This is an optimization exercise on Yosys and OpenROAD, whose aim is a short achievable clock period and few clock cycles, not a production implementation. Function was checked by simulation only, so behaviour that the tests miss may differ from the original. Some runs may be left out. An edit can pass the tests and still lose a function that they never use.

--- flow/constraint.sdc ---
create_clock -name core_clock -period 9.0 [get_ports {clock}]
set_input_delay 1.8000 -clock core_clock [delete_from_list [all_inputs] [get_ports {clock}]]
set_output_delay 1.8000 -clock core_clock [all_outputs]
set_load 0.01 [all_outputs]
--- flow/config.mk ---
export PLATFORM = sky130hd
export DESIGN_NAME = mario_cpu
export DESIGN_NICKNAME = mario_cpu
export VERILOG_FILES = /design/flow/design.v
export SDC_FILE = /design/flow/constraint.sdc
export NUM_CORES = 4
export LEC_CHECK = 0
export CAP_MARGIN = 20
export CORE_MARGIN = 2
export CORE_UTILIZATION = 40
export SLEW_MARGIN = 20
--- flow/run.sh ---
#!/bin/bash
# synth_recipe.tcl (not shown) runs the flow's synth.tcl, then flattens the netlist and writes it again
# the make line also repeats each setting of config.mk as NAME=value (left out here)
make -C /OpenROAD-flow-scripts/flow DESIGN_CONFIG=/design/flow/config.mk WORK_HOME=/design/flow/orfs CLKGATE_MAP_FILE= SYNTH_SCRIPT=/design/flow/synth_recipe.tcl finish
--- flow/design.v ---
module alu(A, B, C, Carry_in, Opcode, Flags);
input [15:0] A, B;
input [7:0] Opcode;
input Carry_in;
output reg [15:0] C;
output reg [4:0] Flags;
parameter WAIT    = 8'b00000000;
parameter ADD     = 8'b00000101;
parameter ADDI    = 8'b01010000;  
parameter ADDU    = 8'b00000110;
parameter ADDUI   = 8'b01100000;  
parameter ADDC    = 8'b00000111;
parameter ADDCI   = 8'b01110000;  
parameter SUB     = 8'b00001001;
parameter SUBI    = 8'b10010000;  
parameter SUBC    = 8'b00001010;
parameter SUBCI   = 8'b10100000;  
parameter CMP     = 8'b00001011;
parameter CMPI    = 8'b10110000;  
parameter CMPU    = 8'b00001111;
parameter CMPUI   = 8'b11110000;  
parameter AND     = 8'b00000001;
parameter ANDI    = 8'b00010000;  
parameter OR      = 8'b00000010;
parameter ORI     = 8'b00100000;  
parameter XOR     = 8'b00000011;
parameter XORI    = 8'b00110000;  
parameter NOT     = 8'b00000100;
parameter LSH     = 8'b10000100;
parameter LSHI    = 8'b10000000;
parameter RSH     = 8'b10000101;
parameter RSHI    = 8'b10000001;
parameter ALSH    = 8'b10000110;
parameter ARSH    = 8'b10000111;
parameter ALSHI   = 8'b10000010;
parameter ARSHI   = 8'b10000011;
wire [15:0] A_sf = {~A[15], A[14:0]};
wire [15:0] B_sf = {~B[15], B[14:0]};
wire cmp_lt  = A_sf < B_sf;
wire cmp_gt  = B_sf < A_sf;
wire cmpu_lt = A < B;
wire cmpu_gt = B < A;
wire [7:0] Op_n = (Opcode[7:4] == 4'b0000 || Opcode[7:4] == 4'b1000) ? Opcode : {Opcode[7:4], 4'b0000};
always @(A, B, Carry_in, Op_n, cmp_lt, cmp_gt, cmpu_lt, cmpu_gt)
begin
	case (Op_n)
	WAIT:
		begin
		Flags[4:0] = 5'b00000;
		C = 0;
		end
	ADD, ADDI:
		begin
			{Flags[4], C} = A + B;  
			if (C == 0) Flags[1] = 1'b1;
			else Flags[1] = 1'b0;
			if( (~A[15] & ~B[15] & C[15]) | (A[15] & B[15] & ~C[15]) ) Flags[2] = 1'b1;  
			else Flags[2] = 1'b0;
			Flags[0] = 1'b0; Flags[4:3] = 2'b00;
		end
	ADDU, ADDUI:
		begin
			C = A + B;
			Flags[4:0] = 5'b00000;
		end
	ADDC, ADDCI:
		begin
			{Flags[4], C} = A + B + Carry_in;  
			if (C == 0) Flags[1] = 1'b1; 
			else Flags[1] = 1'b0;
			if( (~A[15] & ~B[15] & C[15]) | (A[15] & B[15] & ~C[15]) ) Flags[2] = 1'b1;  
			else Flags[2] = 1'b0;
			Flags[0] = 1'b0; Flags[4:3] = 2'b00;
		end
	SUB, SUBI:
		begin
			{Flags[4], C} = A - B;  
			if (C == 0) Flags[1] = 1'b1;
			else Flags[1] = 1'b0;
			if( (~A[15] & B[15] & C[15]) | (A[15] & ~B[15] & ~C[15]) ) Flags[2] = 1'b1;  
			else Flags[2] = 1'b0;
			Flags[3] = 1'b0; Flags[0] = 1'b0;
		end
	SUBC, SUBCI:
		begin
			{Flags[4], C} = A - B - Carry_in;  
			if (C == 0) Flags[1] = 1'b1;
			else Flags[1] = 1'b0;
			if( (~A[15] & B[15] & C[15]) | (A[15] & ~B[15] & ~C[15]) ) Flags[2] = 1'b1;  
			else Flags[2] = 1'b0;
			Flags[3] = 1'b0; Flags[0] = 1'b0;
		end
	CMP, CMPI:
		begin
			Flags[4:0] = {1'b0, cmp_lt, 1'b0, ~cmp_lt & ~cmp_gt, ~cmp_lt & cmp_gt};
			C = A;  
		end
	CMPU, CMPUI:
		begin
			Flags[4:0] = {1'b0, cmpu_lt, 1'b0, ~cmpu_lt & ~cmpu_gt, ~cmpu_lt & cmpu_gt};
			C = A;  
		end
	AND, ANDI:
		begin
			C = A & B;
			Flags[4:0] = 5'b00000;
		end
	OR, ORI:
		begin
			C = A | B;
			Flags[4:0] = 5'b00000;
		end
	XOR, XORI:
		begin
			C = A ^ B;
			Flags[4:0] = 5'b00000;
		end
	NOT:
		begin
		C = ~A;
		Flags[4:0] = 5'b00000;
		end
	LSH, LSHI:
		begin
			C = A << B;
			Flags[4:0] = 5'b00000;
		end
	RSH, RSHI:
		begin
			C = A >> B;
			Flags[4:0] = 5'b00000;
		end
	ALSH, ALSHI:
		begin
			C = A <<< B;
			Flags[4:0] = 5'b00000;
		end
	ARSH, ARSHI:
		begin
			C = A >>> B;
			Flags[4:0] = 5'b00000;
		end
	default:
		begin
			C = 0;
			Flags[4:0] = 5'b11111;  
		end
	endcase
end
endmodule
module register(A,B,clock,en,reset);
	input [15:0] A;
	input reset, clock, en;
	output reg [15:0] B;
	always @(posedge clock, negedge reset) begin
		if (reset == 0) B <= 0;
		else if (en == 1) B <= A;
		else B <= B;
	end
endmodule
module program_counter(clock, reset, pc_en, pc_mux, addr, disp, j_en, dest);
input clock, reset, pc_en, pc_mux, j_en;
input [7:0] disp;
input [15:0] dest;
wire [15:0] increment;
output reg[15:0] addr;
assign increment = pc_mux ? $signed(disp) : 1;
always @(posedge clock, negedge reset) begin
	if (reset == 1'b0) addr <= 1'b0;
	else if (j_en == 1) addr <= dest;
	else if (pc_en == 1) addr <= addr + $signed(increment);
	else addr = addr;
end
endmodule
module datapath(clock, reset, flags_en, regfile_en, alu_mux, opcode, mem_in, flags_out, alu_bus, a_in, b_in, button_mux, accel_mux, button_in, accel_in);
input clock, reset, flags_en, regfile_en, alu_mux, button_mux, accel_mux;
input [15:0] opcode, mem_in, button_in, accel_in;
output reg [4:0] flags_out;
output reg [15:0] alu_bus;
output reg [15:0] a_in, b_in;
reg [15:0] b_in0, r_en;
wire [4:0] flags_in;
wire [15:0] c, r_out0, r_out1, r_out2, r_out3, r_out4, r_out5, r_out6, r_out7, r_out8, r_out9, r_out10, r_out11, r_out12, r_out13, r_out14, r_out15;
register r15 (alu_bus, r_out15, clock, r_en[15], reset);
register r14 (alu_bus, r_out14, clock, r_en[14], reset);
register r13 (alu_bus, r_out13, clock, r_en[13], reset);
register r12 (alu_bus, r_out12, clock, r_en[12], reset);
register r11 (alu_bus, r_out11, clock, r_en[11], reset);
register r10 (alu_bus, r_out10, clock, r_en[10], reset);
register r9 (alu_bus, r_out9, clock, r_en[9], reset);
register r8 (alu_bus, r_out8, clock, r_en[8], reset);
register r7 (alu_bus, r_out7, clock, r_en[7], reset);
register r6 (alu_bus, r_out6, clock, r_en[6], reset);
register r5 (alu_bus, r_out5, clock, r_en[5], reset);
register r4 (alu_bus, r_out4, clock, r_en[4], reset);
register r3 (alu_bus, r_out3, clock, r_en[3], reset);
register r2 (alu_bus, r_out2, clock, r_en[2], reset);
register r1 (alu_bus, r_out1, clock, r_en[1], reset);
register r0 (alu_bus, r_out0, clock, r_en[0], reset);
always @(opcode, regfile_en) begin
	if (regfile_en == 1'b0) r_en = 16'b0000000000000000;
	else begin
		case (opcode[11:8])
			4'b0000: r_en = 16'b0000000000000001;
			4'b0001: r_en = 16'b0000000000000010;
			4'b0010: r_en = 16'b0000000000000100;
			4'b0011: r_en = 16'b0000000000001000;
			4'b0100: r_en = 16'b0000000000010000;
			4'b0101: r_en = 16'b0000000000100000;
			4'b0110: r_en = 16'b0000000001000000;
			4'b0111: r_en = 16'b0000000010000000;
			4'b1000: r_en = 16'b0000000100000000;
			4'b1001: r_en = 16'b0000001000000000;
			4'b1010: r_en = 16'b0000010000000000;
			4'b1011: r_en = 16'b0000100000000000;
			4'b1100: r_en = 16'b0001000000000000;
			4'b1101: r_en = 16'b0010000000000000;
			4'b1110: r_en = 16'b0100000000000000;
			4'b1111: r_en = 16'b1000000000000000;
		endcase
	end
end
always @(opcode, r_out0, r_out1, r_out2, r_out3, r_out4, r_out5, r_out6, r_out7, r_out8, r_out9, r_out10, r_out11, r_out12, r_out13, r_out14, r_out15) begin
	case (opcode[11:8])
		4'b0000: a_in = r_out0;
		4'b0001: a_in = r_out1;
		4'b0010: a_in = r_out2;
		4'b0011: a_in = r_out3;
		4'b0100: a_in = r_out4;
		4'b0101: a_in = r_out5;
		4'b0110: a_in = r_out6;
		4'b0111: a_in = r_out7;
		4'b1000: a_in = r_out8;
		4'b1001: a_in = r_out9;
		4'b1010: a_in = r_out10;
		4'b1011: a_in = r_out11;
		4'b1100: a_in = r_out12;
		4'b1101: a_in = r_out13;
		4'b1110: a_in = r_out14;
		4'b1111: a_in = r_out15;
	endcase
	case (opcode[3:0])
		4'b0000: b_in0 = r_out0;
		4'b0001: b_in0 = r_out1;
		4'b0010: b_in0 = r_out2;
		4'b0011: b_in0 = r_out3;
		4'b0100: b_in0 = r_out4;
		4'b0101: b_in0 = r_out5;
		4'b0110: b_in0 = r_out6;
		4'b0111: b_in0 = r_out7;
		4'b1000: b_in0 = r_out8;
		4'b1001: b_in0 = r_out9;
		4'b1010: b_in0 = r_out10;
		4'b1011: b_in0 = r_out11;
		4'b1100: b_in0 = r_out12;
		4'b1101: b_in0 = r_out13;
		4'b1110: b_in0 = r_out14;
		4'b1111: b_in0 = r_out15;
	endcase
	if (opcode[13] | opcode[12]) b_in = (opcode[7:0]);
	else if (opcode[15] & ~opcode[14] & ~opcode[13] & ~opcode[12] & ~opcode[7] & ~opcode[6]) b_in = opcode[3:0];
	else b_in = b_in0;
end
alu alu1(.A(a_in), .B(b_in), .C(c), .Carry_in(flags_out[4]), .Opcode({opcode[15:12], opcode[7:4]}), .Flags(flags_in));
always @(alu_mux, button_mux, accel_mux, button_in, accel_in, mem_in, c) begin
	if (alu_mux == 1) alu_bus = mem_in;
	else if (button_mux == 1) alu_bus = button_in;
	else if (accel_mux == 1) alu_bus = accel_in;
	else alu_bus = c;
end
always @(negedge reset, posedge clock) begin
	if (reset == 0) flags_out <= 0;
	else if (flags_en == 1) flags_out <= flags_in;
	else flags_out <= flags_out;
end
endmodule
module fsm_v3 (clock, reset, opcode, flags, pc_en, regfile_en, we_a, alu_mux, ls_ctrl, ir_en, flags_en, pc_mux, j_en, button_mux, accel_mux);
input clock, reset;
input [15:0] opcode;
input [4:0] flags;
reg [3:0] current_state, next_state;
output reg pc_en, regfile_en, we_a, alu_mux, ls_ctrl, ir_en, flags_en, pc_mux, j_en;
output button_mux, accel_mux;
parameter [3:0]
 s0 = 4'b0000,
 s1 = 4'b0001,
 s2 = 4'b0010,
 s3 = 4'b0011,
 s4 = 4'b0100,
 s5 = 4'b0101,
 s6 = 4'b0110,
 s7 = 4'b0111,
 s8 = 4'b1000,
 s9 = 4'b1001,
 s10 = 4'b1010,
 s11 = 4'b1011,
 s12 = 4'b1100,
 s13 = 4'b1101,
 s14 = 4'b1110,
 s15 = 4'b1111;
assign button_mux = (current_state == s9) ? 1'b1 : 1'b0;
assign accel_mux = (current_state == s10) ? 1'b1 : 1'b0;
always @(posedge clock, negedge reset) begin
	if (reset == 0) current_state <= s15;
	else current_state <= next_state;
end
always @(current_state, flags, opcode) begin
	case(current_state)
		s0: next_state = s1;
		s1: begin
			case({opcode[15:12], (opcode[15:12] == 4'b1100) ? 4'b0000 : opcode[7:4]})  
				8'b0100_0000: next_state = s4;  
				8'b0100_0100: next_state = s3;  
				8'b0000_0000: next_state = s15;  
				8'b0000_0100: next_state = s9;  
				8'b0000_1000: next_state = s10;  
				8'b1100_0000: begin  
					case(opcode[11:8])
						4'b0000: begin if(flags[1]) next_state = s7; else next_state = s6; end  
						4'b0001: begin if(~flags[1]) next_state = s7; else next_state = s6; end  
						4'b1101: begin if(flags[0] | flags[1]) next_state = s7; else next_state = s6; end  
						4'b0010: begin if(flags[4]) next_state = s7; else next_state = s6; end  
						4'b0011: begin if(~flags[4]) next_state = s7; else next_state = s6; end  
						4'b0100: begin if(flags[3]) next_state = s7; else next_state = s6; end  
						4'b0101: begin if(~flags[3]) next_state = s7; else next_state = s6; end  
						4'b1010: begin if(~flags[3] & ~flags[1]) next_state = s7; else next_state = s6; end  
						4'b1011: begin if(flags[3] | flags[1]) next_state = s7; else next_state = s6; end  
						4'b0110: begin if(flags[0]) next_state = s7; else next_state = s6; end  
						4'b0111: begin if(~flags[0]) next_state = s7; else next_state = s6; end  
						4'b1000: begin if(flags[2]) next_state = s7; else next_state = s6; end  
						4'b1001: begin if(~flags[2]) next_state = s7; else next_state = s6; end  
						4'b1100: begin if(~flags[0] & ~flags[1]) next_state = s7; else next_state = s6; end  
						4'b1110: next_state = s7;  
						4'b1111: next_state = s6;  
					endcase
				end
				8'b0100_1100: begin  
					case(opcode[11:8])
						4'b0000: begin if(flags[1]) next_state = s8; else next_state = s6; end  
						4'b0001: begin if(~flags[1]) next_state = s8; else next_state = s6; end  
						4'b1101: begin if(flags[0] | flags[1]) next_state = s8; else next_state = s6; end  
						4'b0010: begin if(flags[4]) next_state = s8; else next_state = s6; end  
						4'b0011: begin if(~flags[4]) next_state = s8; else next_state = s6; end  
						4'b0100: begin if(flags[3]) next_state = s8; else next_state = s6; end  
						4'b0101: begin if(~flags[3]) next_state = s8; else next_state = s6; end  
						4'b1010: begin if(~flags[3] & ~flags[1]) next_state = s8; else next_state = s6; end  
						4'b1011: begin if(flags[3] | flags[1]) next_state = s8; else next_state = s6; end  
						4'b0110: begin if(flags[0]) next_state = s8; else next_state = s6; end  
						4'b0111: begin if(~flags[0]) next_state = s8; else next_state = s6; end  
						4'b1000: begin if(flags[2]) next_state = s8; else next_state = s6; end  
						4'b1001: begin if(~flags[2]) next_state = s8; else next_state = s6; end  
						4'b1100: begin if(~flags[0] & ~flags[1]) next_state = s8; else next_state = s6; end  
						4'b1110: next_state = s8;  
						4'b1111: next_state = s6;  
					endcase
				end
				default: next_state = s2;  
			endcase
		end
		s2: next_state = s15;
		s3: next_state = s15;
		s4: next_state = s5;
		s5: next_state = s15;
		s6: next_state = s15;
		s7: next_state = s15;
		s8: next_state = s15;
		s9: next_state = s15;
		s10: next_state = s15;
		s15: next_state = s0;
		default: next_state = s15;
	endcase
end
always @(current_state) begin
	case(current_state)
		s15: begin  
			pc_en = 0;
			regfile_en = 0;
			we_a = 0;
			alu_mux = 0;
			ls_ctrl = 0;
			ir_en = 0;
			flags_en = 0;
			pc_mux = 0;
			j_en = 0;
		end
		s0: begin  
			pc_en = 0;
			regfile_en = 0;
			we_a = 0;
			alu_mux = 0;
			ls_ctrl = 0;
			ir_en = 1;
			flags_en = 0;
			pc_mux = 0;
			j_en = 0;
		end
		s1: begin  
			pc_en = 0;
			regfile_en = 0;
			we_a = 0;
			alu_mux = 0;
			ls_ctrl = 0;
			ir_en = 0;
			flags_en = 0;
			pc_mux = 0;
			j_en = 0;
		end
		s2: begin  
			pc_en = 1;
			regfile_en = 1;
			we_a = 0;
			alu_mux = 0;
			ls_ctrl = 0;
			ir_en = 0;
			flags_en = 1;
			pc_mux = 0;
			j_en = 0;
		end
		s3: begin  
			pc_en = 1;
			regfile_en = 0;
			we_a = 1;
			alu_mux = 0;
			ls_ctrl = 1;
			ir_en = 0;
			flags_en = 0;
			pc_mux = 0;
			j_en = 0;
			end
		s4: begin  
			pc_en = 0;
			regfile_en = 0;
			we_a = 0;
			alu_mux = 0;
			ls_ctrl = 1;
			ir_en = 0;
			flags_en = 0;
			pc_mux = 0;
			j_en = 0;
		end
		s5: begin  
			pc_en = 1;
			regfile_en = 1;
			we_a = 0;
			alu_mux = 1;
			ls_ctrl = 0;
			ir_en = 0;
			flags_en = 0;
			pc_mux = 0;
			j_en = 0;
		end
		s6: begin  
			pc_en = 1;
			regfile_en = 0;
			we_a = 0;
			alu_mux = 0;
			ls_ctrl = 0;
			ir_en = 0;
			flags_en = 0;
			pc_mux = 0;
			j_en = 0;
		end
		s7: begin  
			pc_en = 1;
			regfile_en = 0;
			we_a = 0;
			alu_mux = 0;
			ls_ctrl = 0;
			ir_en = 0;
			flags_en = 0;
			pc_mux = 1;
			j_en = 0;
		end
		s8: begin  
			pc_en = 0;
			regfile_en = 0;
			we_a = 0;
			alu_mux = 0;
			ls_ctrl = 0;
			ir_en = 0;
			flags_en = 0;
			pc_mux = 0;
			j_en = 1;
		end
		s9: begin  
			pc_en = 1;
			regfile_en = 1;
			we_a = 0;
			alu_mux = 0;
			ls_ctrl = 0;
			ir_en = 0;
			flags_en = 0;
			pc_mux = 0;
			j_en = 0;
		end
		s10: begin  
			pc_en = 1;
			regfile_en = 1;
			we_a = 0;
			alu_mux = 0;
			ls_ctrl = 0;
			ir_en = 0;
			flags_en = 0;
			pc_mux = 0;
			j_en = 0;
		end
		default: begin  
			pc_en = 0;
			regfile_en = 0;
			we_a = 0;
			alu_mux = 0;
			ls_ctrl = 0;
			ir_en = 0;
			flags_en = 0;
			pc_mux = 0;
			j_en = 0;
		end
	endcase
end
endmodule
module mario_cpu (
	input clock, reset,
	input up_button, down_button, left_button, right_button,
	input [15:0] mem_rdata,
	output [15:0] mem_addr,
	output [15:0] mem_wdata,
	output mem_we
);
wire [4:0] flags;
wire [15:0] alu_bus;
wire [15:0] addr, a_in, b_in, opcode, button_in, accel_in;
wire ls_ctrl, flags_en, regfile_en, alu_mux, pc_en, ir_en, pc_mux, j_en, button_mux, accel_mux;
assign button_in[15:2] = 14'd0;
assign button_in[1] = ~up_button;
assign button_in[0] = ~down_button;
assign accel_in[15] = ~left_button;
assign accel_in[14:0] = ~$signed(right_button);
program_counter pc1(
	.clock(clock),
	.reset(reset),
	.pc_en(pc_en),
	.addr(addr),
	.pc_mux(pc_mux),
	.disp(opcode[7:0]),
	.j_en(j_en),
	.dest(b_in)
);
assign mem_addr = ls_ctrl ? b_in : addr;
assign mem_wdata = a_in;
datapath dp1(
	.clock(clock),
	.reset(reset),
	.flags_en(flags_en),
	.regfile_en(regfile_en),
	.alu_mux(alu_mux),
	.opcode(opcode),
	.mem_in(mem_rdata),
	.flags_out(flags),
	.alu_bus(alu_bus),
	.a_in(a_in),
	.b_in(b_in),
	.button_mux(button_mux),
	.accel_mux(accel_mux),
	.button_in(button_in),
	.accel_in(accel_in)
);
register instruction_register(
	.A(mem_rdata),
	.B(opcode),
	.clock(clock),
	.en(ir_en),
	.reset(reset)
);
fsm_v3 decoder(
	.clock(clock),
	.reset(reset),
	.opcode(opcode),
	.flags(flags),
	.pc_en(pc_en),
	.regfile_en(regfile_en),
	.we_a(mem_we),
	.alu_mux(alu_mux),
	.ls_ctrl(ls_ctrl),
	.ir_en(ir_en),
	.flags_en(flags_en),
	.pc_mux(pc_mux),
	.j_en(j_en),
	.button_mux(button_mux),
	.accel_mux(accel_mux)
);
endmodule
### Clock nets, run 1

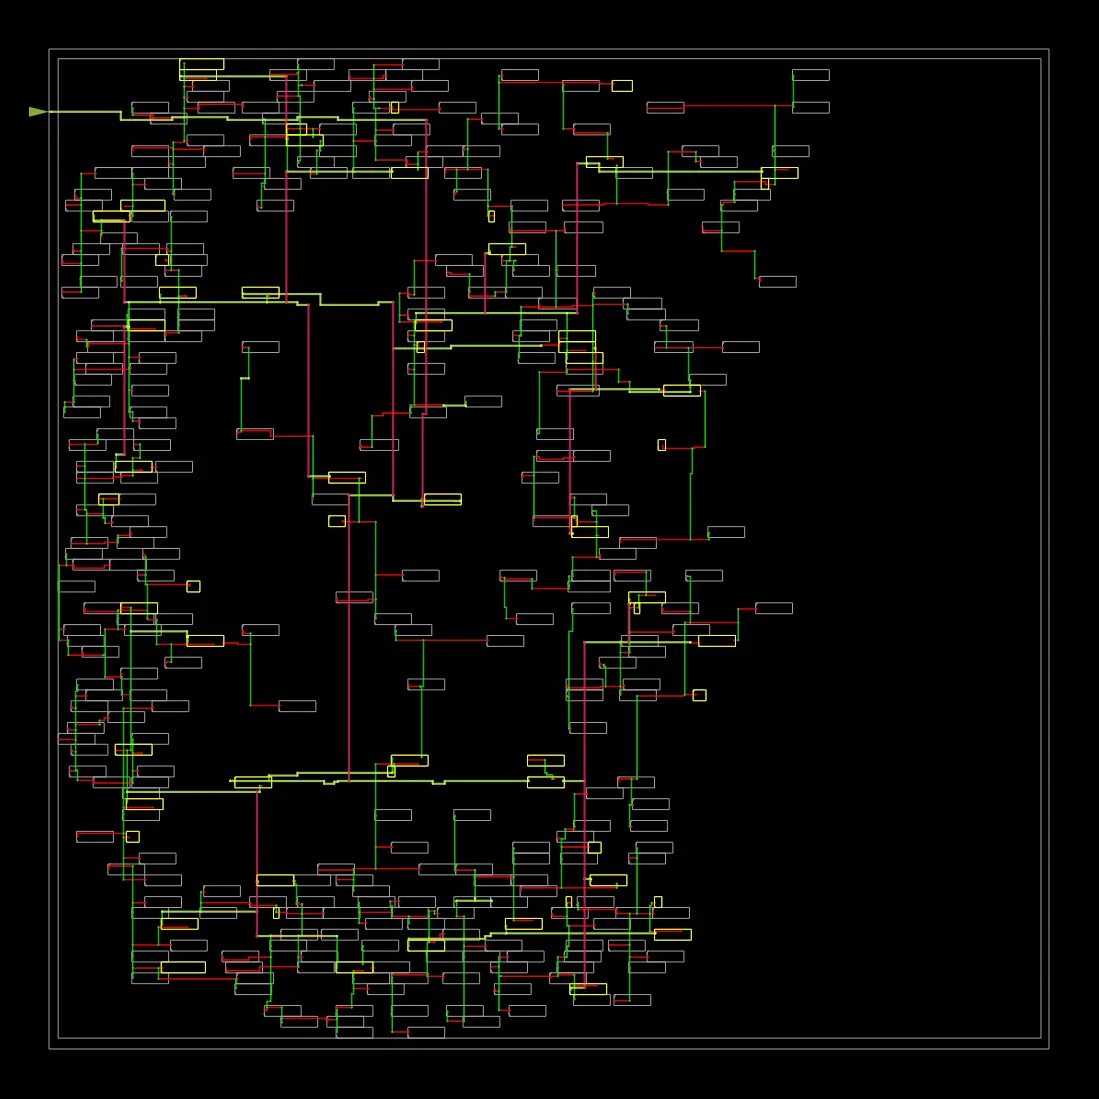
CTS Sinks: 297
cts bufs inserted: 35
Seq cells: 297

### Metal 2, run 1

Drawn at 1.5 px/micron.
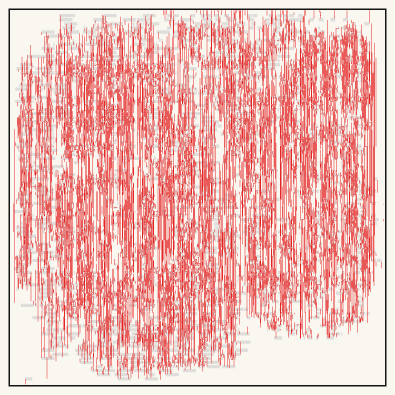
The layer holds 44% of the routed length. The wires run mostly vertical.

==> results.yml, run 1 <==
sta:
  setup_tns_ps: 0
  skew_ps: 27.5
  setup_viol: 0
  max_freq_ghz: 0.128
  period_share_pct: 86.7
  max-slew-margin-rel_pct: 19.5
  period_minus_slack_ps: 7800
  worstMarginPinSlew_ps: 1200
  finalHoldViolations: 0
  rsz0062_at_grt: "no"
  holdWs_ps: 518
  drv_slew: 0
clocking:
  clock_latency_ps: 570
  clkSlewWorstSetupHoldPaths_ps: 60
  clockBufferDepth: 3
  cts_tree: "built"
  htreeDepth: 2
  ctsResizeCount: 0
  cts_root_buf: "clkbuf_16"
  cts_setup_buffers: 0
  cts_hold_buf: 0
synthesis:
  async_reset_ff_share_pct: 100
  ys_types: 106
  netlist_area_sq_mm: 0.0242
  synth.area.top_cells: "dfrtp_1, mux2_2, nand2_1"
  yosys_warnings: 5
  syn_inst: 2948
  yosys-top-cells-count: "nand2_1, dfrtp_1, o21ai_0"
  yosysSeqAreaShare_pct: 30.7
  syn_nets: 3057
  ys.flop_type: "dfrtp_1"
  post-synth-top-area-cell: "dfrtp_1"
  synth_top_area_share_pct: 30.3
  synth_area_per_cell_sq_um: 8.21
  synth_edf_count: 0
  ys_seq_elements: 297
  yosysMostFrequentCell: "nand2_1"
worst_setup_path:
  cp.arrival_ps: 8220
  worstRegToRegCells: 19
  path_class: "reg2reg"
  cp-start-kind: "flop"
  required_ps: 9420
  cp_max_fo: 44
  crit_path_end_kind: "flop"
die:
  core_area_sq_mm: 0.0601
  die_h_microns: 250
  fp.dieW_microns: 250
  num_io_pins: 55
  die-area_sq_mm: 0.0625
  initial_core_util_pct: 40.2
flow_run:
  cap_violations: 0
finish:
  drive_gt1_share_pct: 13.4
  nets: 3035
  finalNonFillerCells: 3732
  stdcell_area_sq_mm: 0.0269
  area.growth.synth_to_final_pct: 11.0
routing:
  ant_nets: 0
  wl_per_cell_microns: 33.1
  drt_pass1_iterations: 6
  wl_microns: 123000
  drt_iter0_markers: 3178
  vias_per_cell: 6.84
  drc_errors: 0
min_path:
  min_path_cells: 2
  min_path_type: "reg2reg"
global_routing:
  antenna_found_initial: 0
  grt_usage_pct: 38.5
  grt_max_degree: 174
  overflow: 0
  grt_pass1_wl_microns: 176000
placement:
  gp_congestion: 1.07
  placedCellCount: 3670
  placed_area_sq_mm: 0.0257
  io_buffer_count: 54
  hpwlAfterDp_microns: 90800
status:
  outcome: "no timing/DRC/antenna violations"
Testbench counts for the RTL of run 1, summed over its fixed seeds: cycles 184,365.
### Met4 routing, run 1

Drawn at 1.5 px/micron. Supply wires on this layer in grey.
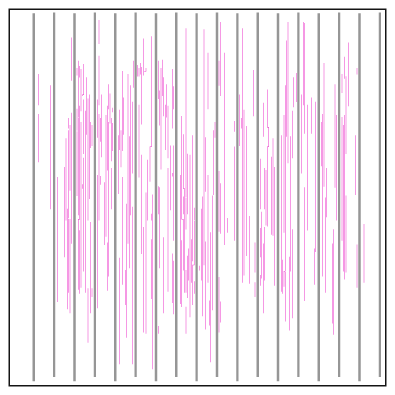
The layer holds 8.3% of the routed length. The layer carries 10200 microns of wire. The longest straight run is 169 microns. The wires run mostly vertical. 171 nets have wire on it.

run 1: worst max-delay path: stages (launching register included):
cell      delay [ps]
dfrtp_2         1070
nor2b_1          390
a22o_1           350
a221oi_1         540
a211oi_2         280
nor2_4           690
ha_1             430
nor2_1           170
o31a_1           200
nor2_1            90
o21ai_0          340
maj3_2           430
o21ai_1          180
a21oi_1          590
xnor2_1          260
nor4_1           640
nand2_1          170
xnor2_1          160
a221oi_1         520
nor2_1            80
run 1: through the flow:
| step | setup slack [ps] | util [%] |
|---|---|---|
| after floorplan | 2870 | - |
| after global placement | 1570 | 42.7 |
| after detailed placement | 1500 | 42.7 |
| after CTS | 1500 | 44.6 |
| after global routing | 992 | 44.7 |
| final | 1200 | 44.7 |
run 1: path summary, 6_finish.rpt:
| path | startpoint | end | slack (ps) |
|---|---|---|---|
| max in group asynchronous | reset | instruction_register.B[8]$_DFFE_PN0P_ | 6330 |
| worst min register to register | dp1.r0.B[2]$_DFFE_PN0P_ | dp1.r0.B[2]$_DFFE_PN0P_ | 520 |
| min in group asynchronous | reset | dp1.r9.B[13]$_DFFE_PN0P_ | 1200 |
| worst max register to register | instruction_register.B[3]$_DFFE_PN0P_ | dp1.flags_out[4]$_DFFE_PN0P_ | 1200 |
| worst max-delay path | instruction_register.B[3]$_DFFE_PN0P_ | dp1.flags_out[4]$_DFFE_PN0P_ | 1200 |
| worst min-delay path | dp1.r0.B[2]$_DFFE_PN0P_ | dp1.r0.B[2]$_DFFE_PN0P_ | 520 |
run 1: per-layer routing:
layer,up-vias,wire length (microns),track usage (%)
met4,0,10200,26.2
met3,457,11600,7.26
met2,1691,54100,59.9
met1,12518,47400,48.4
met5,-,0,0
li1,10871,-,-
run 1: kinds of logic (layout without fill, tap and decap cells):
family	Yosys count	in the layout	synth area share, %
AOI/OAI and AO/OA	967	967	26.8
xor gates and xnor gates	60	60	2.23
adders and majority gates	91	91	4.77
buffers and inverters	308	309	5.34
DFF	297	297	30.7
muxes	236	236	10.7
other	0	1	0
and+or+nand+nor	989	989	19.4
run 1: layout by cell type (no fill, tap or decap), types with 30 or more instances in the layout:
cell type / n
nand2_1: 394
dfrtp_1: 285
o21ai_0: 272
nor2_1: 219
a21oi_1: 155
mux2_2: 145
buf_4: 113
mux2i_1: 87
ha_1: 84
inv_1: 75
a31oi_1: 71
nand3_1: 60
nor3_1: 53
clkdlybuf4s50_1: 53
a22oi_1: 47
a221oi_1: 38
nor2b_1: 38
xnor2_1: 37
clkbuf_16: 37
nand2b_1: 33
a211oi_1: 33
o21ai_1: 30
run 1: final cells by class:
class / count / area (sq um)
antenna: 1 / 2.50
clock buffer: 45 / 986
clock inverter: 15 / 175
fill: 6002 / 33300
inverter: 80 / 300
multi-input combinational: 2343 / 15500
sequential: 297 / 7450
tap: 782 / 978
timing repair buffer: 169 / 1440
### Metal 3, run 1

Drawn at 1.5 px/micron.
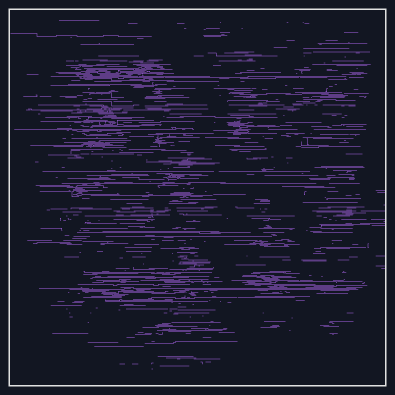

==> run 2: a larger rewrite; changed files in full <==
==> flow/design.v <==
module mario_cpu (
	input clock, reset,
	input up_button, down_button, left_button, right_button,
	input [15:0] mem_rdata,
	output [15:0] mem_addr,
	output [15:0] mem_wdata,
	output mem_we
);
reg [15:0] pcF;           
reg        vD;            
reg [15:0] pcD;           
reg        vE;            
reg [15:0] IR, pcE, BT;   
reg [15:0] dsel, ssel;    
reg        hz;            
reg [4:0]  FL;            
reg        ld1, ld2;      
reg [3:0]  ld1d;
reg [15:0] ld2sel;
reg [15:0] LDR;
reg [255:0] rf;
reg isLD, isST, isJ, isBR, isWAIT, isB1, isB2, isALU;
reg o_add, o_sub, o_cin, o_cmp, o_cmpu, o_and, o_or, o_xor, o_lsh, o_rsh, o_bad;
reg f_zf, f_c;            
reg b_imm8, b_imm4;
wire [3:0] cnd = IR[11:8];
reg cond;
always @(*) begin
	case (cnd)
		4'h0: cond = FL[1];
		4'h1: cond = ~FL[1];
		4'h2: cond = FL[4];
		4'h3: cond = ~FL[4];
		4'h4: cond = FL[3];
		4'h5: cond = ~FL[3];
		4'h6: cond = FL[0];
		4'h7: cond = ~FL[0];
		4'h8: cond = FL[2];
		4'h9: cond = ~FL[2];
		4'hA: cond = ~FL[3] & ~FL[1];
		4'hB: cond = FL[3] | FL[1];
		4'hC: cond = ~FL[0] & ~FL[1];
		4'hD: cond = FL[0] | FL[1];
		4'hE: cond = 1'b1;
		default: cond = 1'b0;
	endcase
end
reg [15:0] Rd, Rs;
integer k;
always @(*) begin
	Rd = 16'd0;
	Rs = 16'd0;
	for (k = 0; k < 16; k = k + 1) begin
		Rd = Rd | (rf[16*k +: 16] & {16{dsel[k]}});
		Rs = Rs | (rf[16*k +: 16] & {16{ssel[k]}});
	end
end
wire exe      = vE & ~hz;
wire halt     = exe & isWAIT;
wire take_br  = exe & isBR & cond;
wire take_j   = exe & isJ & cond;
wire memop    = exe & (isLD | isST);
wire replay   = vE & hz;
wire redirect = take_br | take_j | replay;
wire fetch    = ~memop & ~halt;
wire [15:0] fa = take_j ? Rs : take_br ? BT : replay ? pcE : pcF;
assign mem_addr  = memop ? Rs : fa;
assign mem_we    = exe & isST;
assign mem_wdata = Rd;
wire [15:0] A = Rd;
wire [15:0] B = b_imm8 ? {8'd0, IR[7:0]} : b_imm4 ? {12'd0, IR[3:0]} : Rs;
wire [15:0] Bx = o_sub ? ~B : B;
wire ci = o_sub ? ~(o_cin & FL[4]) : (o_cin & FL[4]);
wire [16:0] S = {1'b0, A} + {1'b0, Bx} + {16'd0, ci};
wire zero = (S[15:0] == 16'd0);
wire ovf  = (A[15] == Bx[15]) & (S[15] != A[15]);
wire eq   = (A == B);
wire ltu  = A < B;
wire lts  = {~A[15], A[14:0]} < {~B[15], B[14:0]};
wire cmp_lt = o_cmpu ? ltu : lts;
wire [15:0] shl = A << B;
wire [15:0] shr = A >> B;
wire [15:0] res =
	({16{o_add | o_sub}} & S[15:0]) |
	({16{o_cmp | o_cmpu}} & A) |
	({16{o_and}} & (A & B)) |
	({16{o_or}}  & (A | B)) |
	({16{o_xor}} & (A ^ B)) |
	({16{o_lsh}} & shl) |
	({16{o_rsh}} & shr) |
	({16{isB1}}  & {14'd0, ~up_button, ~down_button}) |
	({16{isB2}}  & {~left_button, {15{~right_button}}});
wire [4:0] fl_new = o_bad ? 5'b11111 :
	{f_c & ~S[16],
	 (o_cmp | o_cmpu) & cmp_lt,
	 f_zf & ovf,
	 (f_zf & zero) | ((o_cmp | o_cmpu) & eq),
	 (o_cmp | o_cmpu) & ~cmp_lt & ~eq};
wire wr_e = exe & (isALU | isB1 | isB2);
wire [15:0] wdata = ld2 ? LDR : res;
wire [15:0] w = mem_rdata;
wire [3:0] op = w[15:12], ext = w[7:4];
wire n_isLD = (op == 4'h4) & (ext == 4'h0);
wire n_isST = (op == 4'h4) & (ext == 4'h4);
wire n_isJ  = (op == 4'h4) & (ext == 4'hC);
wire n_isBR = (op == 4'hC);
wire n_isWAIT = (op == 4'h0) & (ext == 4'h0);
wire n_isB1 = (op == 4'h0) & (ext == 4'h4);
wire n_isB2 = (op == 4'h0) & (ext == 4'h8);
wire n_isALU = ~(n_isLD | n_isST | n_isJ | n_isBR | n_isWAIT | n_isB1 | n_isB2);
wire r0 = (op == 4'h0);
wire [3:0] key = r0 ? ext : op;    
wire kok = ~r0 ? ((op != 4'h4) & (op != 4'h8) & (op != 4'hC) & (op != 4'hD) & (op != 4'hE)) : 1'b1;
wire n_add  = kok & ((key == 4'h5) | (key == 4'h6) | (key == 4'h7));
wire n_sub  = kok & ((key == 4'h9) | (key == 4'hA));
wire n_cin  = kok & ((key == 4'h7) | (key == 4'hA));
wire n_cmp  = kok & (key == 4'hB);
wire n_cmpu = kok & (key == 4'hF);
wire n_and  = kok & (key == 4'h1);
wire n_or   = kok & (key == 4'h2);
wire n_xor  = kok & (key == 4'h3);
wire n_sh   = (op == 4'h8) & ~ext[3];
wire n_lsh  = n_sh & ~ext[0];
wire n_rsh  = n_sh & ext[0];
wire n_bad  = n_isALU & ~(n_add | n_sub | n_cmp | n_cmpu | n_and | n_or | n_xor | n_sh);
wire n_zf   = kok & ((key == 4'h5) | (key == 4'h7) | (key == 4'h9) | (key == 4'hA));
wire ld_now = exe & isLD;
wire [15:0] n_dsel = 16'd1 << w[11:8];
wire [15:0] n_ssel = 16'd1 << w[3:0];
always @(posedge clock, negedge reset) begin
	if (!reset) begin
		pcF <= 16'd0; vD <= 1'b0; pcD <= 16'd0;
		vE <= 1'b0; IR <= 16'd0; pcE <= 16'd0; BT <= 16'd0;
		dsel <= 16'd0; ssel <= 16'd0; hz <= 1'b0;
		FL <= 5'd0; ld1 <= 1'b0; ld2 <= 1'b0; ld1d <= 4'd0; ld2sel <= 16'd0; LDR <= 16'd0;
		isLD <= 1'b0; isST <= 1'b0; isJ <= 1'b0; isBR <= 1'b0; isWAIT <= 1'b0;
		isB1 <= 1'b0; isB2 <= 1'b0; isALU <= 1'b0;
		o_add <= 1'b0; o_sub <= 1'b0; o_cin <= 1'b0; o_cmp <= 1'b0; o_cmpu <= 1'b0;
		o_and <= 1'b0; o_or <= 1'b0; o_xor <= 1'b0; o_lsh <= 1'b0; o_rsh <= 1'b0; o_bad <= 1'b0;
		f_zf <= 1'b0; f_c <= 1'b0; b_imm8 <= 1'b0; b_imm4 <= 1'b0;
	end else begin
		if (fetch) begin
			pcF <= fa + 16'd1;
			pcD <= fa;
		end
		vD <= fetch;
		ld1 <= ld_now;
		ld1d <= IR[11:8];
		ld2 <= ld1;
		ld2sel <= 16'd1 << ld1d;
		LDR <= mem_rdata;
		if (exe & isALU) FL <= fl_new;
		if (!halt) begin
			vE <= vD & ~redirect;
			IR <= w;
			pcE <= pcD;
			BT <= pcD + {{8{w[7]}}, w[7:0]};
			dsel <= n_dsel;
			ssel <= n_ssel;
			hz <= ld_now & ((w[11:8] == IR[11:8]) | (w[3:0] == IR[11:8]));
			isLD <= n_isLD; isST <= n_isST; isJ <= n_isJ; isBR <= n_isBR; isWAIT <= n_isWAIT;
			isB1 <= n_isB1; isB2 <= n_isB2; isALU <= n_isALU;
			o_add <= n_add; o_sub <= n_sub; o_cin <= n_cin; o_cmp <= n_cmp; o_cmpu <= n_cmpu;
			o_and <= n_and; o_or <= n_or; o_xor <= n_xor; o_lsh <= n_lsh; o_rsh <= n_rsh; o_bad <= n_bad;
			f_zf <= n_zf; f_c <= n_sub;
			b_imm8 <= op[1] | op[0];
			b_imm4 <= (op == 4'h8) & (ext[3:2] == 2'b00);
		end
	end
end
genvar g;
generate
	for (g = 0; g < 16; g = g + 1) begin : regs
		always @(posedge clock, negedge reset) begin
			if (!reset) rf[16*g +: 16] <= 16'd0;
			else if ((wr_e & dsel[g]) | (ld2 & ld2sel[g])) rf[16*g +: 16] <= wdata;
		end
	end
endgenerate
endmodule
==> flow/config.mk <==
export PLATFORM = sky130hd
export DESIGN_NAME = mario_cpu
export DESIGN_NICKNAME = mario_cpu
export VERILOG_FILES = /design/flow/design.v
export SDC_FILE = /design/flow/constraint.sdc
export NUM_CORES = 4
export LEC_CHECK = 0
export ABC_CLOCK_PERIOD_IN_PS = 2500
export CAP_MARGIN = 20
export CORE_MARGIN = 2
export CORE_UTILIZATION = 40
export SETUP_SLACK_MARGIN = 5
export SLEW_MARGIN = 20
export TNS_END_PERCENT = 100
### Metal 3, run 2

Drawn at 1.5 px/micron.
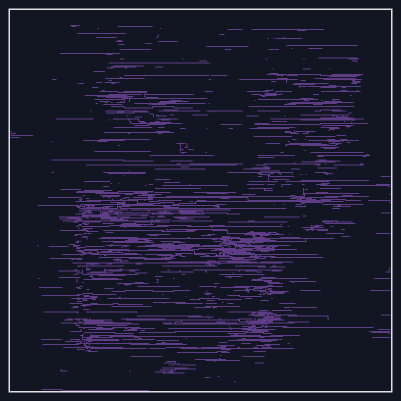
The longest straight run is 137 microns. 535 nets have wire on it.

### Clock nets, run 2

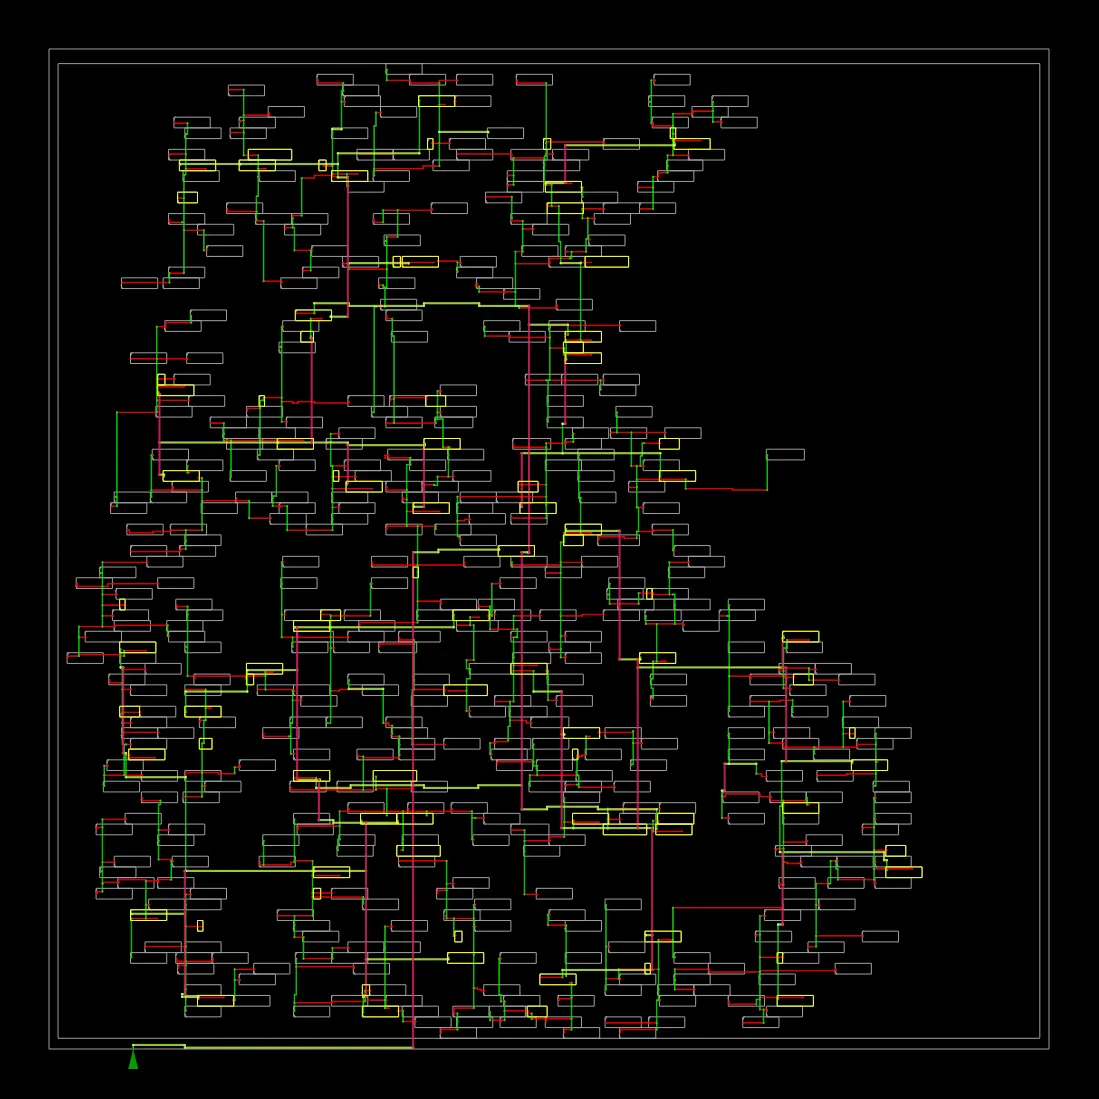
CTS Sinks: 432
Seq cells: 432
worst skew pair latency: 630 ps
CLK BUF: 71

==> run 2 against run 1 <==
  * Maximum frequency increased by 57%
  * Critical endpoint is now FL[1]$_DFFE_PN0P_
  * Die area grew 3.2%
  * Synthesized cell count fell by 11%
  * Via count down 5.7%
==> results.yml, run 2 <==
status:
  outcome: "no timing/DRC/antenna violations"
sta:
  finalHoldViolations: 0
  skew_ps: 70.4
  setup_tns_ps: 0
  max-slew-margin-rel_pct: 25.6
  setup_viol: 0
  period_minus_slack_ps: 4980
  rsz0062_at_grt: "yes"
  period_share_pct: 55.4
  drv_slew: 0
  max_freq_ghz: 0.201
  worstMarginPinSlew_ps: 1110
  worst_slack_ps: 4020
clocking:
  clkSlewWorstSetupHoldPaths_ps: 60
  cts_tree: "built"
  cts_root_buf: "clkbuf_16"
  numCtsBuffers: 47
  clockBufferDepth: 3
  cts_hold_buf: 0
worst_setup_path:
  crit_path_end_kind: "flop"
  worstRegToRegCells: 19
  cp-start-kind: "flop"
  critPathLaunch: "ssel[10]$_DFFE_PN0N_"
  timing.rr.end: "FL[1]$_DFFE_PN0P_"
  r2r_slack_ps: 4020
  path_class: "reg2reg"
  cp_max_fo: 3
  required_ps: 9490
  cp.arrival_ps: 5470
  reg2reg_from: "ssel[10]$_DFFE_PN0N_"
routing:
  wl_microns: 110000
  drt_iter0_markers: 3393
  drt_pass1_iterations: 7
  drc_errors: 0
  ant_nets: 0
  wl_per_cell_microns: 29.8
synthesis:
  syn_nets: 2724
  ys.flop_type: "dfrtp_1"
  synth_top_area_share_pct: 43.3
  async_reset_ff_share_pct: 100
  netlist_area_sq_mm: 0.0250
  ys_seq_elements: 432
  yosysSeqAreaShare_pct: 43.3
  yosys_warnings: 1
  post-synth-top-area-cell: "dfrtp_1"
  synth_edf_count: 0
  ys_types: 89
  syn_inst: 2619
  synth_area_per_cell_sq_um: 9.54
  yosys-top-cells-count: "dfrtp_1, nand2_1, o21ai_0"
die:
  die-area_sq_mm: 0.0645
  die_h_microns: 254
  core_area_sq_mm: 0.0617
  num_io_pins: 55
  fp.dieW_microns: 254
  initial_core_util_pct: 40.5
finish:
  final_common_cell: "dfrtp_1"
  area.growth.synth_to_final_pct: 30.1
  final_cell_mix: "dfrtp_1, nand2_1, buf_4"
  fillers: 5443
  drive_gt1_share_pct: 29.6
  finalNonFillerCells: 3699
global_routing:
  grt_usage_pct: 33.5
  grt_pass1_wl_microns: 158000
  grt_max_degree: 141
  overflow: 0
  grt_pass1_vias: 23303
placement:
  placedCellCount: 3375
  gp_congestion: 1.04
  io_buffer_count: 54
  hpwlAfterDp_microns: 68200
  post-place-ws_ps: 2740
min_path:
  min_path_cells: 0
  min_path_type: "reg2reg"
  min_to: "ld2$_DFF_PN0_"
Testbench counts for the RTL of run 2, summed over its fixed seeds: cycles 54,002.
### Met1 routing, run 2

Drawn at 2 px/micron. Supply wires on this layer in grey.
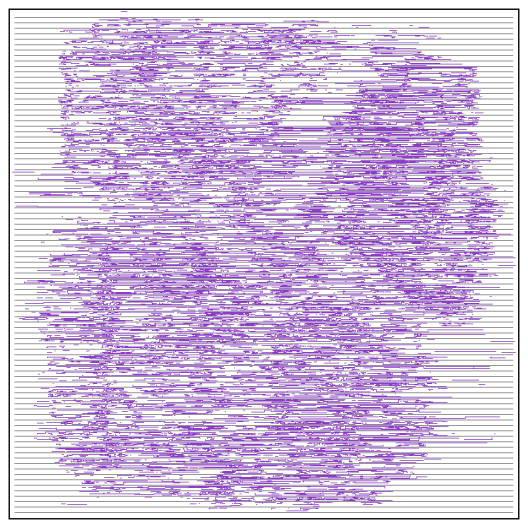
The longest straight run is 81.9 microns. The wires run mostly horizontal. 2749 nets have wire on it. The layer carries 43.1 mm of wire. The layer holds 39% of the routed length.

[run 2: worst max-delay path by stage]
| stage | slack, ps | to | cells past startpoint |
|---|---|---|---|
| after detailed placement | 2740 | FL[1]$_DFFE_PN0P_ | 19 |
| after global routing | 3930 | FL[1]$_DFFE_PN0P_ | 18 |
| final | 4020 | FL[1]$_DFFE_PN0P_ | 19 |
| after CTS | 4080 | FL[1]$_DFFE_PN0P_ | 17 |
| after global placement | 2820 | FL[1]$_DFFE_PN0P_ | 19 |
| after floorplan | 4260 | FL[1]$_DFFE_PN0P_ | 21 |
[run 2: metal layers]
| metal | track usage [%] | vias up | wire length [microns] |
|---|---|---|---|
| met5 | 0 | - | 0 |
| met4 | 19.1 | 0 | 7460 |
| met3 | 8.32 | 475 | 12700 |
| met2 | 50.1 | 1709 | 47100 |
| met1 | 44.2 | 11767 | 43100 |
| li1 | - | 10118 | - |
[run 2: cell families after synthesis]
kind of cell,Yosys count,synth area share (%)
XOR/XNOR,61,2.14
AND/OR/NAND/NOR,743,13.7
adder cells (fa/ha/maj),83,4.25
buffers and inverters,291,4.82
flip-flops,432,43.3
multiplexers,170,7.52
AO/OA/AOI/OAI,839,24.3
[run 2: layout make-up]
class | count | area [sq um] | area share, %
sequential | 432 | 10800 | 33.3
multi-input combinational | 1898 | 14700 | 45.3
inverter | 84 | 382 | 1.17
timing repair buffer | 356 | 3850 | 11.8
clock inverter | 16 | 238 | 0.731
clock buffer | 71 | 1400 | 4.30
antenna | 2 | 5.00 | 0.0154
timing repair inverter | 3 | 26.3 | 0.0808
tap | 837 | 1050 | 3.22
[run 2: per-stage QoR]
| stage | utilization [%] | hold slack, ps | instance area, sq um |
|---|---|---|---|
| 2_1_floorplan | - | 331 | 25400 |
| 3_3_place_gp | 43.0 | 339 | 26500 |
| 3_5_place_dp | 43.0 | 338 | 26500 |
| 4_1_cts | 50.7 | 361 | 31300 |
| 5_1_grt | 52.7 | 380 | 32500 |
| 6_report | 52.7 | 360 | 32500 |
[run 2: repair_timing]
action	4_1_cts	5_1_grt
setup endpoints to repair	306	301
buffers inserted	177	43
cloned	10	2
gates resized for setup	498	180
pin swaps	106	72
[run 2: critical path, stage by stage, from the launching register on]
cell       delay, ps
dfrtp_2          440
buf_12           140
a22o_1           190
a221oi_2         220
and4_4           330
a21oi_4           80
buf_12           170
inv_16            50
xnor2_4           50
fa_2             370
buf_4            150
a21o_1           160
a211oi_2         230
a21oi_1          100
or4_1            510
or4_1            530
or3_4            350
or4_4            440
nor4_4           190
a2bb2oi_2        150
### Metal 2, run 2

Drawn at 1.5 px/micron.
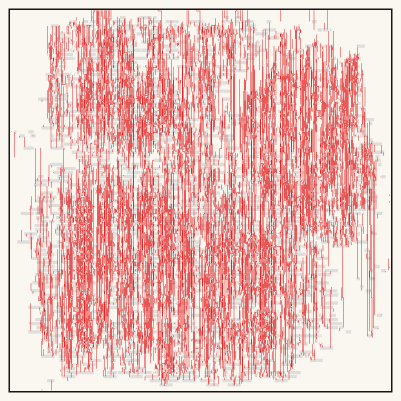

## Run 3: files that changed since run 2, shown whole
==> flow/design.v <==
module mario_cpu (
	input clock, reset,
	input up_button, down_button, left_button, right_button,
	input [15:0] mem_rdata,
	output [15:0] mem_addr,
	output [15:0] mem_wdata,
	output mem_we
);
reg [15:0] MA;            
reg        MAd;           
reg        WE;            
reg        vD;            
reg [15:0] pcD;           
reg [15:0] LFA;           
reg        vE;            
reg [15:0] pcE, pcE1, BTE;  
reg [15:0] A, B;          
reg [3:0]  dE;            
reg [15:0] csel;          
reg        predE;         
reg [4:0]  FL;            
reg        ld1;           
reg [3:0]  ld1d;
reg [255:0] rf;
reg isLD, isST, isJ, isBR, isWAIT, isB1, isB2, isALU;
reg o_add, o_sub, o_cin, o_cmp, o_cmpu, o_and, o_or, o_xor, o_lsh, o_rsh, o_bad;
reg f_zf;
assign mem_addr  = MA;
assign mem_we    = WE;
assign mem_wdata = A;
wire cond = |(csel & {1'b0, 1'b1, FL[0] | FL[1], ~FL[0] & ~FL[1], FL[3] | FL[1], ~FL[3] & ~FL[1],
                      ~FL[2], FL[2], ~FL[0], FL[0], ~FL[3], FL[3], ~FL[4], FL[4], ~FL[1], FL[1]});
wire br_fix = vE & isBR & (cond ^ predE);
wire j_tk   = vE & isJ & cond;
wire e_wait = vE & isWAIT;
wire e_redir = br_fix | j_tk | e_wait;
wire [15:0] e_tgt = j_tk ? B : e_wait ? pcE : cond ? BTE : pcE1;
wire [15:0] Bx = o_sub ? ~B : B;
wire ci = o_sub ? ~(o_cin & FL[4]) : (o_cin & FL[4]);
wire [16:0] S = {1'b0, A} + {1'b0, Bx} + {16'd0, ci};
wire zero = (S[15:0] == 16'd0);
wire ovf  = (A[15] == Bx[15]) & (S[15] != A[15]);
wire eq   = (A == B);
wire ltu  = A < B;
wire lts  = {~A[15], A[14:0]} < {~B[15], B[14:0]};
wire cmp_lt = o_cmpu ? ltu : lts;
wire [15:0] shl = A << B;
wire [15:0] shr = A >> B;
wire [15:0] res =
	({16{o_add | o_sub}} & S[15:0]) |
	({16{o_cmp | o_cmpu}} & A) |
	({16{o_and}} & (A & B)) |
	({16{o_or}}  & (A | B)) |
	({16{o_xor}} & (A ^ B)) |
	({16{o_lsh}} & shl) |
	({16{o_rsh}} & shr) |
	({16{isB1}}  & {14'd0, ~up_button, ~down_button}) |
	({16{isB2}}  & {~left_button, {15{~right_button}}});
wire [4:0] fl_new = o_bad ? 5'b11111 :
	{o_sub & ~S[16],
	 (o_cmp | o_cmpu) & cmp_lt,
	 f_zf & ovf,
	 (f_zf & zero) | ((o_cmp | o_cmpu) & eq),
	 (o_cmp | o_cmpu) & ~cmp_lt & ~eq};
wire wr_e = vE & (isALU | isB1 | isB2);
wire [15:0] w = mem_rdata;
wire [3:0] op = w[15:12], ext = w[7:4], wd = w[11:8], ws = w[3:0];
wire n_isLD = (op == 4'h4) & (ext == 4'h0);
wire n_isST = (op == 4'h4) & (ext == 4'h4);
wire n_isJ  = (op == 4'h4) & (ext == 4'hC);
wire n_isBR = (op == 4'hC);
wire n_isWAIT = (op == 4'h0) & (ext == 4'h0);
wire n_isB1 = (op == 4'h0) & (ext == 4'h4);
wire n_isB2 = (op == 4'h0) & (ext == 4'h8);
wire n_isALU = ~(n_isLD | n_isST | n_isJ | n_isBR | n_isWAIT | n_isB1 | n_isB2);
wire r0 = (op == 4'h0);
wire [3:0] key = r0 ? ext : op;
wire kok = ~r0 ? ((op != 4'h4) & (op != 4'h8) & (op != 4'hC) & (op != 4'hD) & (op != 4'hE)) : 1'b1;
wire n_add  = kok & ((key == 4'h5) | (key == 4'h6) | (key == 4'h7));
wire n_sub  = kok & ((key == 4'h9) | (key == 4'hA));
wire n_cin  = kok & ((key == 4'h7) | (key == 4'hA));
wire n_cmp  = kok & (key == 4'hB);
wire n_cmpu = kok & (key == 4'hF);
wire n_and  = kok & (key == 4'h1);
wire n_or   = kok & (key == 4'h2);
wire n_xor  = kok & (key == 4'h3);
wire n_sh   = (op == 4'h8) & ~ext[3];
wire n_lsh  = n_sh & ~ext[0];
wire n_rsh  = n_sh & ext[0];
wire n_bad  = n_isALU & ~(n_add | n_sub | n_cmp | n_cmpu | n_and | n_or | n_xor | n_sh);
wire n_zf   = kok & ((key == 4'h5) | (key == 4'h7) | (key == 4'h9) | (key == 4'hA));
wire imm8   = op[1] | op[0];
wire imm4   = (op == 4'h8) & (ext[3:2] == 2'b00);
wire n_mem  = n_isLD | n_isST;
wire n_pred = n_isBR & ((w[7] & (wd != 4'hF)) | (wd == 4'hE));
wire d_ok = vD & ~e_redir;                         
wire hz   = vE & isLD & ((wd == dE) | (ws == dE));  
wire d_go = d_ok & ~hz;
wire [15:0] rd_d = rf[16*wd +: 16];
wire [15:0] rd_s = rf[16*ws +: 16];
wire fw_d = wr_e & (dE == wd);
wire fw_s = wr_e & (dE == ws);
wire [15:0] va = fw_d ? res : rd_d;
wire [15:0] vs = fw_s ? res : rd_s;
wire [15:0] vb = imm8 ? {8'd0, w[7:0]} : imm4 ? {12'd0, ws} : vs;
wire [15:0] bt = pcD + {{8{w[7]}}, w[7:0]};
wire [15:0] seq = LFA + 16'd1;
reg [15:0] ma_n;
reg mad_n, vd_n;
always @(*) begin
	mad_n = 1'b0;
	vd_n = ~MAd;
	if (e_redir) begin
		ma_n = e_tgt; vd_n = 1'b0;
	end else if (d_ok & hz) begin
		ma_n = pcD; vd_n = 1'b0;
	end else if (d_ok & n_mem) begin
		ma_n = vs; mad_n = 1'b1;
	end else if (d_ok & n_pred) begin
		ma_n = bt; vd_n = 1'b0;
	end else begin
		ma_n = seq;
	end
end
always @(posedge clock, negedge reset) begin
	if (!reset) begin
		MA <= 16'd0; LFA <= 16'd0; MAd <= 1'b0; WE <= 1'b0; vD <= 1'b0; pcD <= 16'd0;
		vE <= 1'b0; pcE <= 16'd0; pcE1 <= 16'd0; BTE <= 16'd0;
		A <= 16'd0; B <= 16'd0; dE <= 4'd0; csel <= 16'd0; predE <= 1'b0;
		FL <= 5'd0; ld1 <= 1'b0; ld1d <= 4'd0;
		isLD <= 1'b0; isST <= 1'b0; isJ <= 1'b0; isBR <= 1'b0; isWAIT <= 1'b0;
		isB1 <= 1'b0; isB2 <= 1'b0; isALU <= 1'b0;
		o_add <= 1'b0; o_sub <= 1'b0; o_cin <= 1'b0; o_cmp <= 1'b0; o_cmpu <= 1'b0;
		o_and <= 1'b0; o_or <= 1'b0; o_xor <= 1'b0; o_lsh <= 1'b0; o_rsh <= 1'b0; o_bad <= 1'b0;
		f_zf <= 1'b0;
	end else begin
		MA <= ma_n;
		if (!mad_n) LFA <= ma_n;
		MAd <= mad_n;
		WE <= d_go & n_isST;
		vD <= vd_n;
		pcD <= MA;
		ld1 <= vE & isLD;
		ld1d <= dE;
		if (vE & isALU) FL <= fl_new;
		vE <= d_go;
		pcE <= pcD;
		pcE1 <= pcD + 16'd1;
		BTE <= bt;
		A <= va;
		B <= vb;
		dE <= wd;
		csel <= 16'd1 << wd;
		predE <= n_pred;
		isLD <= n_isLD; isST <= n_isST; isJ <= n_isJ; isBR <= n_isBR; isWAIT <= n_isWAIT;
		isB1 <= n_isB1; isB2 <= n_isB2; isALU <= n_isALU;
		o_add <= n_add; o_sub <= n_sub; o_cin <= n_cin; o_cmp <= n_cmp; o_cmpu <= n_cmpu;
		o_and <= n_and; o_or <= n_or; o_xor <= n_xor; o_lsh <= n_lsh; o_rsh <= n_rsh; o_bad <= n_bad;
		f_zf <= n_zf;
	end
end
genvar g;
generate
	for (g = 0; g < 16; g = g + 1) begin : regs
		always @(posedge clock, negedge reset) begin
			if (!reset) rf[16*g +: 16] <= 16'd0;
			else if (wr_e & (dE == g)) rf[16*g +: 16] <= res;
			else if (ld1 & (ld1d == g)) rf[16*g +: 16] <= mem_rdata;
		end
	end
endgenerate
endmodule
### Metal 2, run 3

Drawn at 1.5 px/micron.
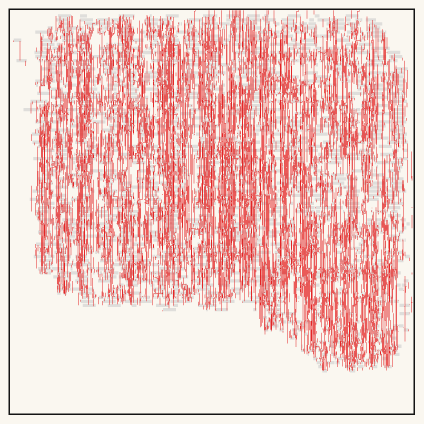
The wires run mostly vertical. The layer holds 45% of the routed length. The longest straight run is 121 microns. The layer carries 45.6 mm of wire.

### Met4 routing, run 3

Drawn at 1.5 px/micron. Supply wires on this layer in grey.
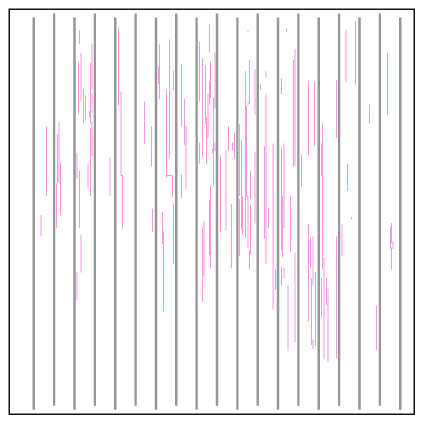
The layer carries 4340 microns of wire. The longest straight run is 113 microns. The layer holds 4.3% of the routed length. The wires run mostly vertical. 79 nets have wire on it.

### Metal 3, run 3

Drawn at 1.5 px/micron.
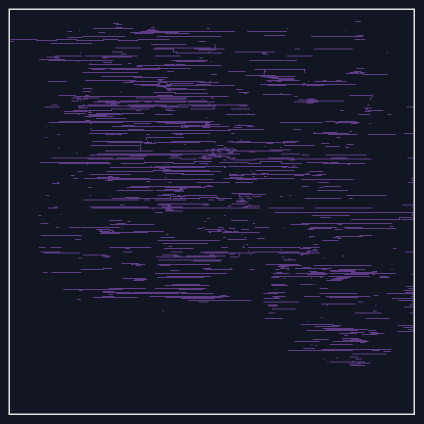
The layer carries 9940 microns of wire. 388 nets have wire on it. The wires run mostly horizontal. The layer holds 9.9% of the routed length. The longest straight run is 111 microns.

==> run 3 against run 2 <==
  * Final cell count grew 0.38%
  * Still clean on timing, DRC and antenna
  * Clock skew shrank 31 ps
  * Utilization shrank 7.7 points
  * Critical path type unchanged
  * Non-clock buffer count shrank 234
  * Worst setup slack gained 1000 ps
  * Critical path depth shrank 7
  * Highest routed layer is now met5
  * Largest cell class unchanged
==> results.yml, run 3 <==
clocking:
  clkSlewWorstSetupHoldPaths_ps: 60
  cts_tree: "built"
  numCtsBuffers: 47
  clockBufferDepth: 3
  clock_latency_ps: 610
  htreeDepth: 2
  cts_hold_buf: 0
sta:
  setup_tns_ps: 0
  period_minus_slack_ps: 3940
  worstMarginPinSlew_ps: 1040
  drv_slew: 0
  max_freq_ghz: 0.254
  period_share_pct: 43.8
  setup_viol: 0
  finalHoldViolations: 0
  worst_slack_ps: 5060
  skew_ps: 39.4
routing:
  wl_microns: 101000
  drc_errors: 0
  drt_pass1_iterations: 8
  vias_per_cell: 6.38
  wl_per_cell_microns: 27.2
  drt_iter0_markers: 2999
synthesis:
  yosys_warnings: 1
  ys_seq_elements: 437
  synthMuxAreaShare_pct: 22.1
  yosys.area_share.simple_pct: 12.5
  synth_edf_count: 0
  yosysSeqAreaShare_pct: 38.9
  synth_compound_area_share_pct: 16.0
  yosys-top-cells-count: "dfrtp_1, nand2_1, a21oi_1"
  async_reset_ff_share_pct: 100
  post-synth-top-area-cell: "dfrtp_1"
  synth_top_family_by_area: "multiplexers"
  ys_types: 79
  netlist_area_sq_mm: 0.0281
  syn_nets: 2906
  synthAdderAreaFrac_pct: 3.82
  synth_top_area_share_pct: 38.9
global_routing:
  grt_pass1_vias: 22827
  grt_max_degree: 150
  grt_busiest_layer: "met2"
  grtUsageMet3_pct: 5.48
  use_met2_pct: 43.0
  grt_pass1_wl_microns: 149000
worst_setup_path:
  cpPeakStageDelay_ps: 720
  worstRegToRegCells: 12
  required_ps: 9450
  crit_chain: "buf_6 -> xor2_1 -> fa_2 -> fa_1 -> a211oi_2 -> o21ai_1 -> a31o_2 -> nor2_1 -> or4_1 -> and3_1 -> a211o_1 -> a21oi_1"
  cp_slowest_cell: "and3_1"
  crit_path_end_kind: "flop"
  path_class: "reg2reg"
  r2r_slack_ps: 5060
  cp-start-kind: "flop"
  timing.rr.end: "MA[12]$_DFF_PN0_"
  critPathTopFamily: "compound AO/OA/AOI/OAI gates"
  cp_max_fo: 28
  reg2reg_from: "B[0]$_DFF_PN0_"
die:
  core_area_sq_mm: 0.0698
  die-area_sq_mm: 0.0724
  num_io_pins: 55
  fp.dieW_microns: 269
finish:
  seq_area_sq_mm: 0.0109
  drive_gt1_share_pct: 18.6
  multi_input_area_sq_mm: 0.0163
  finalNonFillerCells: 3713
  area.growth.synth_to_final_pct: 11.6
  fillers: 6539
  final_common_cell: "dfrtp_1"
min_path:
  min_path_type: "reg2reg"
  min_to: "pcD[15]$_DFF_PN0_"
  min_from: "MA[15]$_DFF_PN0_"
  min_path_cells: 0
placement:
  placedCellCount: 3623
  io_buffer_count: 54
  gp_congestion: 0.973
  hpwlAfterDp_microns: 65200
  post-place-ws_ps: 3630
status:
  outcome: "no timing/DRC/antenna violations"
Testbench counts for the RTL of run 3, summed over its fixed seeds: cycles 56,235.
## run 3: area by class of cell
type / count / area share, %
diodes: 3 / 0.0239
clock buffers: 67 / 4.32
clock inverters: 14 / 0.590
inverters: 71 / 0.870
multi-input cells: 2059 / 51.8
flip-flops and latches: 437 / 34.9
well taps: 940 / 3.75
repair buffers: 122 / 3.75
## run 3: worst reg2reg max path: cells and delay by family, from the launching register on
kind / cells / cell delay [ps]
DFF: 1 / 370
and+or+nand+nor: 3 / 1000
AOI/OAI and AO/OA: 5 / 1130
buffers and inverters: 1 / 180
adders and majority gates: 2 / 860
xor gates and xnor gates: 1 / 240
## run 3: stage by stage
| stage | utilization, % | cell area, sq um |
|---|---|---|
| finish | 44.9 | 31400 |
| floorplan | - | 28100 |
| CTS | 44.8 | 31300 |
| detailed placement | 42.2 | 29500 |
| global route | 44.9 | 31400 |
| global placement | 42.2 | 29500 |
## run 3: kinds of logic (layout without fill, tap and decap cells)
kind of cell | count (synthesis) | count (layout)
AOI/OAI and AO/OA | 735 | 735
xor gates and xnor gates | 76 | 76
adders and majority gates | 84 | 84
buffers and inverters | 304 | 274
DFF | 437 | 437
muxes | 410 | 410
other | 0 | 3
and+or+nand+nor | 754 | 754
## run 3: worst max path at each step
| stage | start | end | slack [ps] | cells after the start |
|---|---|---|---|---|
| after floorplan | mem_rdata[1] | LFA[6]$_DFFE_PN0N_ | 5020 | 12 |
| after global placement | mem_rdata[14] | LFA[3]$_DFFE_PN0N_ | 3730 | 8 |
| after detailed placement | mem_rdata[14] | MA[3]$_DFF_PN0_ | 3630 | 8 |
| after CTS | mem_rdata[15] | LFA[3]$_DFFE_PN0N_ | 4990 | 8 |
| after global routing | B[8]$_DFF_PN0_ | MA[12]$_DFF_PN0_ | 4900 | 8 |
| final | B[0]$_DFF_PN0_ | MA[12]$_DFF_PN0_ | 5060 | 12 |
## run 3: metal layers
metal | part of all wire [%] | up-vias
li1 | - | 10155
met1 | 41 | 11883
met2 | 45 | 1370
met3 | 9.8 | 272
met4 | 4.3 | 4
met5 | 0.025 | -
## run 3: what timing repair did
action / in CTS / in global routing
buffers inserted: 4 / 1
endpoints found under the setup margin: 103 / 42
gates resized for setup: 52 / 38
endpoints found under the hold margin: 0 / 0
cloned: 1 / 0
pin swaps: 2 / 2
### Met1 routing, run 3

Drawn at 2 px/micron. Supply wires on this layer in grey.
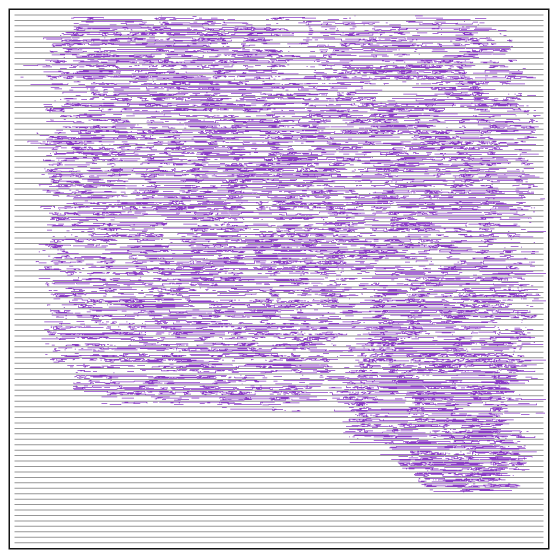

## Run 4: files that changed since run 3, shown whole
removed: flow/run.sh
==> flow/design.v <==
module mario_cpu (
	input clock, reset,
	input up_button, down_button, left_button, right_button,
	input [15:0] mem_rdata,
	output [15:0] mem_addr,
	output [15:0] mem_wdata,
	output mem_we
);
reg [15:0] MA;            
reg        MAd;           
reg        WE;            
reg [15:0] WD;            
reg        vD;            
reg [15:0] pcD;           
reg [15:0] LFA;           
reg        vE;            
reg [15:0] pcE, pcE1;     
reg [7:0]  dispE;         
reg [15:0] A, B;          
reg [3:0]  dE;            
reg [15:0] csel;          
reg        predE;         
reg        predD;         
reg        LBv;           
reg [15:0] LBpc, LBtgt;
reg [4:0]  FL;            
reg        ld1, ld2;      
reg [3:0]  ld1d, ld2d;
reg        hzE;           
reg [255:0] rf;
reg isLD, isST, isJ, isBR, isWAIT, isB1, isB2, isALU;
reg o_add, o_sub, o_cin, o_cmp, o_cmpu, o_and, o_or, o_xor, o_lsh, o_rsh, o_bad;
reg f_zf;
assign mem_addr  = MA;
assign mem_we    = WE;
assign mem_wdata = WD;
wire cond = |(csel & {1'b0, 1'b1, FL[0] | FL[1], ~FL[0] & ~FL[1], FL[3] | FL[1], ~FL[3] & ~FL[1],
                      ~FL[2], FL[2], ~FL[0], FL[0], ~FL[3], FL[3], ~FL[4], FL[4], ~FL[1], FL[1]});
wire exe    = vE & ~hzE;
wire [15:0] BTE = pcE + {{8{dispE[7]}}, dispE};
wire br_tk  = isBR & cond;
wire br_fix = exe & (br_tk ^ predE);
wire j_tk   = exe & isJ & cond;
wire e_rep  = vE & (hzE | isWAIT);      
wire e_redir = br_fix | j_tk | e_rep;
wire memE   = exe & (isLD | isST);
wire early  = e_redir | memE;
wire [15:0] early_val = (j_tk | memE) ? B : e_rep ? pcE : br_tk ? BTE : pcE1;
wire [15:0] Bx = o_sub ? ~B : B;
wire ci = o_sub ? ~(o_cin & FL[4]) : (o_cin & FL[4]);
wire [16:0] S = {1'b0, A} + {1'b0, Bx} + {16'd0, ci};
wire zero = (S[15:0] == 16'd0);
wire ovf  = (A[15] == Bx[15]) & (S[15] != A[15]);
wire eq   = (A == B);
wire ltu  = A < B;
wire lts  = {~A[15], A[14:0]} < {~B[15], B[14:0]};
wire cmp_lt = o_cmpu ? ltu : lts;
wire [15:0] shl = A << B;
wire [15:0] shr = A >> B;
wire [15:0] res =
	({16{o_add | o_sub}} & S[15:0]) |
	({16{o_cmp | o_cmpu}} & A) |
	({16{o_and}} & (A & B)) |
	({16{o_or}}  & (A | B)) |
	({16{o_xor}} & (A ^ B)) |
	({16{o_lsh}} & shl) |
	({16{o_rsh}} & shr) |
	({16{isB1}}  & {14'd0, ~up_button, ~down_button}) |
	({16{isB2}}  & {~left_button, {15{~right_button}}});
wire [4:0] fl_new = o_bad ? 5'b11111 :
	{o_sub & ~S[16],
	 (o_cmp | o_cmpu) & cmp_lt,
	 f_zf & ovf,
	 (f_zf & zero) | ((o_cmp | o_cmpu) & eq),
	 (o_cmp | o_cmpu) & ~cmp_lt & ~eq};
wire wr_e = exe & (isALU | isB1 | isB2);
wire [15:0] w = mem_rdata;
wire [3:0] op = w[15:12], ext = w[7:4], wd = w[11:8], ws = w[3:0];
wire n_isLD = (op == 4'h4) & (ext == 4'h0);
wire n_isST = (op == 4'h4) & (ext == 4'h4);
wire n_isJ  = (op == 4'h4) & (ext == 4'hC);
wire n_isBR = (op == 4'hC);
wire n_isWAIT = (op == 4'h0) & (ext == 4'h0);
wire n_isB1 = (op == 4'h0) & (ext == 4'h4);
wire n_isB2 = (op == 4'h0) & (ext == 4'h8);
wire n_isALU = ~(n_isLD | n_isST | n_isJ | n_isBR | n_isWAIT | n_isB1 | n_isB2);
wire r0 = (op == 4'h0);
wire [3:0] key = r0 ? ext : op;
wire kok = ~r0 ? ((op != 4'h4) & (op != 4'h8) & (op != 4'hC) & (op != 4'hD) & (op != 4'hE)) : 1'b1;
wire n_add  = kok & ((key == 4'h5) | (key == 4'h6) | (key == 4'h7));
wire n_sub  = kok & ((key == 4'h9) | (key == 4'hA));
wire n_cin  = kok & ((key == 4'h7) | (key == 4'hA));
wire n_cmp  = kok & (key == 4'hB);
wire n_cmpu = kok & (key == 4'hF);
wire n_and  = kok & (key == 4'h1);
wire n_or   = kok & (key == 4'h2);
wire n_xor  = kok & (key == 4'h3);
wire n_sh   = (op == 4'h8) & ~ext[3];
wire n_lsh  = n_sh & ~ext[0];
wire n_rsh  = n_sh & ext[0];
wire n_bad  = n_isALU & ~(n_add | n_sub | n_cmp | n_cmpu | n_and | n_or | n_xor | n_sh);
wire n_zf   = kok & ((key == 4'h5) | (key == 4'h7) | (key == 4'h9) | (key == 4'hA));
wire imm8   = op[1] | op[0];
wire imm4   = (op == 4'h8) & (ext[3:2] == 2'b00);
wire n_mem  = n_isLD | n_isST;
wire d_ok = vD & ~e_redir;                         
wire ldE  = exe & isLD;
wire hz   = ~n_isBR & ((ldE & ((wd == dE) | (ws == dE))) | (ld1 & ((wd == ld1d) | (ws == ld1d))));
wire [15:0] rd_d = rf[16*wd +: 16];
wire [15:0] rd_s = rf[16*ws +: 16];
wire fw_d = wr_e & (dE == wd);
wire fw_s = wr_e & (dE == ws);
wire [15:0] va = fw_d ? res : rd_d;
wire [15:0] vs = fw_s ? res : rd_s;
wire [15:0] vb = imm8 ? {8'd0, w[7:0]} : imm4 ? {12'd0, ws} : vs;
wire hit = LBv & (LFA == LBpc);
wire [15:0] seq = hit ? LBtgt : LFA + 16'd1;
wire [15:0] ma_n = early ? early_val : seq;
wire vd_n = ~MAd & ~e_redir;
always @(posedge clock, negedge reset) begin
	if (!reset) begin
		MA <= 16'd0; LFA <= 16'd0; MAd <= 1'b0; WE <= 1'b0; WD <= 16'd0; hzE <= 1'b0; vD <= 1'b0; pcD <= 16'd0;
		vE <= 1'b0; pcE <= 16'd0; pcE1 <= 16'd0; dispE <= 8'd0;
		A <= 16'd0; B <= 16'd0; dE <= 4'd0; csel <= 16'd0; predE <= 1'b0; predD <= 1'b0; LBv <= 1'b0; LBpc <= 16'd0; LBtgt <= 16'd0;
		FL <= 5'd0; ld1 <= 1'b0; ld1d <= 4'd0; ld2 <= 1'b0; ld2d <= 4'd0;
		isLD <= 1'b0; isST <= 1'b0; isJ <= 1'b0; isBR <= 1'b0; isWAIT <= 1'b0;
		isB1 <= 1'b0; isB2 <= 1'b0; isALU <= 1'b0;
		o_add <= 1'b0; o_sub <= 1'b0; o_cin <= 1'b0; o_cmp <= 1'b0; o_cmpu <= 1'b0;
		o_and <= 1'b0; o_or <= 1'b0; o_xor <= 1'b0; o_lsh <= 1'b0; o_rsh <= 1'b0; o_bad <= 1'b0;
		f_zf <= 1'b0;
	end else begin
		MA <= ma_n;
		if (!memE) LFA <= ma_n;
		MAd <= memE;
		WE <= memE & isST;
		WD <= A;
		vD <= vd_n;
		pcD <= MA;
		ld1 <= ldE;
		ld1d <= dE;
		ld2 <= ld1;
		ld2d <= ld1d;
		if (exe & isALU) FL <= fl_new;
		vE <= d_ok;
		hzE <= hz;
		pcE <= pcD;
		pcE1 <= pcD + 16'd1;
		dispE <= w[7:0];
		A <= va;
		B <= vb;
		dE <= wd;
		csel <= 16'd1 << wd;
		predD <= hit;
		predE <= predD;
				if (exe & br_tk & dispE[7]) begin
			LBv <= 1'b1;
			LBpc <= pcE;
			LBtgt <= BTE;
		end
		isLD <= n_isLD; isST <= n_isST; isJ <= n_isJ; isBR <= n_isBR; isWAIT <= n_isWAIT;
		isB1 <= n_isB1; isB2 <= n_isB2; isALU <= n_isALU;
		o_add <= n_add; o_sub <= n_sub; o_cin <= n_cin; o_cmp <= n_cmp; o_cmpu <= n_cmpu;
		o_and <= n_and; o_or <= n_or; o_xor <= n_xor; o_lsh <= n_lsh; o_rsh <= n_rsh; o_bad <= n_bad;
		f_zf <= n_zf;
	end
end
genvar g;
generate
	for (g = 0; g < 16; g = g + 1) begin : regs
		always @(posedge clock, negedge reset) begin
			if (!reset) rf[16*g +: 16] <= 16'd0;
			else if (wr_e & (dE == g)) rf[16*g +: 16] <= res;
			else if (ld2 & (ld2d == g)) rf[16*g +: 16] <= mem_rdata;
		end
	end
endgenerate
endmodule
==> flow/flow/run.sh <==
#!/bin/bash
# The standard layout, with timing repair aiming below the clock period: the
# setup margin makes repair_timing work until the slack exceeds it.
set -euo pipefail
MARGIN=$(cat flow/margin.txt)
bash standard.sh SETUP_SLACK_MARGIN=$MARGIN finish > standard_flow.log 2>&1
==> flow/flow/margin.txt <==
6.5
==> flow/standard.sh <==
#!/bin/bash
# synth_recipe.tcl (not shown) runs the flow's synth.tcl, then flattens the netlist and writes it again
# the make line also repeats each setting of config.mk as NAME=value (left out here)
make -C /OpenROAD-flow-scripts/flow DESIGN_CONFIG=/design/flow/config.mk WORK_HOME=/design/flow/orfs CLKGATE_MAP_FILE= SYNTH_SCRIPT=/design/flow/synth_recipe.tcl "${@:-finish}"
==> flow/config.mk <==
export PLATFORM = sky130hd
export DESIGN_NAME = mario_cpu
export DESIGN_NICKNAME = mario_cpu
export VERILOG_FILES = /design/flow/design.v
export SDC_FILE = /design/flow/constraint.sdc
export NUM_CORES = 4
export LEC_CHECK = 0
export CAP_MARGIN = 20
export CORE_MARGIN = 2
export CORE_UTILIZATION = 40
export SLEW_MARGIN = 20
export TNS_END_PERCENT = 100
### Met1 routing, run 4

Drawn at 1.5 px/micron. Supply wires on this layer in grey.
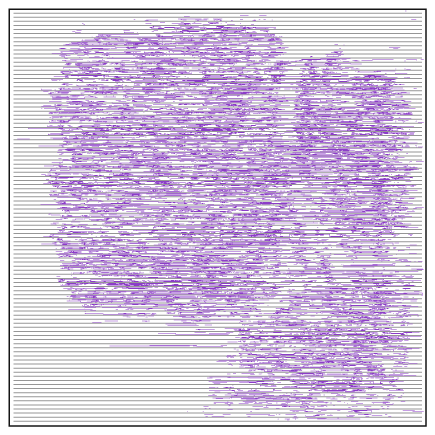
The layer carries 43.8 mm of wire. 2904 nets have wire on it. The layer holds 37% of the routed length. The wires run mostly horizontal.

### Met4 routing, run 4

Drawn at 1.5 px/micron. Supply wires on this layer in grey.
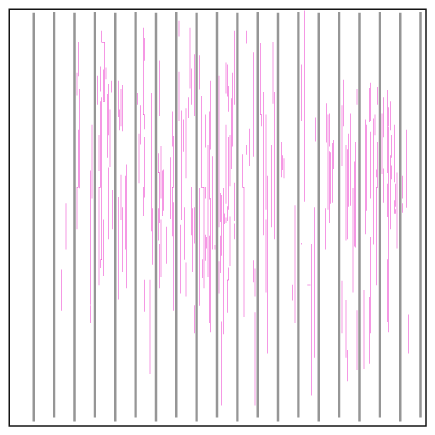
The layer carries 7880 microns of wire. The layer holds 6.7% of the routed length. 137 nets have wire on it. The longest straight run is 137 microns. The wires run mostly vertical.

==> run 4 against run 3 <==
  * Die area is 5.9% higher
  * Count of clock-buffer cells in the layout is 14 higher
  * Global-route usage is 1.8 points higher
  * Maximum frequency is 7.7% higher
  * Sequential share of layout area is 3.3 points lower
  * Clock skew is 12 ps higher
  * Final area is 23% higher
  * Worst setup slack better by 280 ps
  * Utilization is 7.3 points higher
  * First-iteration DRC count is 7.1% higher
  * Largest cell class unchanged
  * Highest routed layer unchanged
==> results.yml, run 4 <==
finish:
  area.growth.synth_to_final_pct: 29.8
  final_common_cell: "dfrtp_1"
  drive_gt1_share_pct: 38.0
  stdcell_area_sq_mm: 0.0387
  finalNonFillerCells: 3990
sta:
  skew_ps: 51.0
  period_share_pct: 40.7
  setup_tns_ps: 0
  setup_viol: 0
  worstMarginPinSlew_ps: 1130
  drv_slew: 0
  rsz0062_at_grt: "yes"
  period_minus_slack_ps: 3660
  finalHoldViolations: 0
  max_freq_ghz: 0.273
routing:
  wl_microns: 118000
  drc_errors: 0
  vias: 25681
  drt_pass1_iterations: 6
  vias_per_cell: 6.44
  drt_iter0_markers: 3211
  ant_nets: 0
  wl_per_cell_microns: 29.6
worst_setup_path:
  cp_max_fo: 8
  cp-start-kind: "flop"
  path_class: "reg2reg"
  crit_path_end_kind: "flop"
  required_ps: 9530
die:
  num_io_pins: 55
  fp.dieW_microns: 277
  initial_core_util_pct: 40.2
  die-area_sq_mm: 0.0767
  die_h_microns: 277
  core_area_sq_mm: 0.0741
synthesis:
  yosys.area_share.simple_pct: 11.3
  yosys-top-cells-count: "dfrtp_1, nand2_1, o21ai_0"
  syn_nets: 2923
  synth_edf_count: 0
  synthAdderAreaFrac_pct: 3.60
  synthMuxAreaShare_pct: 23.4
  ys_types: 84
  yosys_warnings: 1
  yosysSeqAreaShare_pct: 40.8
  async_reset_ff_share_pct: 100
  synth.area.top_cells: "dfrtp_1, mux4_2, mux2_2"
  synth_compound_area_share_pct: 14.1
  synth_top_area_share_pct: 40.8
  ys_seq_elements: 486
  synth_top_family_by_area: "multiplexers"
  netlist_area_sq_mm: 0.0298
  post-synth-top-area-cell: "dfrtp_1"
clocking:
  cts_tree: "built"
  clock_latency_ps: 650
  clockBufferDepth: 3
  htreeDepth: 2
  numCtsBuffers: 55
  clkSlewWorstSetupHoldPaths_ps: 60
placement:
  placed_area_sq_mm: 0.0315
  placedCellCount: 3665
  hpwlAfterDp_microns: 63500
status:
  outcome: "no timing/DRC/antenna violations"
min_path:
  min_path_type: "reg2reg"
global_routing:
  grt_pass1_vias: 25299
  grt_max_degree: 108
  grt_pass1_wl_microns: 169000
Testbench counts for the RTL of run 4, summed over its fixed seeds: cycles 55,964.
### Metal 2, run 4

Drawn at 1.5 px/micron.
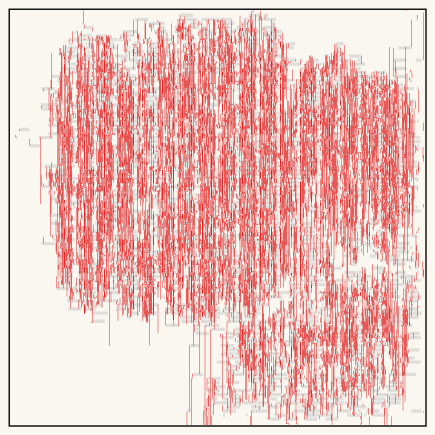
The wires run mostly vertical. The layer carries 53.5 mm of wire. The layer holds 45% of the routed length. The longest straight run is 89.4 microns. 2600 nets have wire on it.

-- run 4: changes by cell type after synthesis, moves of 20 or more --
cell and change:
a211oi_1 -20, mux2_2 +25, dfrtp_1 +49, xor2_1 +27
a21oi_1 -35, mux4_2 +21
-- run 4: per-layer routing --
metal,up-vias,track usage [%],wire length [microns]
li1,10681,-,-
met1,12936,37.9,43800
met3,456,6.46,12800
met2,1602,46.4,53500
met4,6,16.5,7880
met5,-,0,92
-- run 4: cell families after synthesis --
logic type | after synthesis
simple gates | 721
compound gates | 686
flops | 486
mux | 454
buf+inv | 289
xor+xnor | 97
fa+ha+maj | 84
-- run 4: cell type report --
cell class / count / area (sq um)
fillers: 6266 / 35400
multi-input cells: 2047 / 18600
flip-flops and latches: 486 / 12200
repair buffers: 328 / 4380
clock buffers: 81 / 1620
well taps: 969 / 1210
clock inverters: 20 / 400
inverters: 58 / 248
diodes: 1 / 2.50
-- run 4: per-stage QoR --
stage / utilization, % / worst slack (ps)
6_report: 52.2 / 5340
5_1_grt: 52.2 / 5310
4_1_cts: 50.0 / 5420
3_5_place_dp: 42.5 / 4000
3_3_place_gp: 42.5 / 4020
2_1_floorplan: - / 5300
-- run 4: repair_timing --
| action | in CTS | in global routing |
|---|---|---|
| pin swaps | 52 | 40 |
| gates resized for setup | 525 | 229 |
| endpoints found under the setup margin | 806 | 684 |
| cloned | 44 | 10 |
| hold buffers | 0 | 0 |
| setup buffers | 110 | 58 |
-- run 4: worst paths after layout --
| kind | startpoint | to | slack [ps] | cells past startpoint |
|---|---|---|---|---|
| max in group asynchronous | reset | B[2]$_DFF_PN0_ | 6680 | 2 |
| min reg2reg | predD$_DFF_PN0_ | predE$_DFF_PN0_ | 360 | 0 |
| max | B[0]$_DFF_PN0_ | rf[222]$_DFFE_PN0P_ | 5340 | 16 |
| max reg2reg | B[0]$_DFF_PN0_ | rf[222]$_DFFE_PN0P_ | 5340 | 16 |
| min in group asynchronous | reset | pcE[11]$_DFF_PN0_ | 1140 | 1 |
| min | predD$_DFF_PN0_ | predE$_DFF_PN0_ | 360 | 0 |
-- run 4: critical path: stages, from the launching register on --
cell and delay [ps]:
dfrtp_2 430, buf_12 150, xor2_4 150, fa_2 400
fa_2 390, buf_6 140, a211oi_4 220, o21a_1 180
buf_6 110, o31ai_2 60, a21o_1 220, a41o_1 230
mux2i_2 180, a21oi_4 300, buf_12 200, buf_12 120
a21oi_2 40
### Metal 3, run 4

Drawn at 1.5 px/micron.
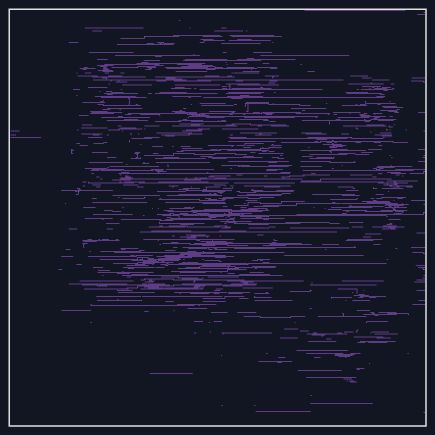

==> inputs of run 5 (changes only) <==
==> flow/run.sh (new file) <==
#!/bin/bash
# synth_recipe.tcl (not shown) runs the flow's synth.tcl, then flattens the netlist and writes it again
# the make line also repeats each setting of config.mk as NAME=value (left out here)
make -C /OpenROAD-flow-scripts/flow DESIGN_CONFIG=/design/flow/config.mk WORK_HOME=/design/flow/orfs CLKGATE_MAP_FILE= SYNTH_SCRIPT=/design/flow/synth_recipe.tcl finish
--- a/flow/config.mk
+++ b/flow/config.mk
@@ -6,7 +6,9 @@
 export NUM_CORES = 4
 export LEC_CHECK = 0
+export ABC_CLOCK_PERIOD_IN_PS = 2500
 export CAP_MARGIN = 20
 export CORE_MARGIN = 2
 export CORE_UTILIZATION = 40
+export SETUP_SLACK_MARGIN = 5
 export SLEW_MARGIN = 20
 export TNS_END_PERCENT = 100
removed: flow/flow/run.sh
removed: flow/flow/margin.txt
removed: flow/standard.sh
### Metal 3, run 5

Drawn at 1.5 px/micron.
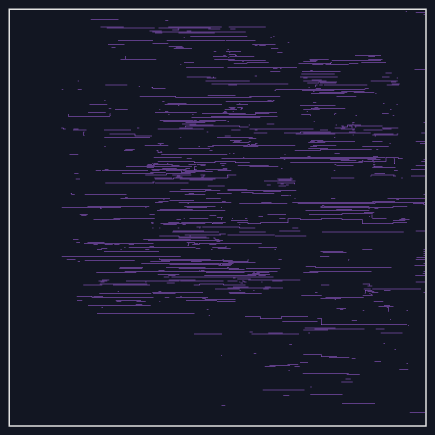
The layer holds 8.3% of the routed length. The layer carries 8380 microns of wire.

### Clock nets, run 5

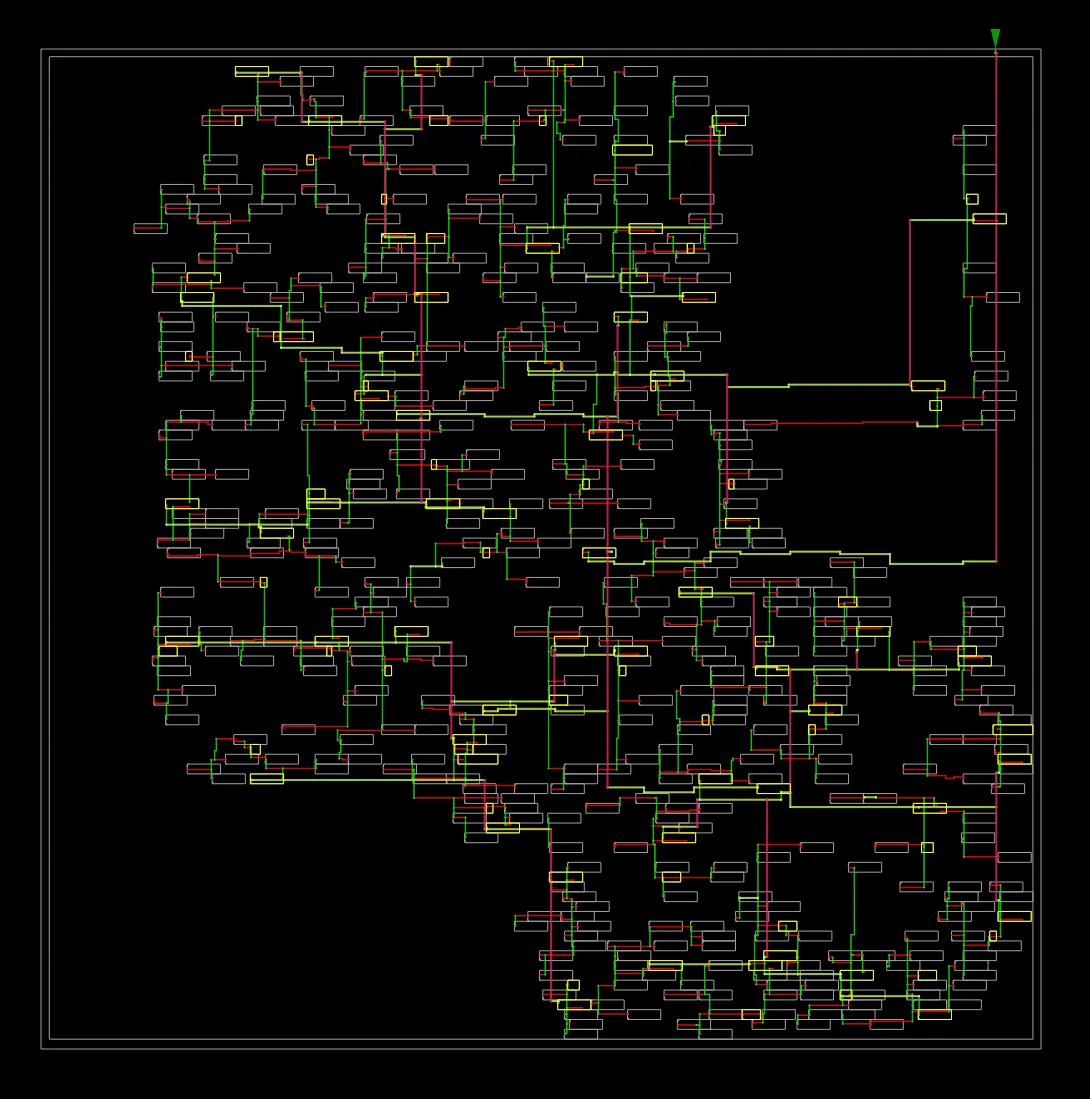
Seq cells: 486
clk_skew: 33.4 ps
CTS Sinks: 486
CLK BUF: 75

### Metal 2, run 5

Drawn at 1.5 px/micron.
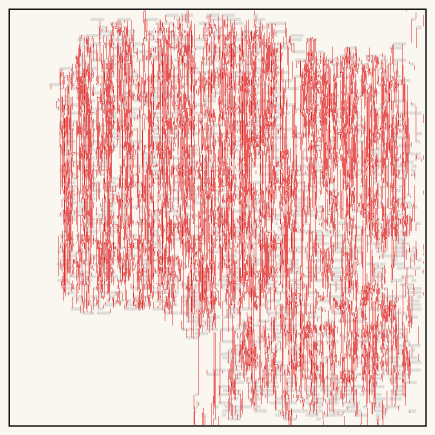
The layer carries 47.3 mm of wire. The wires run mostly vertical. The longest straight run is 88.1 microns.

==> run 5 against run 4 <==
  * Synthesized area stayed put
  * Via count fell by 8.5%
  * Critical path depth fell by 5
  * Synthesized cell count did not move
  * Highest routed layer is now met4
  * Final cell count is 5.3% lower
  * Largest cell class unchanged
  * Non-clock buffer count fell by 208
  * Sequential share of layout area grew 5.1 points
  * Critical endpoint is now FL[1]$_DFFE_PN0P_
==> results.yml, run 5 <==
status:
  outcome: "no timing/DRC/antenna violations"
global_routing:
  grt_max_degree: 172
  grt_pass1_wl_microns: 151000
finish:
  final_cell_mix: "dfrtp_1, nand2_1, o21ai_0"
  fillers: 6790
  final_common_cell: "dfrtp_1"
  stdcell_area_sq_mm: 0.0332
  drive_gt1_share_pct: 19.9
  utilization_pct: 44.8
  multi_input_area_sq_mm: 0.0166
  seq_area_sq_mm: 0.0122
  area.growth.synth_to_final_pct: 11.4
routing:
  drt_iter0_markers: 2707
  drc_errors: 0
  ant_nets: 0
  wl_per_cell_microns: 26.6
  vias_per_cell: 6.22
  vias: 23493
  wl_microns: 101000
  drt_pass1_iterations: 8
sta:
  setup_viol: 0
  rsz0062_at_grt: "yes"
  holdWs_ps: 354
  finalHoldViolations: 0
  period_minus_slack_ps: 4010
  max_freq_ghz: 0.249
  setup_tns_ps: 0
  period_share_pct: 44.6
  worstMarginPinSlew_ps: 1150
  drv_slew: 0
worst_setup_path:
  worstRegToRegCells: 11
  cp_max_fo: 38
  critPathLaunch: "B[0]$_DFF_PN0_"
  crit_path_end_kind: "flop"
  cp_slowest_cell: "fa_1"
  r2r_slack_ps: 4990
  path_class: "reg2reg"
  cp-start-kind: "flop"
  cpPeakStageDelay_ps: 480
  required_ps: 9530
  reg2reg_from: "B[0]$_DFF_PN0_"
  crit_end: "FL[1]$_DFFE_PN0P_"
  timing.rr.end: "FL[1]$_DFFE_PN0P_"
  crit_chain: "buf_12 -> xor2_1 -> fa_1 -> fa_1 -> xor2_1 -> or4_1 -> or3_1 -> or4_1 -> nor4b_1 -> nand4b_1 -> o31ai_1"
synthesis:
  syn_nets: 2923
  yosys-top-cells-count: "dfrtp_1, nand2_1, o21ai_0"
  async_reset_ff_share_pct: 100
  post-synth-top-area-cell: "dfrtp_1"
  netlist_area_sq_mm: 0.0298
  synth.area.top_cells: "dfrtp_1, mux4_2, mux2_2"
  synth_edf_count: 0
  yosys_warnings: 1
  ys_types: 84
  synth_top_area_share_pct: 40.8
  yosysSeqAreaShare_pct: 40.8
  ys_seq_elements: 486
clocking:
  clock_latency_ps: 630
  clockBufferDepth: 3
  htreeDepth: 2
  numCtsBuffers: 55
  clkSlewWorstSetupHoldPaths_ps: 60
die:
  initial_core_util_pct: 40.2
  core_area_sq_mm: 0.0741
  die_h_microns: 277
  fp.dieW_microns: 277
  die-area_sq_mm: 0.0767
  num_io_pins: 55
placement:
  placed_area_sq_mm: 0.0312
min_path:
  min_path_type: "reg2reg"
[run 5: cell count changes in the layout (fill, tap and decap cells not counted), sizes merged, moves of 3 or more]
cell	delta
buf	-219
clkbuf	-15
o21ai	-3
clkinv	+13
clkdlybuf4s50	+41
bufinv	-7
bufbuf	-21
[run 5: worst min-delay path by stage]
stage / cells after the start / end / slack [ps] / from
after floorplan: 0 / predE$_DFF_PN0_ / 330 / predD$_DFF_PN0_
after global placement: 0 / predE$_DFF_PN0_ / 340 / predD$_DFF_PN0_
after detailed placement: 0 / predE$_DFF_PN0_ / 340 / predD$_DFF_PN0_
after CTS: 0 / predE$_DFF_PN0_ / 350 / predD$_DFF_PN0_
after global routing: 0 / predE$_DFF_PN0_ / 380 / predD$_DFF_PN0_
final: 0 / predE$_DFF_PN0_ / 350 / predD$_DFF_PN0_
[run 5: cells by family (layout without fill, tap and decap cells)]
| kind of cell | Yosys count | after routing | share of synthesized area (%) |
|---|---|---|---|
| fa+ha+maj | 84 | 84 | 3.60 |
| mux | 454 | 454 | 23.4 |
| buf+inv | 289 | 279 | 3.94 |
| xor+xnor | 97 | 97 | 2.85 |
| simple gates | 721 | 721 | 11.3 |
| compound gates | 686 | 686 | 14.1 |
| flops | 486 | 486 | 40.8 |
| other cells | 0 | 3 | 0 |
[run 5: critical path: cells and delay by family, from the launching register on]
| kind | cells | cell delay [ps] |
|---|---|---|
| DFF | 1 | 450 |
| and+or+nand+nor | 5 | 1680 |
| adders and majority gates | 2 | 920 |
| AOI/OAI and AO/OA | 1 | 220 |
| xor gates and xnor gates | 2 | 400 |
| buffers and inverters | 1 | 200 |
[run 5: layer usage]
metal	vias up	track usage, %	routed length (microns)
li1	10212	-	-
met1	11781	33.9	39900
met2	1199	42.6	47300
met3	301	4.32	8380
met4	0	12.0	5070
met5	-	0	0
[run 5: repair_timing]
action                                  in CTS  in global routing
setup buffers                                1                  2
gates resized for setup                     10                 10
endpoints found under the setup margin      96                 87
cloned                                       0                  0
pin swaps                                    1                  2
hold buffers                                 0                  0
[run 5: cell type report]
cell class	count	area share, %
diodes	3	0.0226
clock buffers	75	4.83
inverters	58	0.679
repair buffers	120	3.34
flip-flops and latches	486	36.7
clock inverters	26	0.739
well taps	969	3.65
multi-input cells	2042	50.1
[run 5: metrics by stage]
stage          setup WS (ps)  cells
2_1_floorplan           5020   2817
3_3_place_gp            3040   3669
3_5_place_dp            3860   3670
4_1_cts                 5010   3772
5_1_grt                 4800   3776
6_report                4990   3779
### Met1 routing, run 5

Drawn at 1.5 px/micron. Supply wires on this layer in grey.
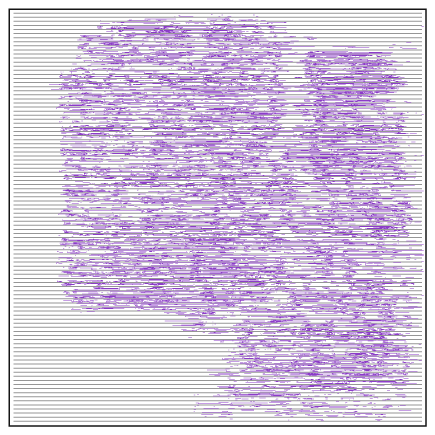

==> inputs of run 6 (changes only) <==
--- a/flow/design.v
+++ b/flow/design.v
@@ -18,4 +18,6 @@
 reg [7:0]  dispE;         
 reg [15:0] A, B;          
+reg [3:0]  Bs;            
+reg [15:0] AD;            
 reg [3:0]  dE;            
 reg [15:0] csel;          
@@ -25,4 +27,5 @@
 reg [15:0] LBpc, LBtgt;
 reg [4:0]  FL;            
+reg        ci;            
 reg        ld1, ld2;      
 reg [3:0]  ld1d, ld2d;
@@ -46,18 +49,17 @@
 wire memE   = exe & (isLD | isST);
 wire early  = e_redir | memE;
-wire [15:0] early_val = (j_tk | memE) ? B : e_rep ? pcE : br_tk ? BTE : pcE1;
-wire [15:0] Bx = o_sub ? ~B : B;
-wire ci = o_sub ? ~(o_cin & FL[4]) : (o_cin & FL[4]);
-wire [16:0] S = {1'b0, A} + {1'b0, Bx} + {16'd0, ci};
-wire zero = (S[15:0] == 16'd0);
-wire ovf  = (A[15] == Bx[15]) & (S[15] != A[15]);
-wire eq   = (A == B);
-wire ltu  = A < B;
-wire lts  = {~A[15], A[14:0]} < {~B[15], B[14:0]};
-wire cmp_lt = o_cmpu ? ltu : lts;
-wire [15:0] shl = A << B;
-wire [15:0] shr = A >> B;
+wire [15:0] early_val = (j_tk | memE) ? AD : e_rep ? pcE : br_tk ? BTE : pcE1;
+wire [15:0] S16 = A + B + {15'd0, ci};
+wire [16:0] S = {1'b0, A} + {1'b0, B} + {16'd0, ci};    
+wire [15:0] sp = A ^ B;
+wire [15:0] st = A | B;
+wire zero = &(sp ~^ {st[14:0], ci});
+wire shbig = |B[15:4];
+wire ovf  = (A[15] == B[15]) & (S16[15] != A[15]);
+wire lt   = o_cmpu ? ~S[16] : (S16[15] ^ ovf);
+wire [15:0] shl = shbig ? 16'd0 : A << Bs;
+wire [15:0] shr = shbig ? 16'd0 : A >> Bs;
 wire [15:0] res =
-	({16{o_add | o_sub}} & S[15:0]) |
+	({16{o_add | o_sub}} & S16) |
 	({16{o_cmp | o_cmpu}} & A) |
 	({16{o_and}} & (A & B)) |
@@ -70,8 +72,8 @@
 wire [4:0] fl_new = o_bad ? 5'b11111 :
 	{o_sub & ~S[16],
-	 (o_cmp | o_cmpu) & cmp_lt,
+	 (o_cmp | o_cmpu) & lt,
 	 f_zf & ovf,
-	 (f_zf & zero) | ((o_cmp | o_cmpu) & eq),
-	 (o_cmp | o_cmpu) & ~cmp_lt & ~eq};
+	 (f_zf | o_cmp | o_cmpu) & zero,
+	 (o_cmp | o_cmpu) & ~lt & ~zero};
 wire wr_e = exe & (isALU | isB1 | isB2);
 wire [15:0] w = mem_rdata;
@@ -106,5 +108,8 @@
 wire d_ok = vD & ~e_redir;                         
 wire ldE  = exe & isLD;
-wire hz   = ~n_isBR & ((ldE & ((wd == dE) | (ws == dE))) | (ld1 & ((wd == ld1d) | (ws == ld1d))));
+wire use_d = ~(n_isBR | n_isJ | n_isWAIT | n_isLD);
+wire use_s = ~(n_isBR | n_isWAIT | n_isB1 | n_isB2 | imm8 | imm4);
+wire hz   = (ldE & ((use_d & (wd == dE)) | (use_s & (ws == dE)))) |
+            (ld1 & ((use_d & (wd == ld1d)) | (use_s & (ws == ld1d))));
 wire [15:0] rd_d = rf[16*wd +: 16];
 wire [15:0] rd_s = rf[16*ws +: 16];
@@ -114,4 +119,7 @@
 wire [15:0] vs = fw_s ? res : rd_s;
 wire [15:0] vb = imm8 ? {8'd0, w[7:0]} : imm4 ? {12'd0, ws} : vs;
+wire inv_b = n_sub | n_cmp | n_cmpu;
+wire c4 = (exe & isALU) ? fl_new[4] : FL[4];
+wire ci_n = inv_b ? ~(n_cin & c4) : (n_cin & c4);
 wire hit = LBv & (LFA == LBpc);
 wire [15:0] seq = hit ? LBtgt : LFA + 16'd1;
@@ -122,6 +130,6 @@
 		MA <= 16'd0; LFA <= 16'd0; MAd <= 1'b0; WE <= 1'b0; WD <= 16'd0; hzE <= 1'b0; vD <= 1'b0; pcD <= 16'd0;
 		vE <= 1'b0; pcE <= 16'd0; pcE1 <= 16'd0; dispE <= 8'd0;
-		A <= 16'd0; B <= 16'd0; dE <= 4'd0; csel <= 16'd0; predE <= 1'b0; predD <= 1'b0; LBv <= 1'b0; LBpc <= 16'd0; LBtgt <= 16'd0;
-		FL <= 5'd0; ld1 <= 1'b0; ld1d <= 4'd0; ld2 <= 1'b0; ld2d <= 4'd0;
+		A <= 16'd0; B <= 16'd0; Bs <= 4'd0; AD <= 16'd0; dE <= 4'd0; csel <= 16'd0; predE <= 1'b0; predD <= 1'b0; LBv <= 1'b0; LBpc <= 16'd0; LBtgt <= 16'd0;
+		FL <= 5'd0; ci <= 1'b0; ld1 <= 1'b0; ld1d <= 4'd0; ld2 <= 1'b0; ld2d <= 4'd0;
 		isLD <= 1'b0; isST <= 1'b0; isJ <= 1'b0; isBR <= 1'b0; isWAIT <= 1'b0;
 		isB1 <= 1'b0; isB2 <= 1'b0; isALU <= 1'b0;
@@ -148,5 +156,8 @@
 		dispE <= w[7:0];
 		A <= va;
-		B <= vb;
+		B <= vb ^ {16{inv_b}};
+		Bs <= vb[3:0];
+		if (n_mem | n_isJ) AD <= vs;
+		ci <= ci_n;
 		dE <= wd;
 		csel <= 16'd1 << wd;
==> flow/flow/run.sh (new file) <==
#!/bin/bash
# The standard layout, with timing repair aiming below the clock period: the
# setup margin makes repair_timing work until the slack exceeds it.
set -euo pipefail
MARGIN=$(cat flow/margin.txt)
bash standard.sh SETUP_SLACK_MARGIN=$MARGIN finish > standard_flow.log 2>&1
==> flow/flow/margin.txt (new file) <==
6.5
==> flow/standard.sh (new file) <==
#!/bin/bash
# synth_recipe.tcl (not shown) runs the flow's synth.tcl, then flattens the netlist and writes it again
# the make line also repeats each setting of config.mk as NAME=value (left out here)
make -C /OpenROAD-flow-scripts/flow DESIGN_CONFIG=/design/flow/config.mk WORK_HOME=/design/flow/orfs CLKGATE_MAP_FILE= SYNTH_SCRIPT=/design/flow/synth_recipe.tcl "${@:-finish}"
--- a/flow/config.mk
+++ b/flow/config.mk
@@ -6,9 +6,7 @@
 export NUM_CORES = 4
 export LEC_CHECK = 0
-export ABC_CLOCK_PERIOD_IN_PS = 2500
 export CAP_MARGIN = 20
 export CORE_MARGIN = 2
 export CORE_UTILIZATION = 40
-export SETUP_SLACK_MARGIN = 5
 export SLEW_MARGIN = 20
 export TNS_END_PERCENT = 100
removed: flow/run.sh
### Met1 routing, run 6

Drawn at 1.5 px/micron. Supply wires on this layer in grey.
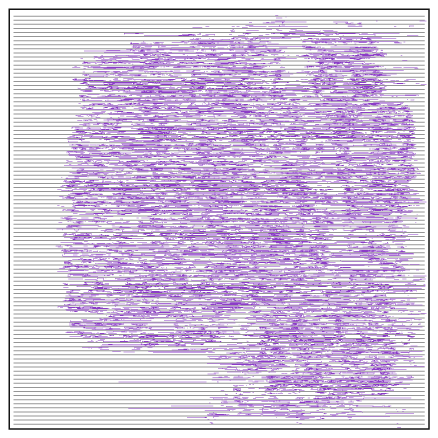
3003 nets have wire on it. The layer carries 46.6 mm of wire. The wires run mostly horizontal. The layer holds 38% of the routed length. The longest straight run is 86.0 microns.

### Metal 3, run 6

Drawn at 1.5 px/micron.
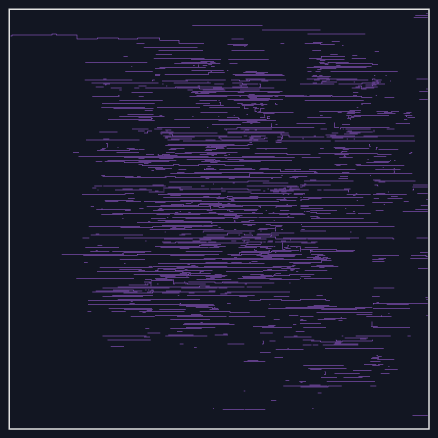
The wires run mostly horizontal. The layer carries 13300 microns of wire. The layer holds 11% of the routed length. The longest straight run is 161 microns. 513 nets have wire on it.

==> run 6 against run 5 <==
  * Non-clock buffer count increased by 291
  * Hold slack got worse by 0.84 ps
  * Final area increased by 22%
  * Count of clock-buffer cells in the layout increased by 2
  * Global-route usage increased by 3.7 points
  * Highest routed layer unchanged
  * Register-to-register slack improved by 320 ps
  * Worst setup slack improved by 320 ps
==> results.yml, run 6 <==
status:
  outcome: "no timing/DRC/antenna violations"
die:
  die_h_microns: 279
  core_area_sq_mm: 0.0746
  die-area_sq_mm: 0.0777
  rows: 100
  num_io_pins: 55
  initial_core_util_pct: 40.5
  fp.dieW_microns: 279
routing:
  drt_pass1_iterations: 8
  route.met2.wl_microns: 54200
  wl_met3_microns: 13300
  wl_per_cell_microns: 29.5
  wl_microns: 121000
  vias: 26676
  wl_met1_microns: 46600
  drt_iter0_markers: 3305
  ant_nets: 0
  vias_per_cell: 6.48
  drc_errors: 0
  top_layer: "met4"
min_path:
  min_path_cells: 0
  min_path_type: "reg2reg"
worst_setup_path:
  worstRegToRegCells: 16
  cp.arrival_ps: 4230
  path_class: "reg2reg"
  required_ps: 9540
  crit_path_end_kind: "flop"
  cp_max_fo: 5
  cp-start-kind: "flop"
sta:
  period_share_pct: 41.0
  setup_viol: 0
  max-slew-margin-rel_pct: 16.3
  rsz0062_at_grt: "yes"
  max_freq_ghz: 0.271
  skew_ps: 28.7
  setup_tns_ps: 0
  worstMarginPinSlew_ps: 1240
  period_minus_slack_ps: 3690
  drv_slew: 0
  finalHoldViolations: 0
clocking:
  clockBufferDepth: 3
  cts_tree: "built"
  clkSlewWorstSetupHoldPaths_ps: 70
  cts_root_buf: "clkbuf_16"
  numCtsBuffers: 57
  htreeDepth: 2
  cts_sinks: 506
  clock_latency_ps: 660
  cts_hold_buf: 0
synthesis:
  yosys-top-cells-count: "dfrtp_1, nand2_1, nor2_1"
  post-synth-top-area-cell: "dfrtp_1"
  synth_edf_count: 0
  ys_seq_elements: 506
  syn_nets: 2954
  async_reset_ff_share_pct: 100
  syn_inst: 2879
  ys.flop_type: "dfrtp_1"
  synth_top_area_share_pct: 41.9
  netlist_area_sq_mm: 0.0302
  yosysMostFrequentCell: "dfrtp_1"
  ys_types: 83
  yosysSeqAreaShare_pct: 41.9
  synth.area.top_cells: "dfrtp_1, mux4_2, mux2i_1"
  yosys_warnings: 1
  synth_area_per_cell_sq_um: 10.5
finish:
  largest_register: "rf"
  nets: 3176
  stdcell_area_sq_mm: 0.0406
  largest_reg_flops: 256
  final_common_cell: "dfrtp_1"
  area.growth.synth_to_final_pct: 34.3
  drive_gt1_share_pct: 39.6
  final_cell_mix: "dfrtp_1, nand2_1, mux2i_1"
global_routing:
  grt_max_degree: 96
  grt_usage_pct: 29.7
  overflow: 0
  grt_pass1_vias: 25710
  grt_pass1_wl_microns: 172000
  antenna_found_initial: 2
placement:
  gp_congestion: 0.936
  hpwlAfterDp_microns: 63500
  placed_area_sq_mm: 0.0321
  io_buffer_count: 54
flow_run:
  cap_violations: 0
Testbench counts for the RTL of run 6, summed over its fixed seeds: cycles 55,691.
### Metal 2, run 6

Drawn at 1.5 px/micron.
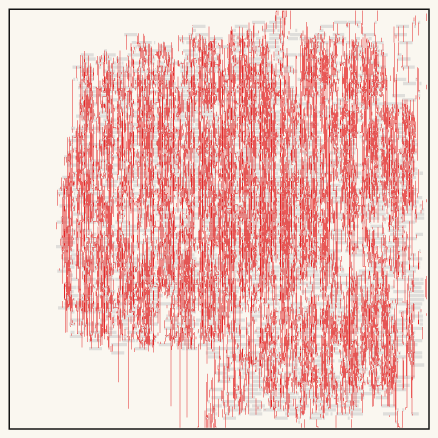
The wires run mostly vertical. The longest straight run is 122 microns. The layer carries 54.2 mm of wire. 2696 nets have wire on it. The layer holds 45% of the routed length.

run 6: cell count changes after synthesis, moves of 26 or more:
cell / before / now
ha_1: 81 / 49
mux2i_1: 132 / 198
a211oi_1: 85 / 52
mux2_2: 143 / 83
xnor2_1: 34 / 64
o21ai_1: 11 / 83
o21ai_0: 217 / 140
nor2b_1: 73 / 47
clkbuf_1: 168 / 212
run 6: layout make-up:
| class | instances | area [sq um] |
|---|---|---|
| timing repair buffer | 411 | 5480 |
| fill | 6020 | 34000 |
| tap | 969 | 1210 |
| multi-input combinational | 2057 | 18800 |
| timing repair inverter | 1 | 5.00 |
| clock inverter | 29 | 424 |
| antenna | 1 | 2.50 |
| sequential | 506 | 12700 |
| clock buffer | 77 | 1610 |
| inverter | 67 | 334 |
run 6: critical path, stage by stage (launching register included):
cell and delay, ps:
dfrtp_4 550, inv_4 90, ha_4 200, nor2b_4 130, o31a_1 320, o211ai_1 210, buf_4 170, a21o_1 140
a21oi_2 60, o21ai_1 150, nand2_1 90, fa_2 450, a221oi_4 310, o21ai_4 140, buf_12 170, buf_12 140
mux2_4 270
run 6: repair_timing:
| action | 4_1_cts | 5_1_grt |
|---|---|---|
| pin swaps | 82 | 73 |
| setup endpoints to repair | 766 | 445 |
| gates resized for setup | 601 | 301 |
| gates cloned | 57 | 16 |
| setup buffers | 151 | 75 |
| endpoints found under the hold margin | 0 | 0 |
run 6: per-layer routing:
metal / vias up / global-route usage (%)
met2: 1744 / 45.6
met4: 0 / 14.8
met1: 13471 / 39.9
met3: 436 / 6.39
met5: - / 0
li1: 11025 / -
run 6: cell families (layout without fill, tap and decap cells):
family                     Yosys count  in the layout  share of synthesized area, %
muxes                              470            470                          23.7
and+or+nand+nor                    747            751                          11.2
xor gates and xnor gates           105            105                          3.04
AOI/OAI and AO/OA                  672            676                          13.6
other                                0              1                             0
DFF                                506            506                          41.9
buffers and inverters              324            585                          4.20
adders and majority gates           55             55                          2.36
run 6: worst paths after layout:
path | startpoint | end | slack (ps)
setup / recovery | A[1]$_DFF_PN0_ | A[15]$_DFF_PN0_ | 5310
hold / removal | predD$_DFF_PN0_ | predE$_DFF_PN0_ | 350
setup reg to reg | A[1]$_DFF_PN0_ | A[15]$_DFF_PN0_ | 5310
hold reg to reg | predD$_DFF_PN0_ | predE$_DFF_PN0_ | 350
max in group asynchronous | reset | pcD[2]$_DFF_PN0_ | 6690
min in group asynchronous | reset | LBtgt[10]$_DFFE_PN0P_ | 1170
run 6: stage by stage:
step	util (%)	hold slack [ps]	setup WS, ps	cells
after global placement	43.0	342	3900	3711
final	54.4	353	5310	4118
after floorplan	-	331	5340	2879
after global routing	54.4	372	5240	4117
after detailed placement	43.0	345	3760	3712
after CTS	51.4	358	5380	4026
### Met4 routing, run 6

Drawn at 1.5 px/micron. Supply wires on this layer in grey.
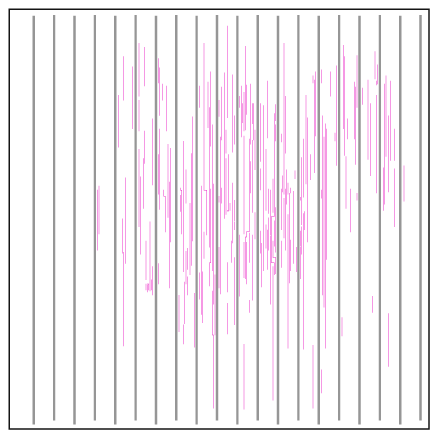

==> inputs of run 7 (changes only) <==
==> flow/flow/run.sh (replaced) <==
#!/bin/bash
# The standard layout (bash standard.sh), with extra make settings from
# flow/args.txt: a setup margin that makes repair_timing work below the
# clock period, and the like. Each tool's output goes to its log under orfs/logs;
# make's own output goes to standard_flow.log.
set -euo pipefail
mapfile -t ARGS < <(grep -v '^#' flow/args.txt | grep -v '^$')
bash standard.sh "${ARGS[@]}" finish > standard_flow.log 2>&1
==> flow/flow/args.txt (new file) <==
SETUP_SLACK_MARGIN=6.5
ADDER_MAP_FILE=
removed: flow/flow/margin.txt
### Met4 routing, run 7

Drawn at 1.5 px/micron. Supply wires on this layer in grey.
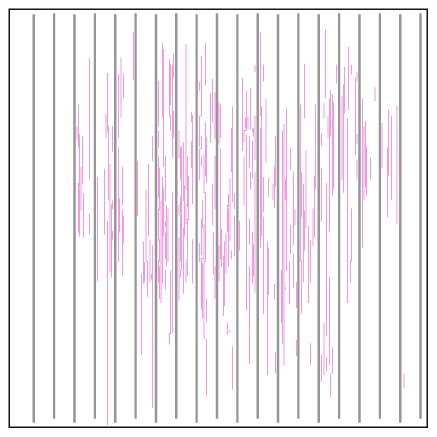
142 nets have wire on it. The layer holds 6.9% of the routed length.

### Metal 3, run 7

Drawn at 1.5 px/micron.
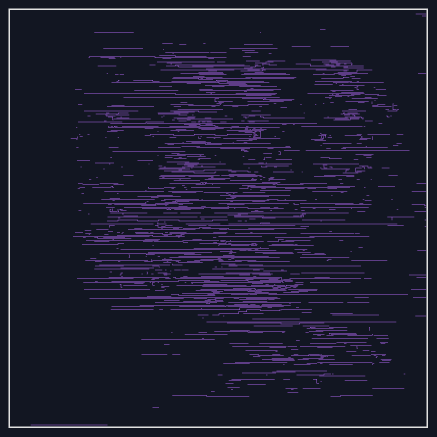
The longest straight run is 126 microns. The layer carries 13500 microns of wire. The wires run mostly horizontal.

### Met1 routing, run 7

Drawn at 1.5 px/micron. Supply wires on this layer in grey.
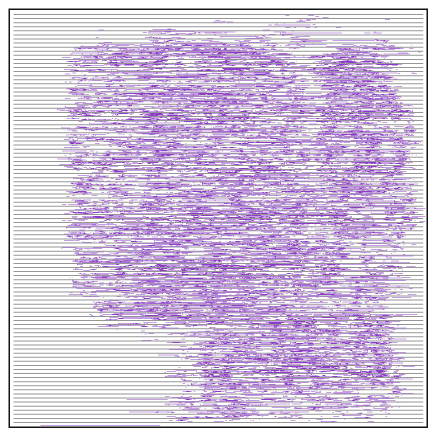
The wires run mostly horizontal. The layer carries 44.6 mm of wire. 3034 nets have wire on it. The layer holds 37% of the routed length. The longest straight run is 79.6 microns.

==> run 7 against run 6 <==
  * Utilization rose by 1.1 points
  * Count of clock-buffer cells in the layout rose by 4
  * Final area rose by 1.7%
  * Synthesized cell count rose by 1.8%
  * Final cell count rose by 1.7%
  * Non-clock buffer count rose by 36
  * Maximum frequency rose by 10%
  * Sequential share of layout area fell by 0.48 points
  * Sequential cell count did not move
  * Critical path depth fell by 9
  * Worst setup slack improved by 340 ps
  * Critical endpoint is now B[0]$_DFF_PN0_
==> results.yml, run 7 <==
worst_setup_path:
  reg2reg_from: "A[5]$_DFF_PN0_"
  cp-start-kind: "input port"
  cp.arrival_ps: 3850
  crit_path_end_kind: "flop"
  required_ps: 9500
die:
  initial_core_util_pct: 40.3
  die-area_sq_mm: 0.0771
  die_h_microns: 278
  num_io_pins: 55
  rows: 100
  core_area_sq_mm: 0.0743
  fp.dieW_microns: 278
finish:
  stdcell_area_sq_mm: 0.0413
  final_cell_mix: "dfrtp_1, mux2i_1, mux4_2"
  area.growth.synth_to_final_pct: 37.8
  largest_reg_flops: 256
  nets: 3192
global_routing:
  antenna_found_initial: 3
  grtUsageMet3_pct: 7.03
  grt_busiest_layer: "met2"
  overflow: 0
  grt_pass1_vias: 25994
  grt_usage_pct: 29.6
  grt_max_degree: 89
  use_met2_pct: 46.3
sta:
  holdWs_ps: 354
  drv_slew: 0
  max-slew-margin-rel_pct: 30.6
  finalHoldViolations: 0
  setup_tns_ps: 0
  setup_viol: 0
  worstMarginPinSlew_ps: 1040
synthesis:
  synth_edf_count: 0
  ys.flop_type: "dfrtp_1"
  synth_top_area_share_pct: 42.3
  netlist_area_sq_mm: 0.0300
  ys_types: 79
  yosys-top-cells-count: "dfrtp_1, nand2_1, o21ai_0"
  syn_inst: 2931
routing:
  vias_per_cell: 6.47
  drc_errors: 0
  drt_pass1_iterations: 5
  drt_iter0_markers: 3303
clocking:
  cts_sinks: 506
  clock_latency_ps: 620
  cts_tree: "built"
  htreeDepth: 2
  cts_hold_buf: 0
  numCtsBuffers: 55
placement:
  io_buffer_count: 54
  gp_congestion: 0.938
  placed_area_sq_mm: 0.0318
min_path:
  min_path_cells: 0
  min_path_type: "reg2reg"
  min_to: "predE$_DFF_PN0_"
status:
  outcome: "no timing/DRC/antenna violations"
flow_run:
  cap_violations: 0
## run 7: changes by cell type after synthesis, sizes merged, moves of 18 or more
| cell | delta |
|---|---|
| ha | -49 |
| a211oi | -18 |
| a21oi | -56 |
| inv | -34 |
| mux2i | +48 |
| xnor2 | +23 |
| o21ai | +117 |
| nor2 | -19 |
| o211ai | -19 |
| clkbuf | +18 |
| nand2 | +96 |
## run 7: per-stage QoR
step | utilization (%) | worst slack, ps
after floorplan | - | 5350
after global placement | 42.8 | 3780
after detailed placement | 42.8 | 3750
after CTS | 51.1 | 5710
after global routing | 55.6 | 5610
final | 55.6 | 5640
## run 7: worst max-delay path by stage
stage | cells past startpoint | to | from | slack [ps]
6_report | 7 | B[0]$_DFF_PN0_ | mem_rdata[0] | 5640
5_1_grt | 8 | B[0]$_DFF_PN0_ | mem_rdata[3] | 5610
4_1_cts | 7 | B[0]$_DFF_PN0_ | mem_rdata[0] | 5710
3_5_place_dp | 7 | B[0]$_DFF_PN0_ | mem_rdata[0] | 3750
3_3_place_gp | 7 | B[0]$_DFF_PN0_ | mem_rdata[0] | 3780
2_1_floorplan | 6 | B[0]$_DFF_PN0_ | mem_rdata[0] | 5350
## run 7: cell type report
cell class / count / area, sq um
Inverter: 37 / 173
Clock inverter: 22 / 349
Clock buffer: 81 / 1670
Tap cell: 969 / 1210
Timing Repair Buffer: 447 / 5870
Multi-Input combinational cell: 2123 / 19300
Fill cell: 5928 / 33000
Antenna cell: 1 / 2.50
Sequential cell: 506 / 12700
## run 7: cells by family after synthesis
kind of cell	Yosys count	synth area share, %
buffers and inverters	307	3.95
AOI/OAI and AO/OA	685	13.5
xor gates and xnor gates	130	3.80
and+or+nand+nor	799	11.8
muxes	496	24.4
DFF	506	42.3
adders and majority gates	8	0.271
## run 7: worst max-delay path, cell delays in order
cell and delay [ps]:
buf_16 130, buf_16 160, mux4_2 490, mux4_2 500, mux2_4 300, mux2_4 280, xor2_1 150
## run 7: routing by layer
layer  up-vias  routed length, microns
met1     13628                   44600
met2      1741                   55100
met5         -                      29
met3       530                   13500
li1      11161                       -
met4         4                    8400
## run 7: timing repair
item	CTS	global route
buffers inserted	181	77
endpoints found under the setup margin	618	534
gates cloned	48	18
pin swaps	83	90
resized for setup	604	632

[re-timing with driven ports]
No port has a modelled driver above. Below, the same layouts with a new extraction and two added sets of constraints. Step 1, drivers: a clkbuf_16 drives clock and a buf_2 each remaining input, both assumed. Step 2 moves the port delays by t, midway between the first and last clock arrival at a register: inputs arrive t later, outputs are due t later. That takes back most of the time a late clock gives input paths. a / b / c = no drivers / after step 1 / after step 2; a / b = the first two.
| run | t (ns) | setup slack, ns | worst setup path after step 2 |
|---|---|---|---|
| run 1 | 0.612 | 1.197 / 1.197 / 1.197 | register to register |
| run 2 | 0.650 | 4.017 / 4.017 / 4.017 | register to register |
| run 3 | 0.649 | 5.058 / 5.046 / 4.437 | input to register |
| run 4 | 0.693 | 5.340 / 5.340 / 5.131 | input to register |
| run 5 | 0.684 | 4.986 / 4.986 / 4.505 | input to register |
| run 6 | 0.715 | 5.307 / 5.307 / 4.644 | input to register |
| run 7 | 0.685 | 5.644 / 5.500 / 4.815 | input to register |
After both steps every run listed still meets setup and hold. For run 7, which loses most, drivers alone change the setup slack by -0.144 ns; drivers and shift together by -0.829 ns.
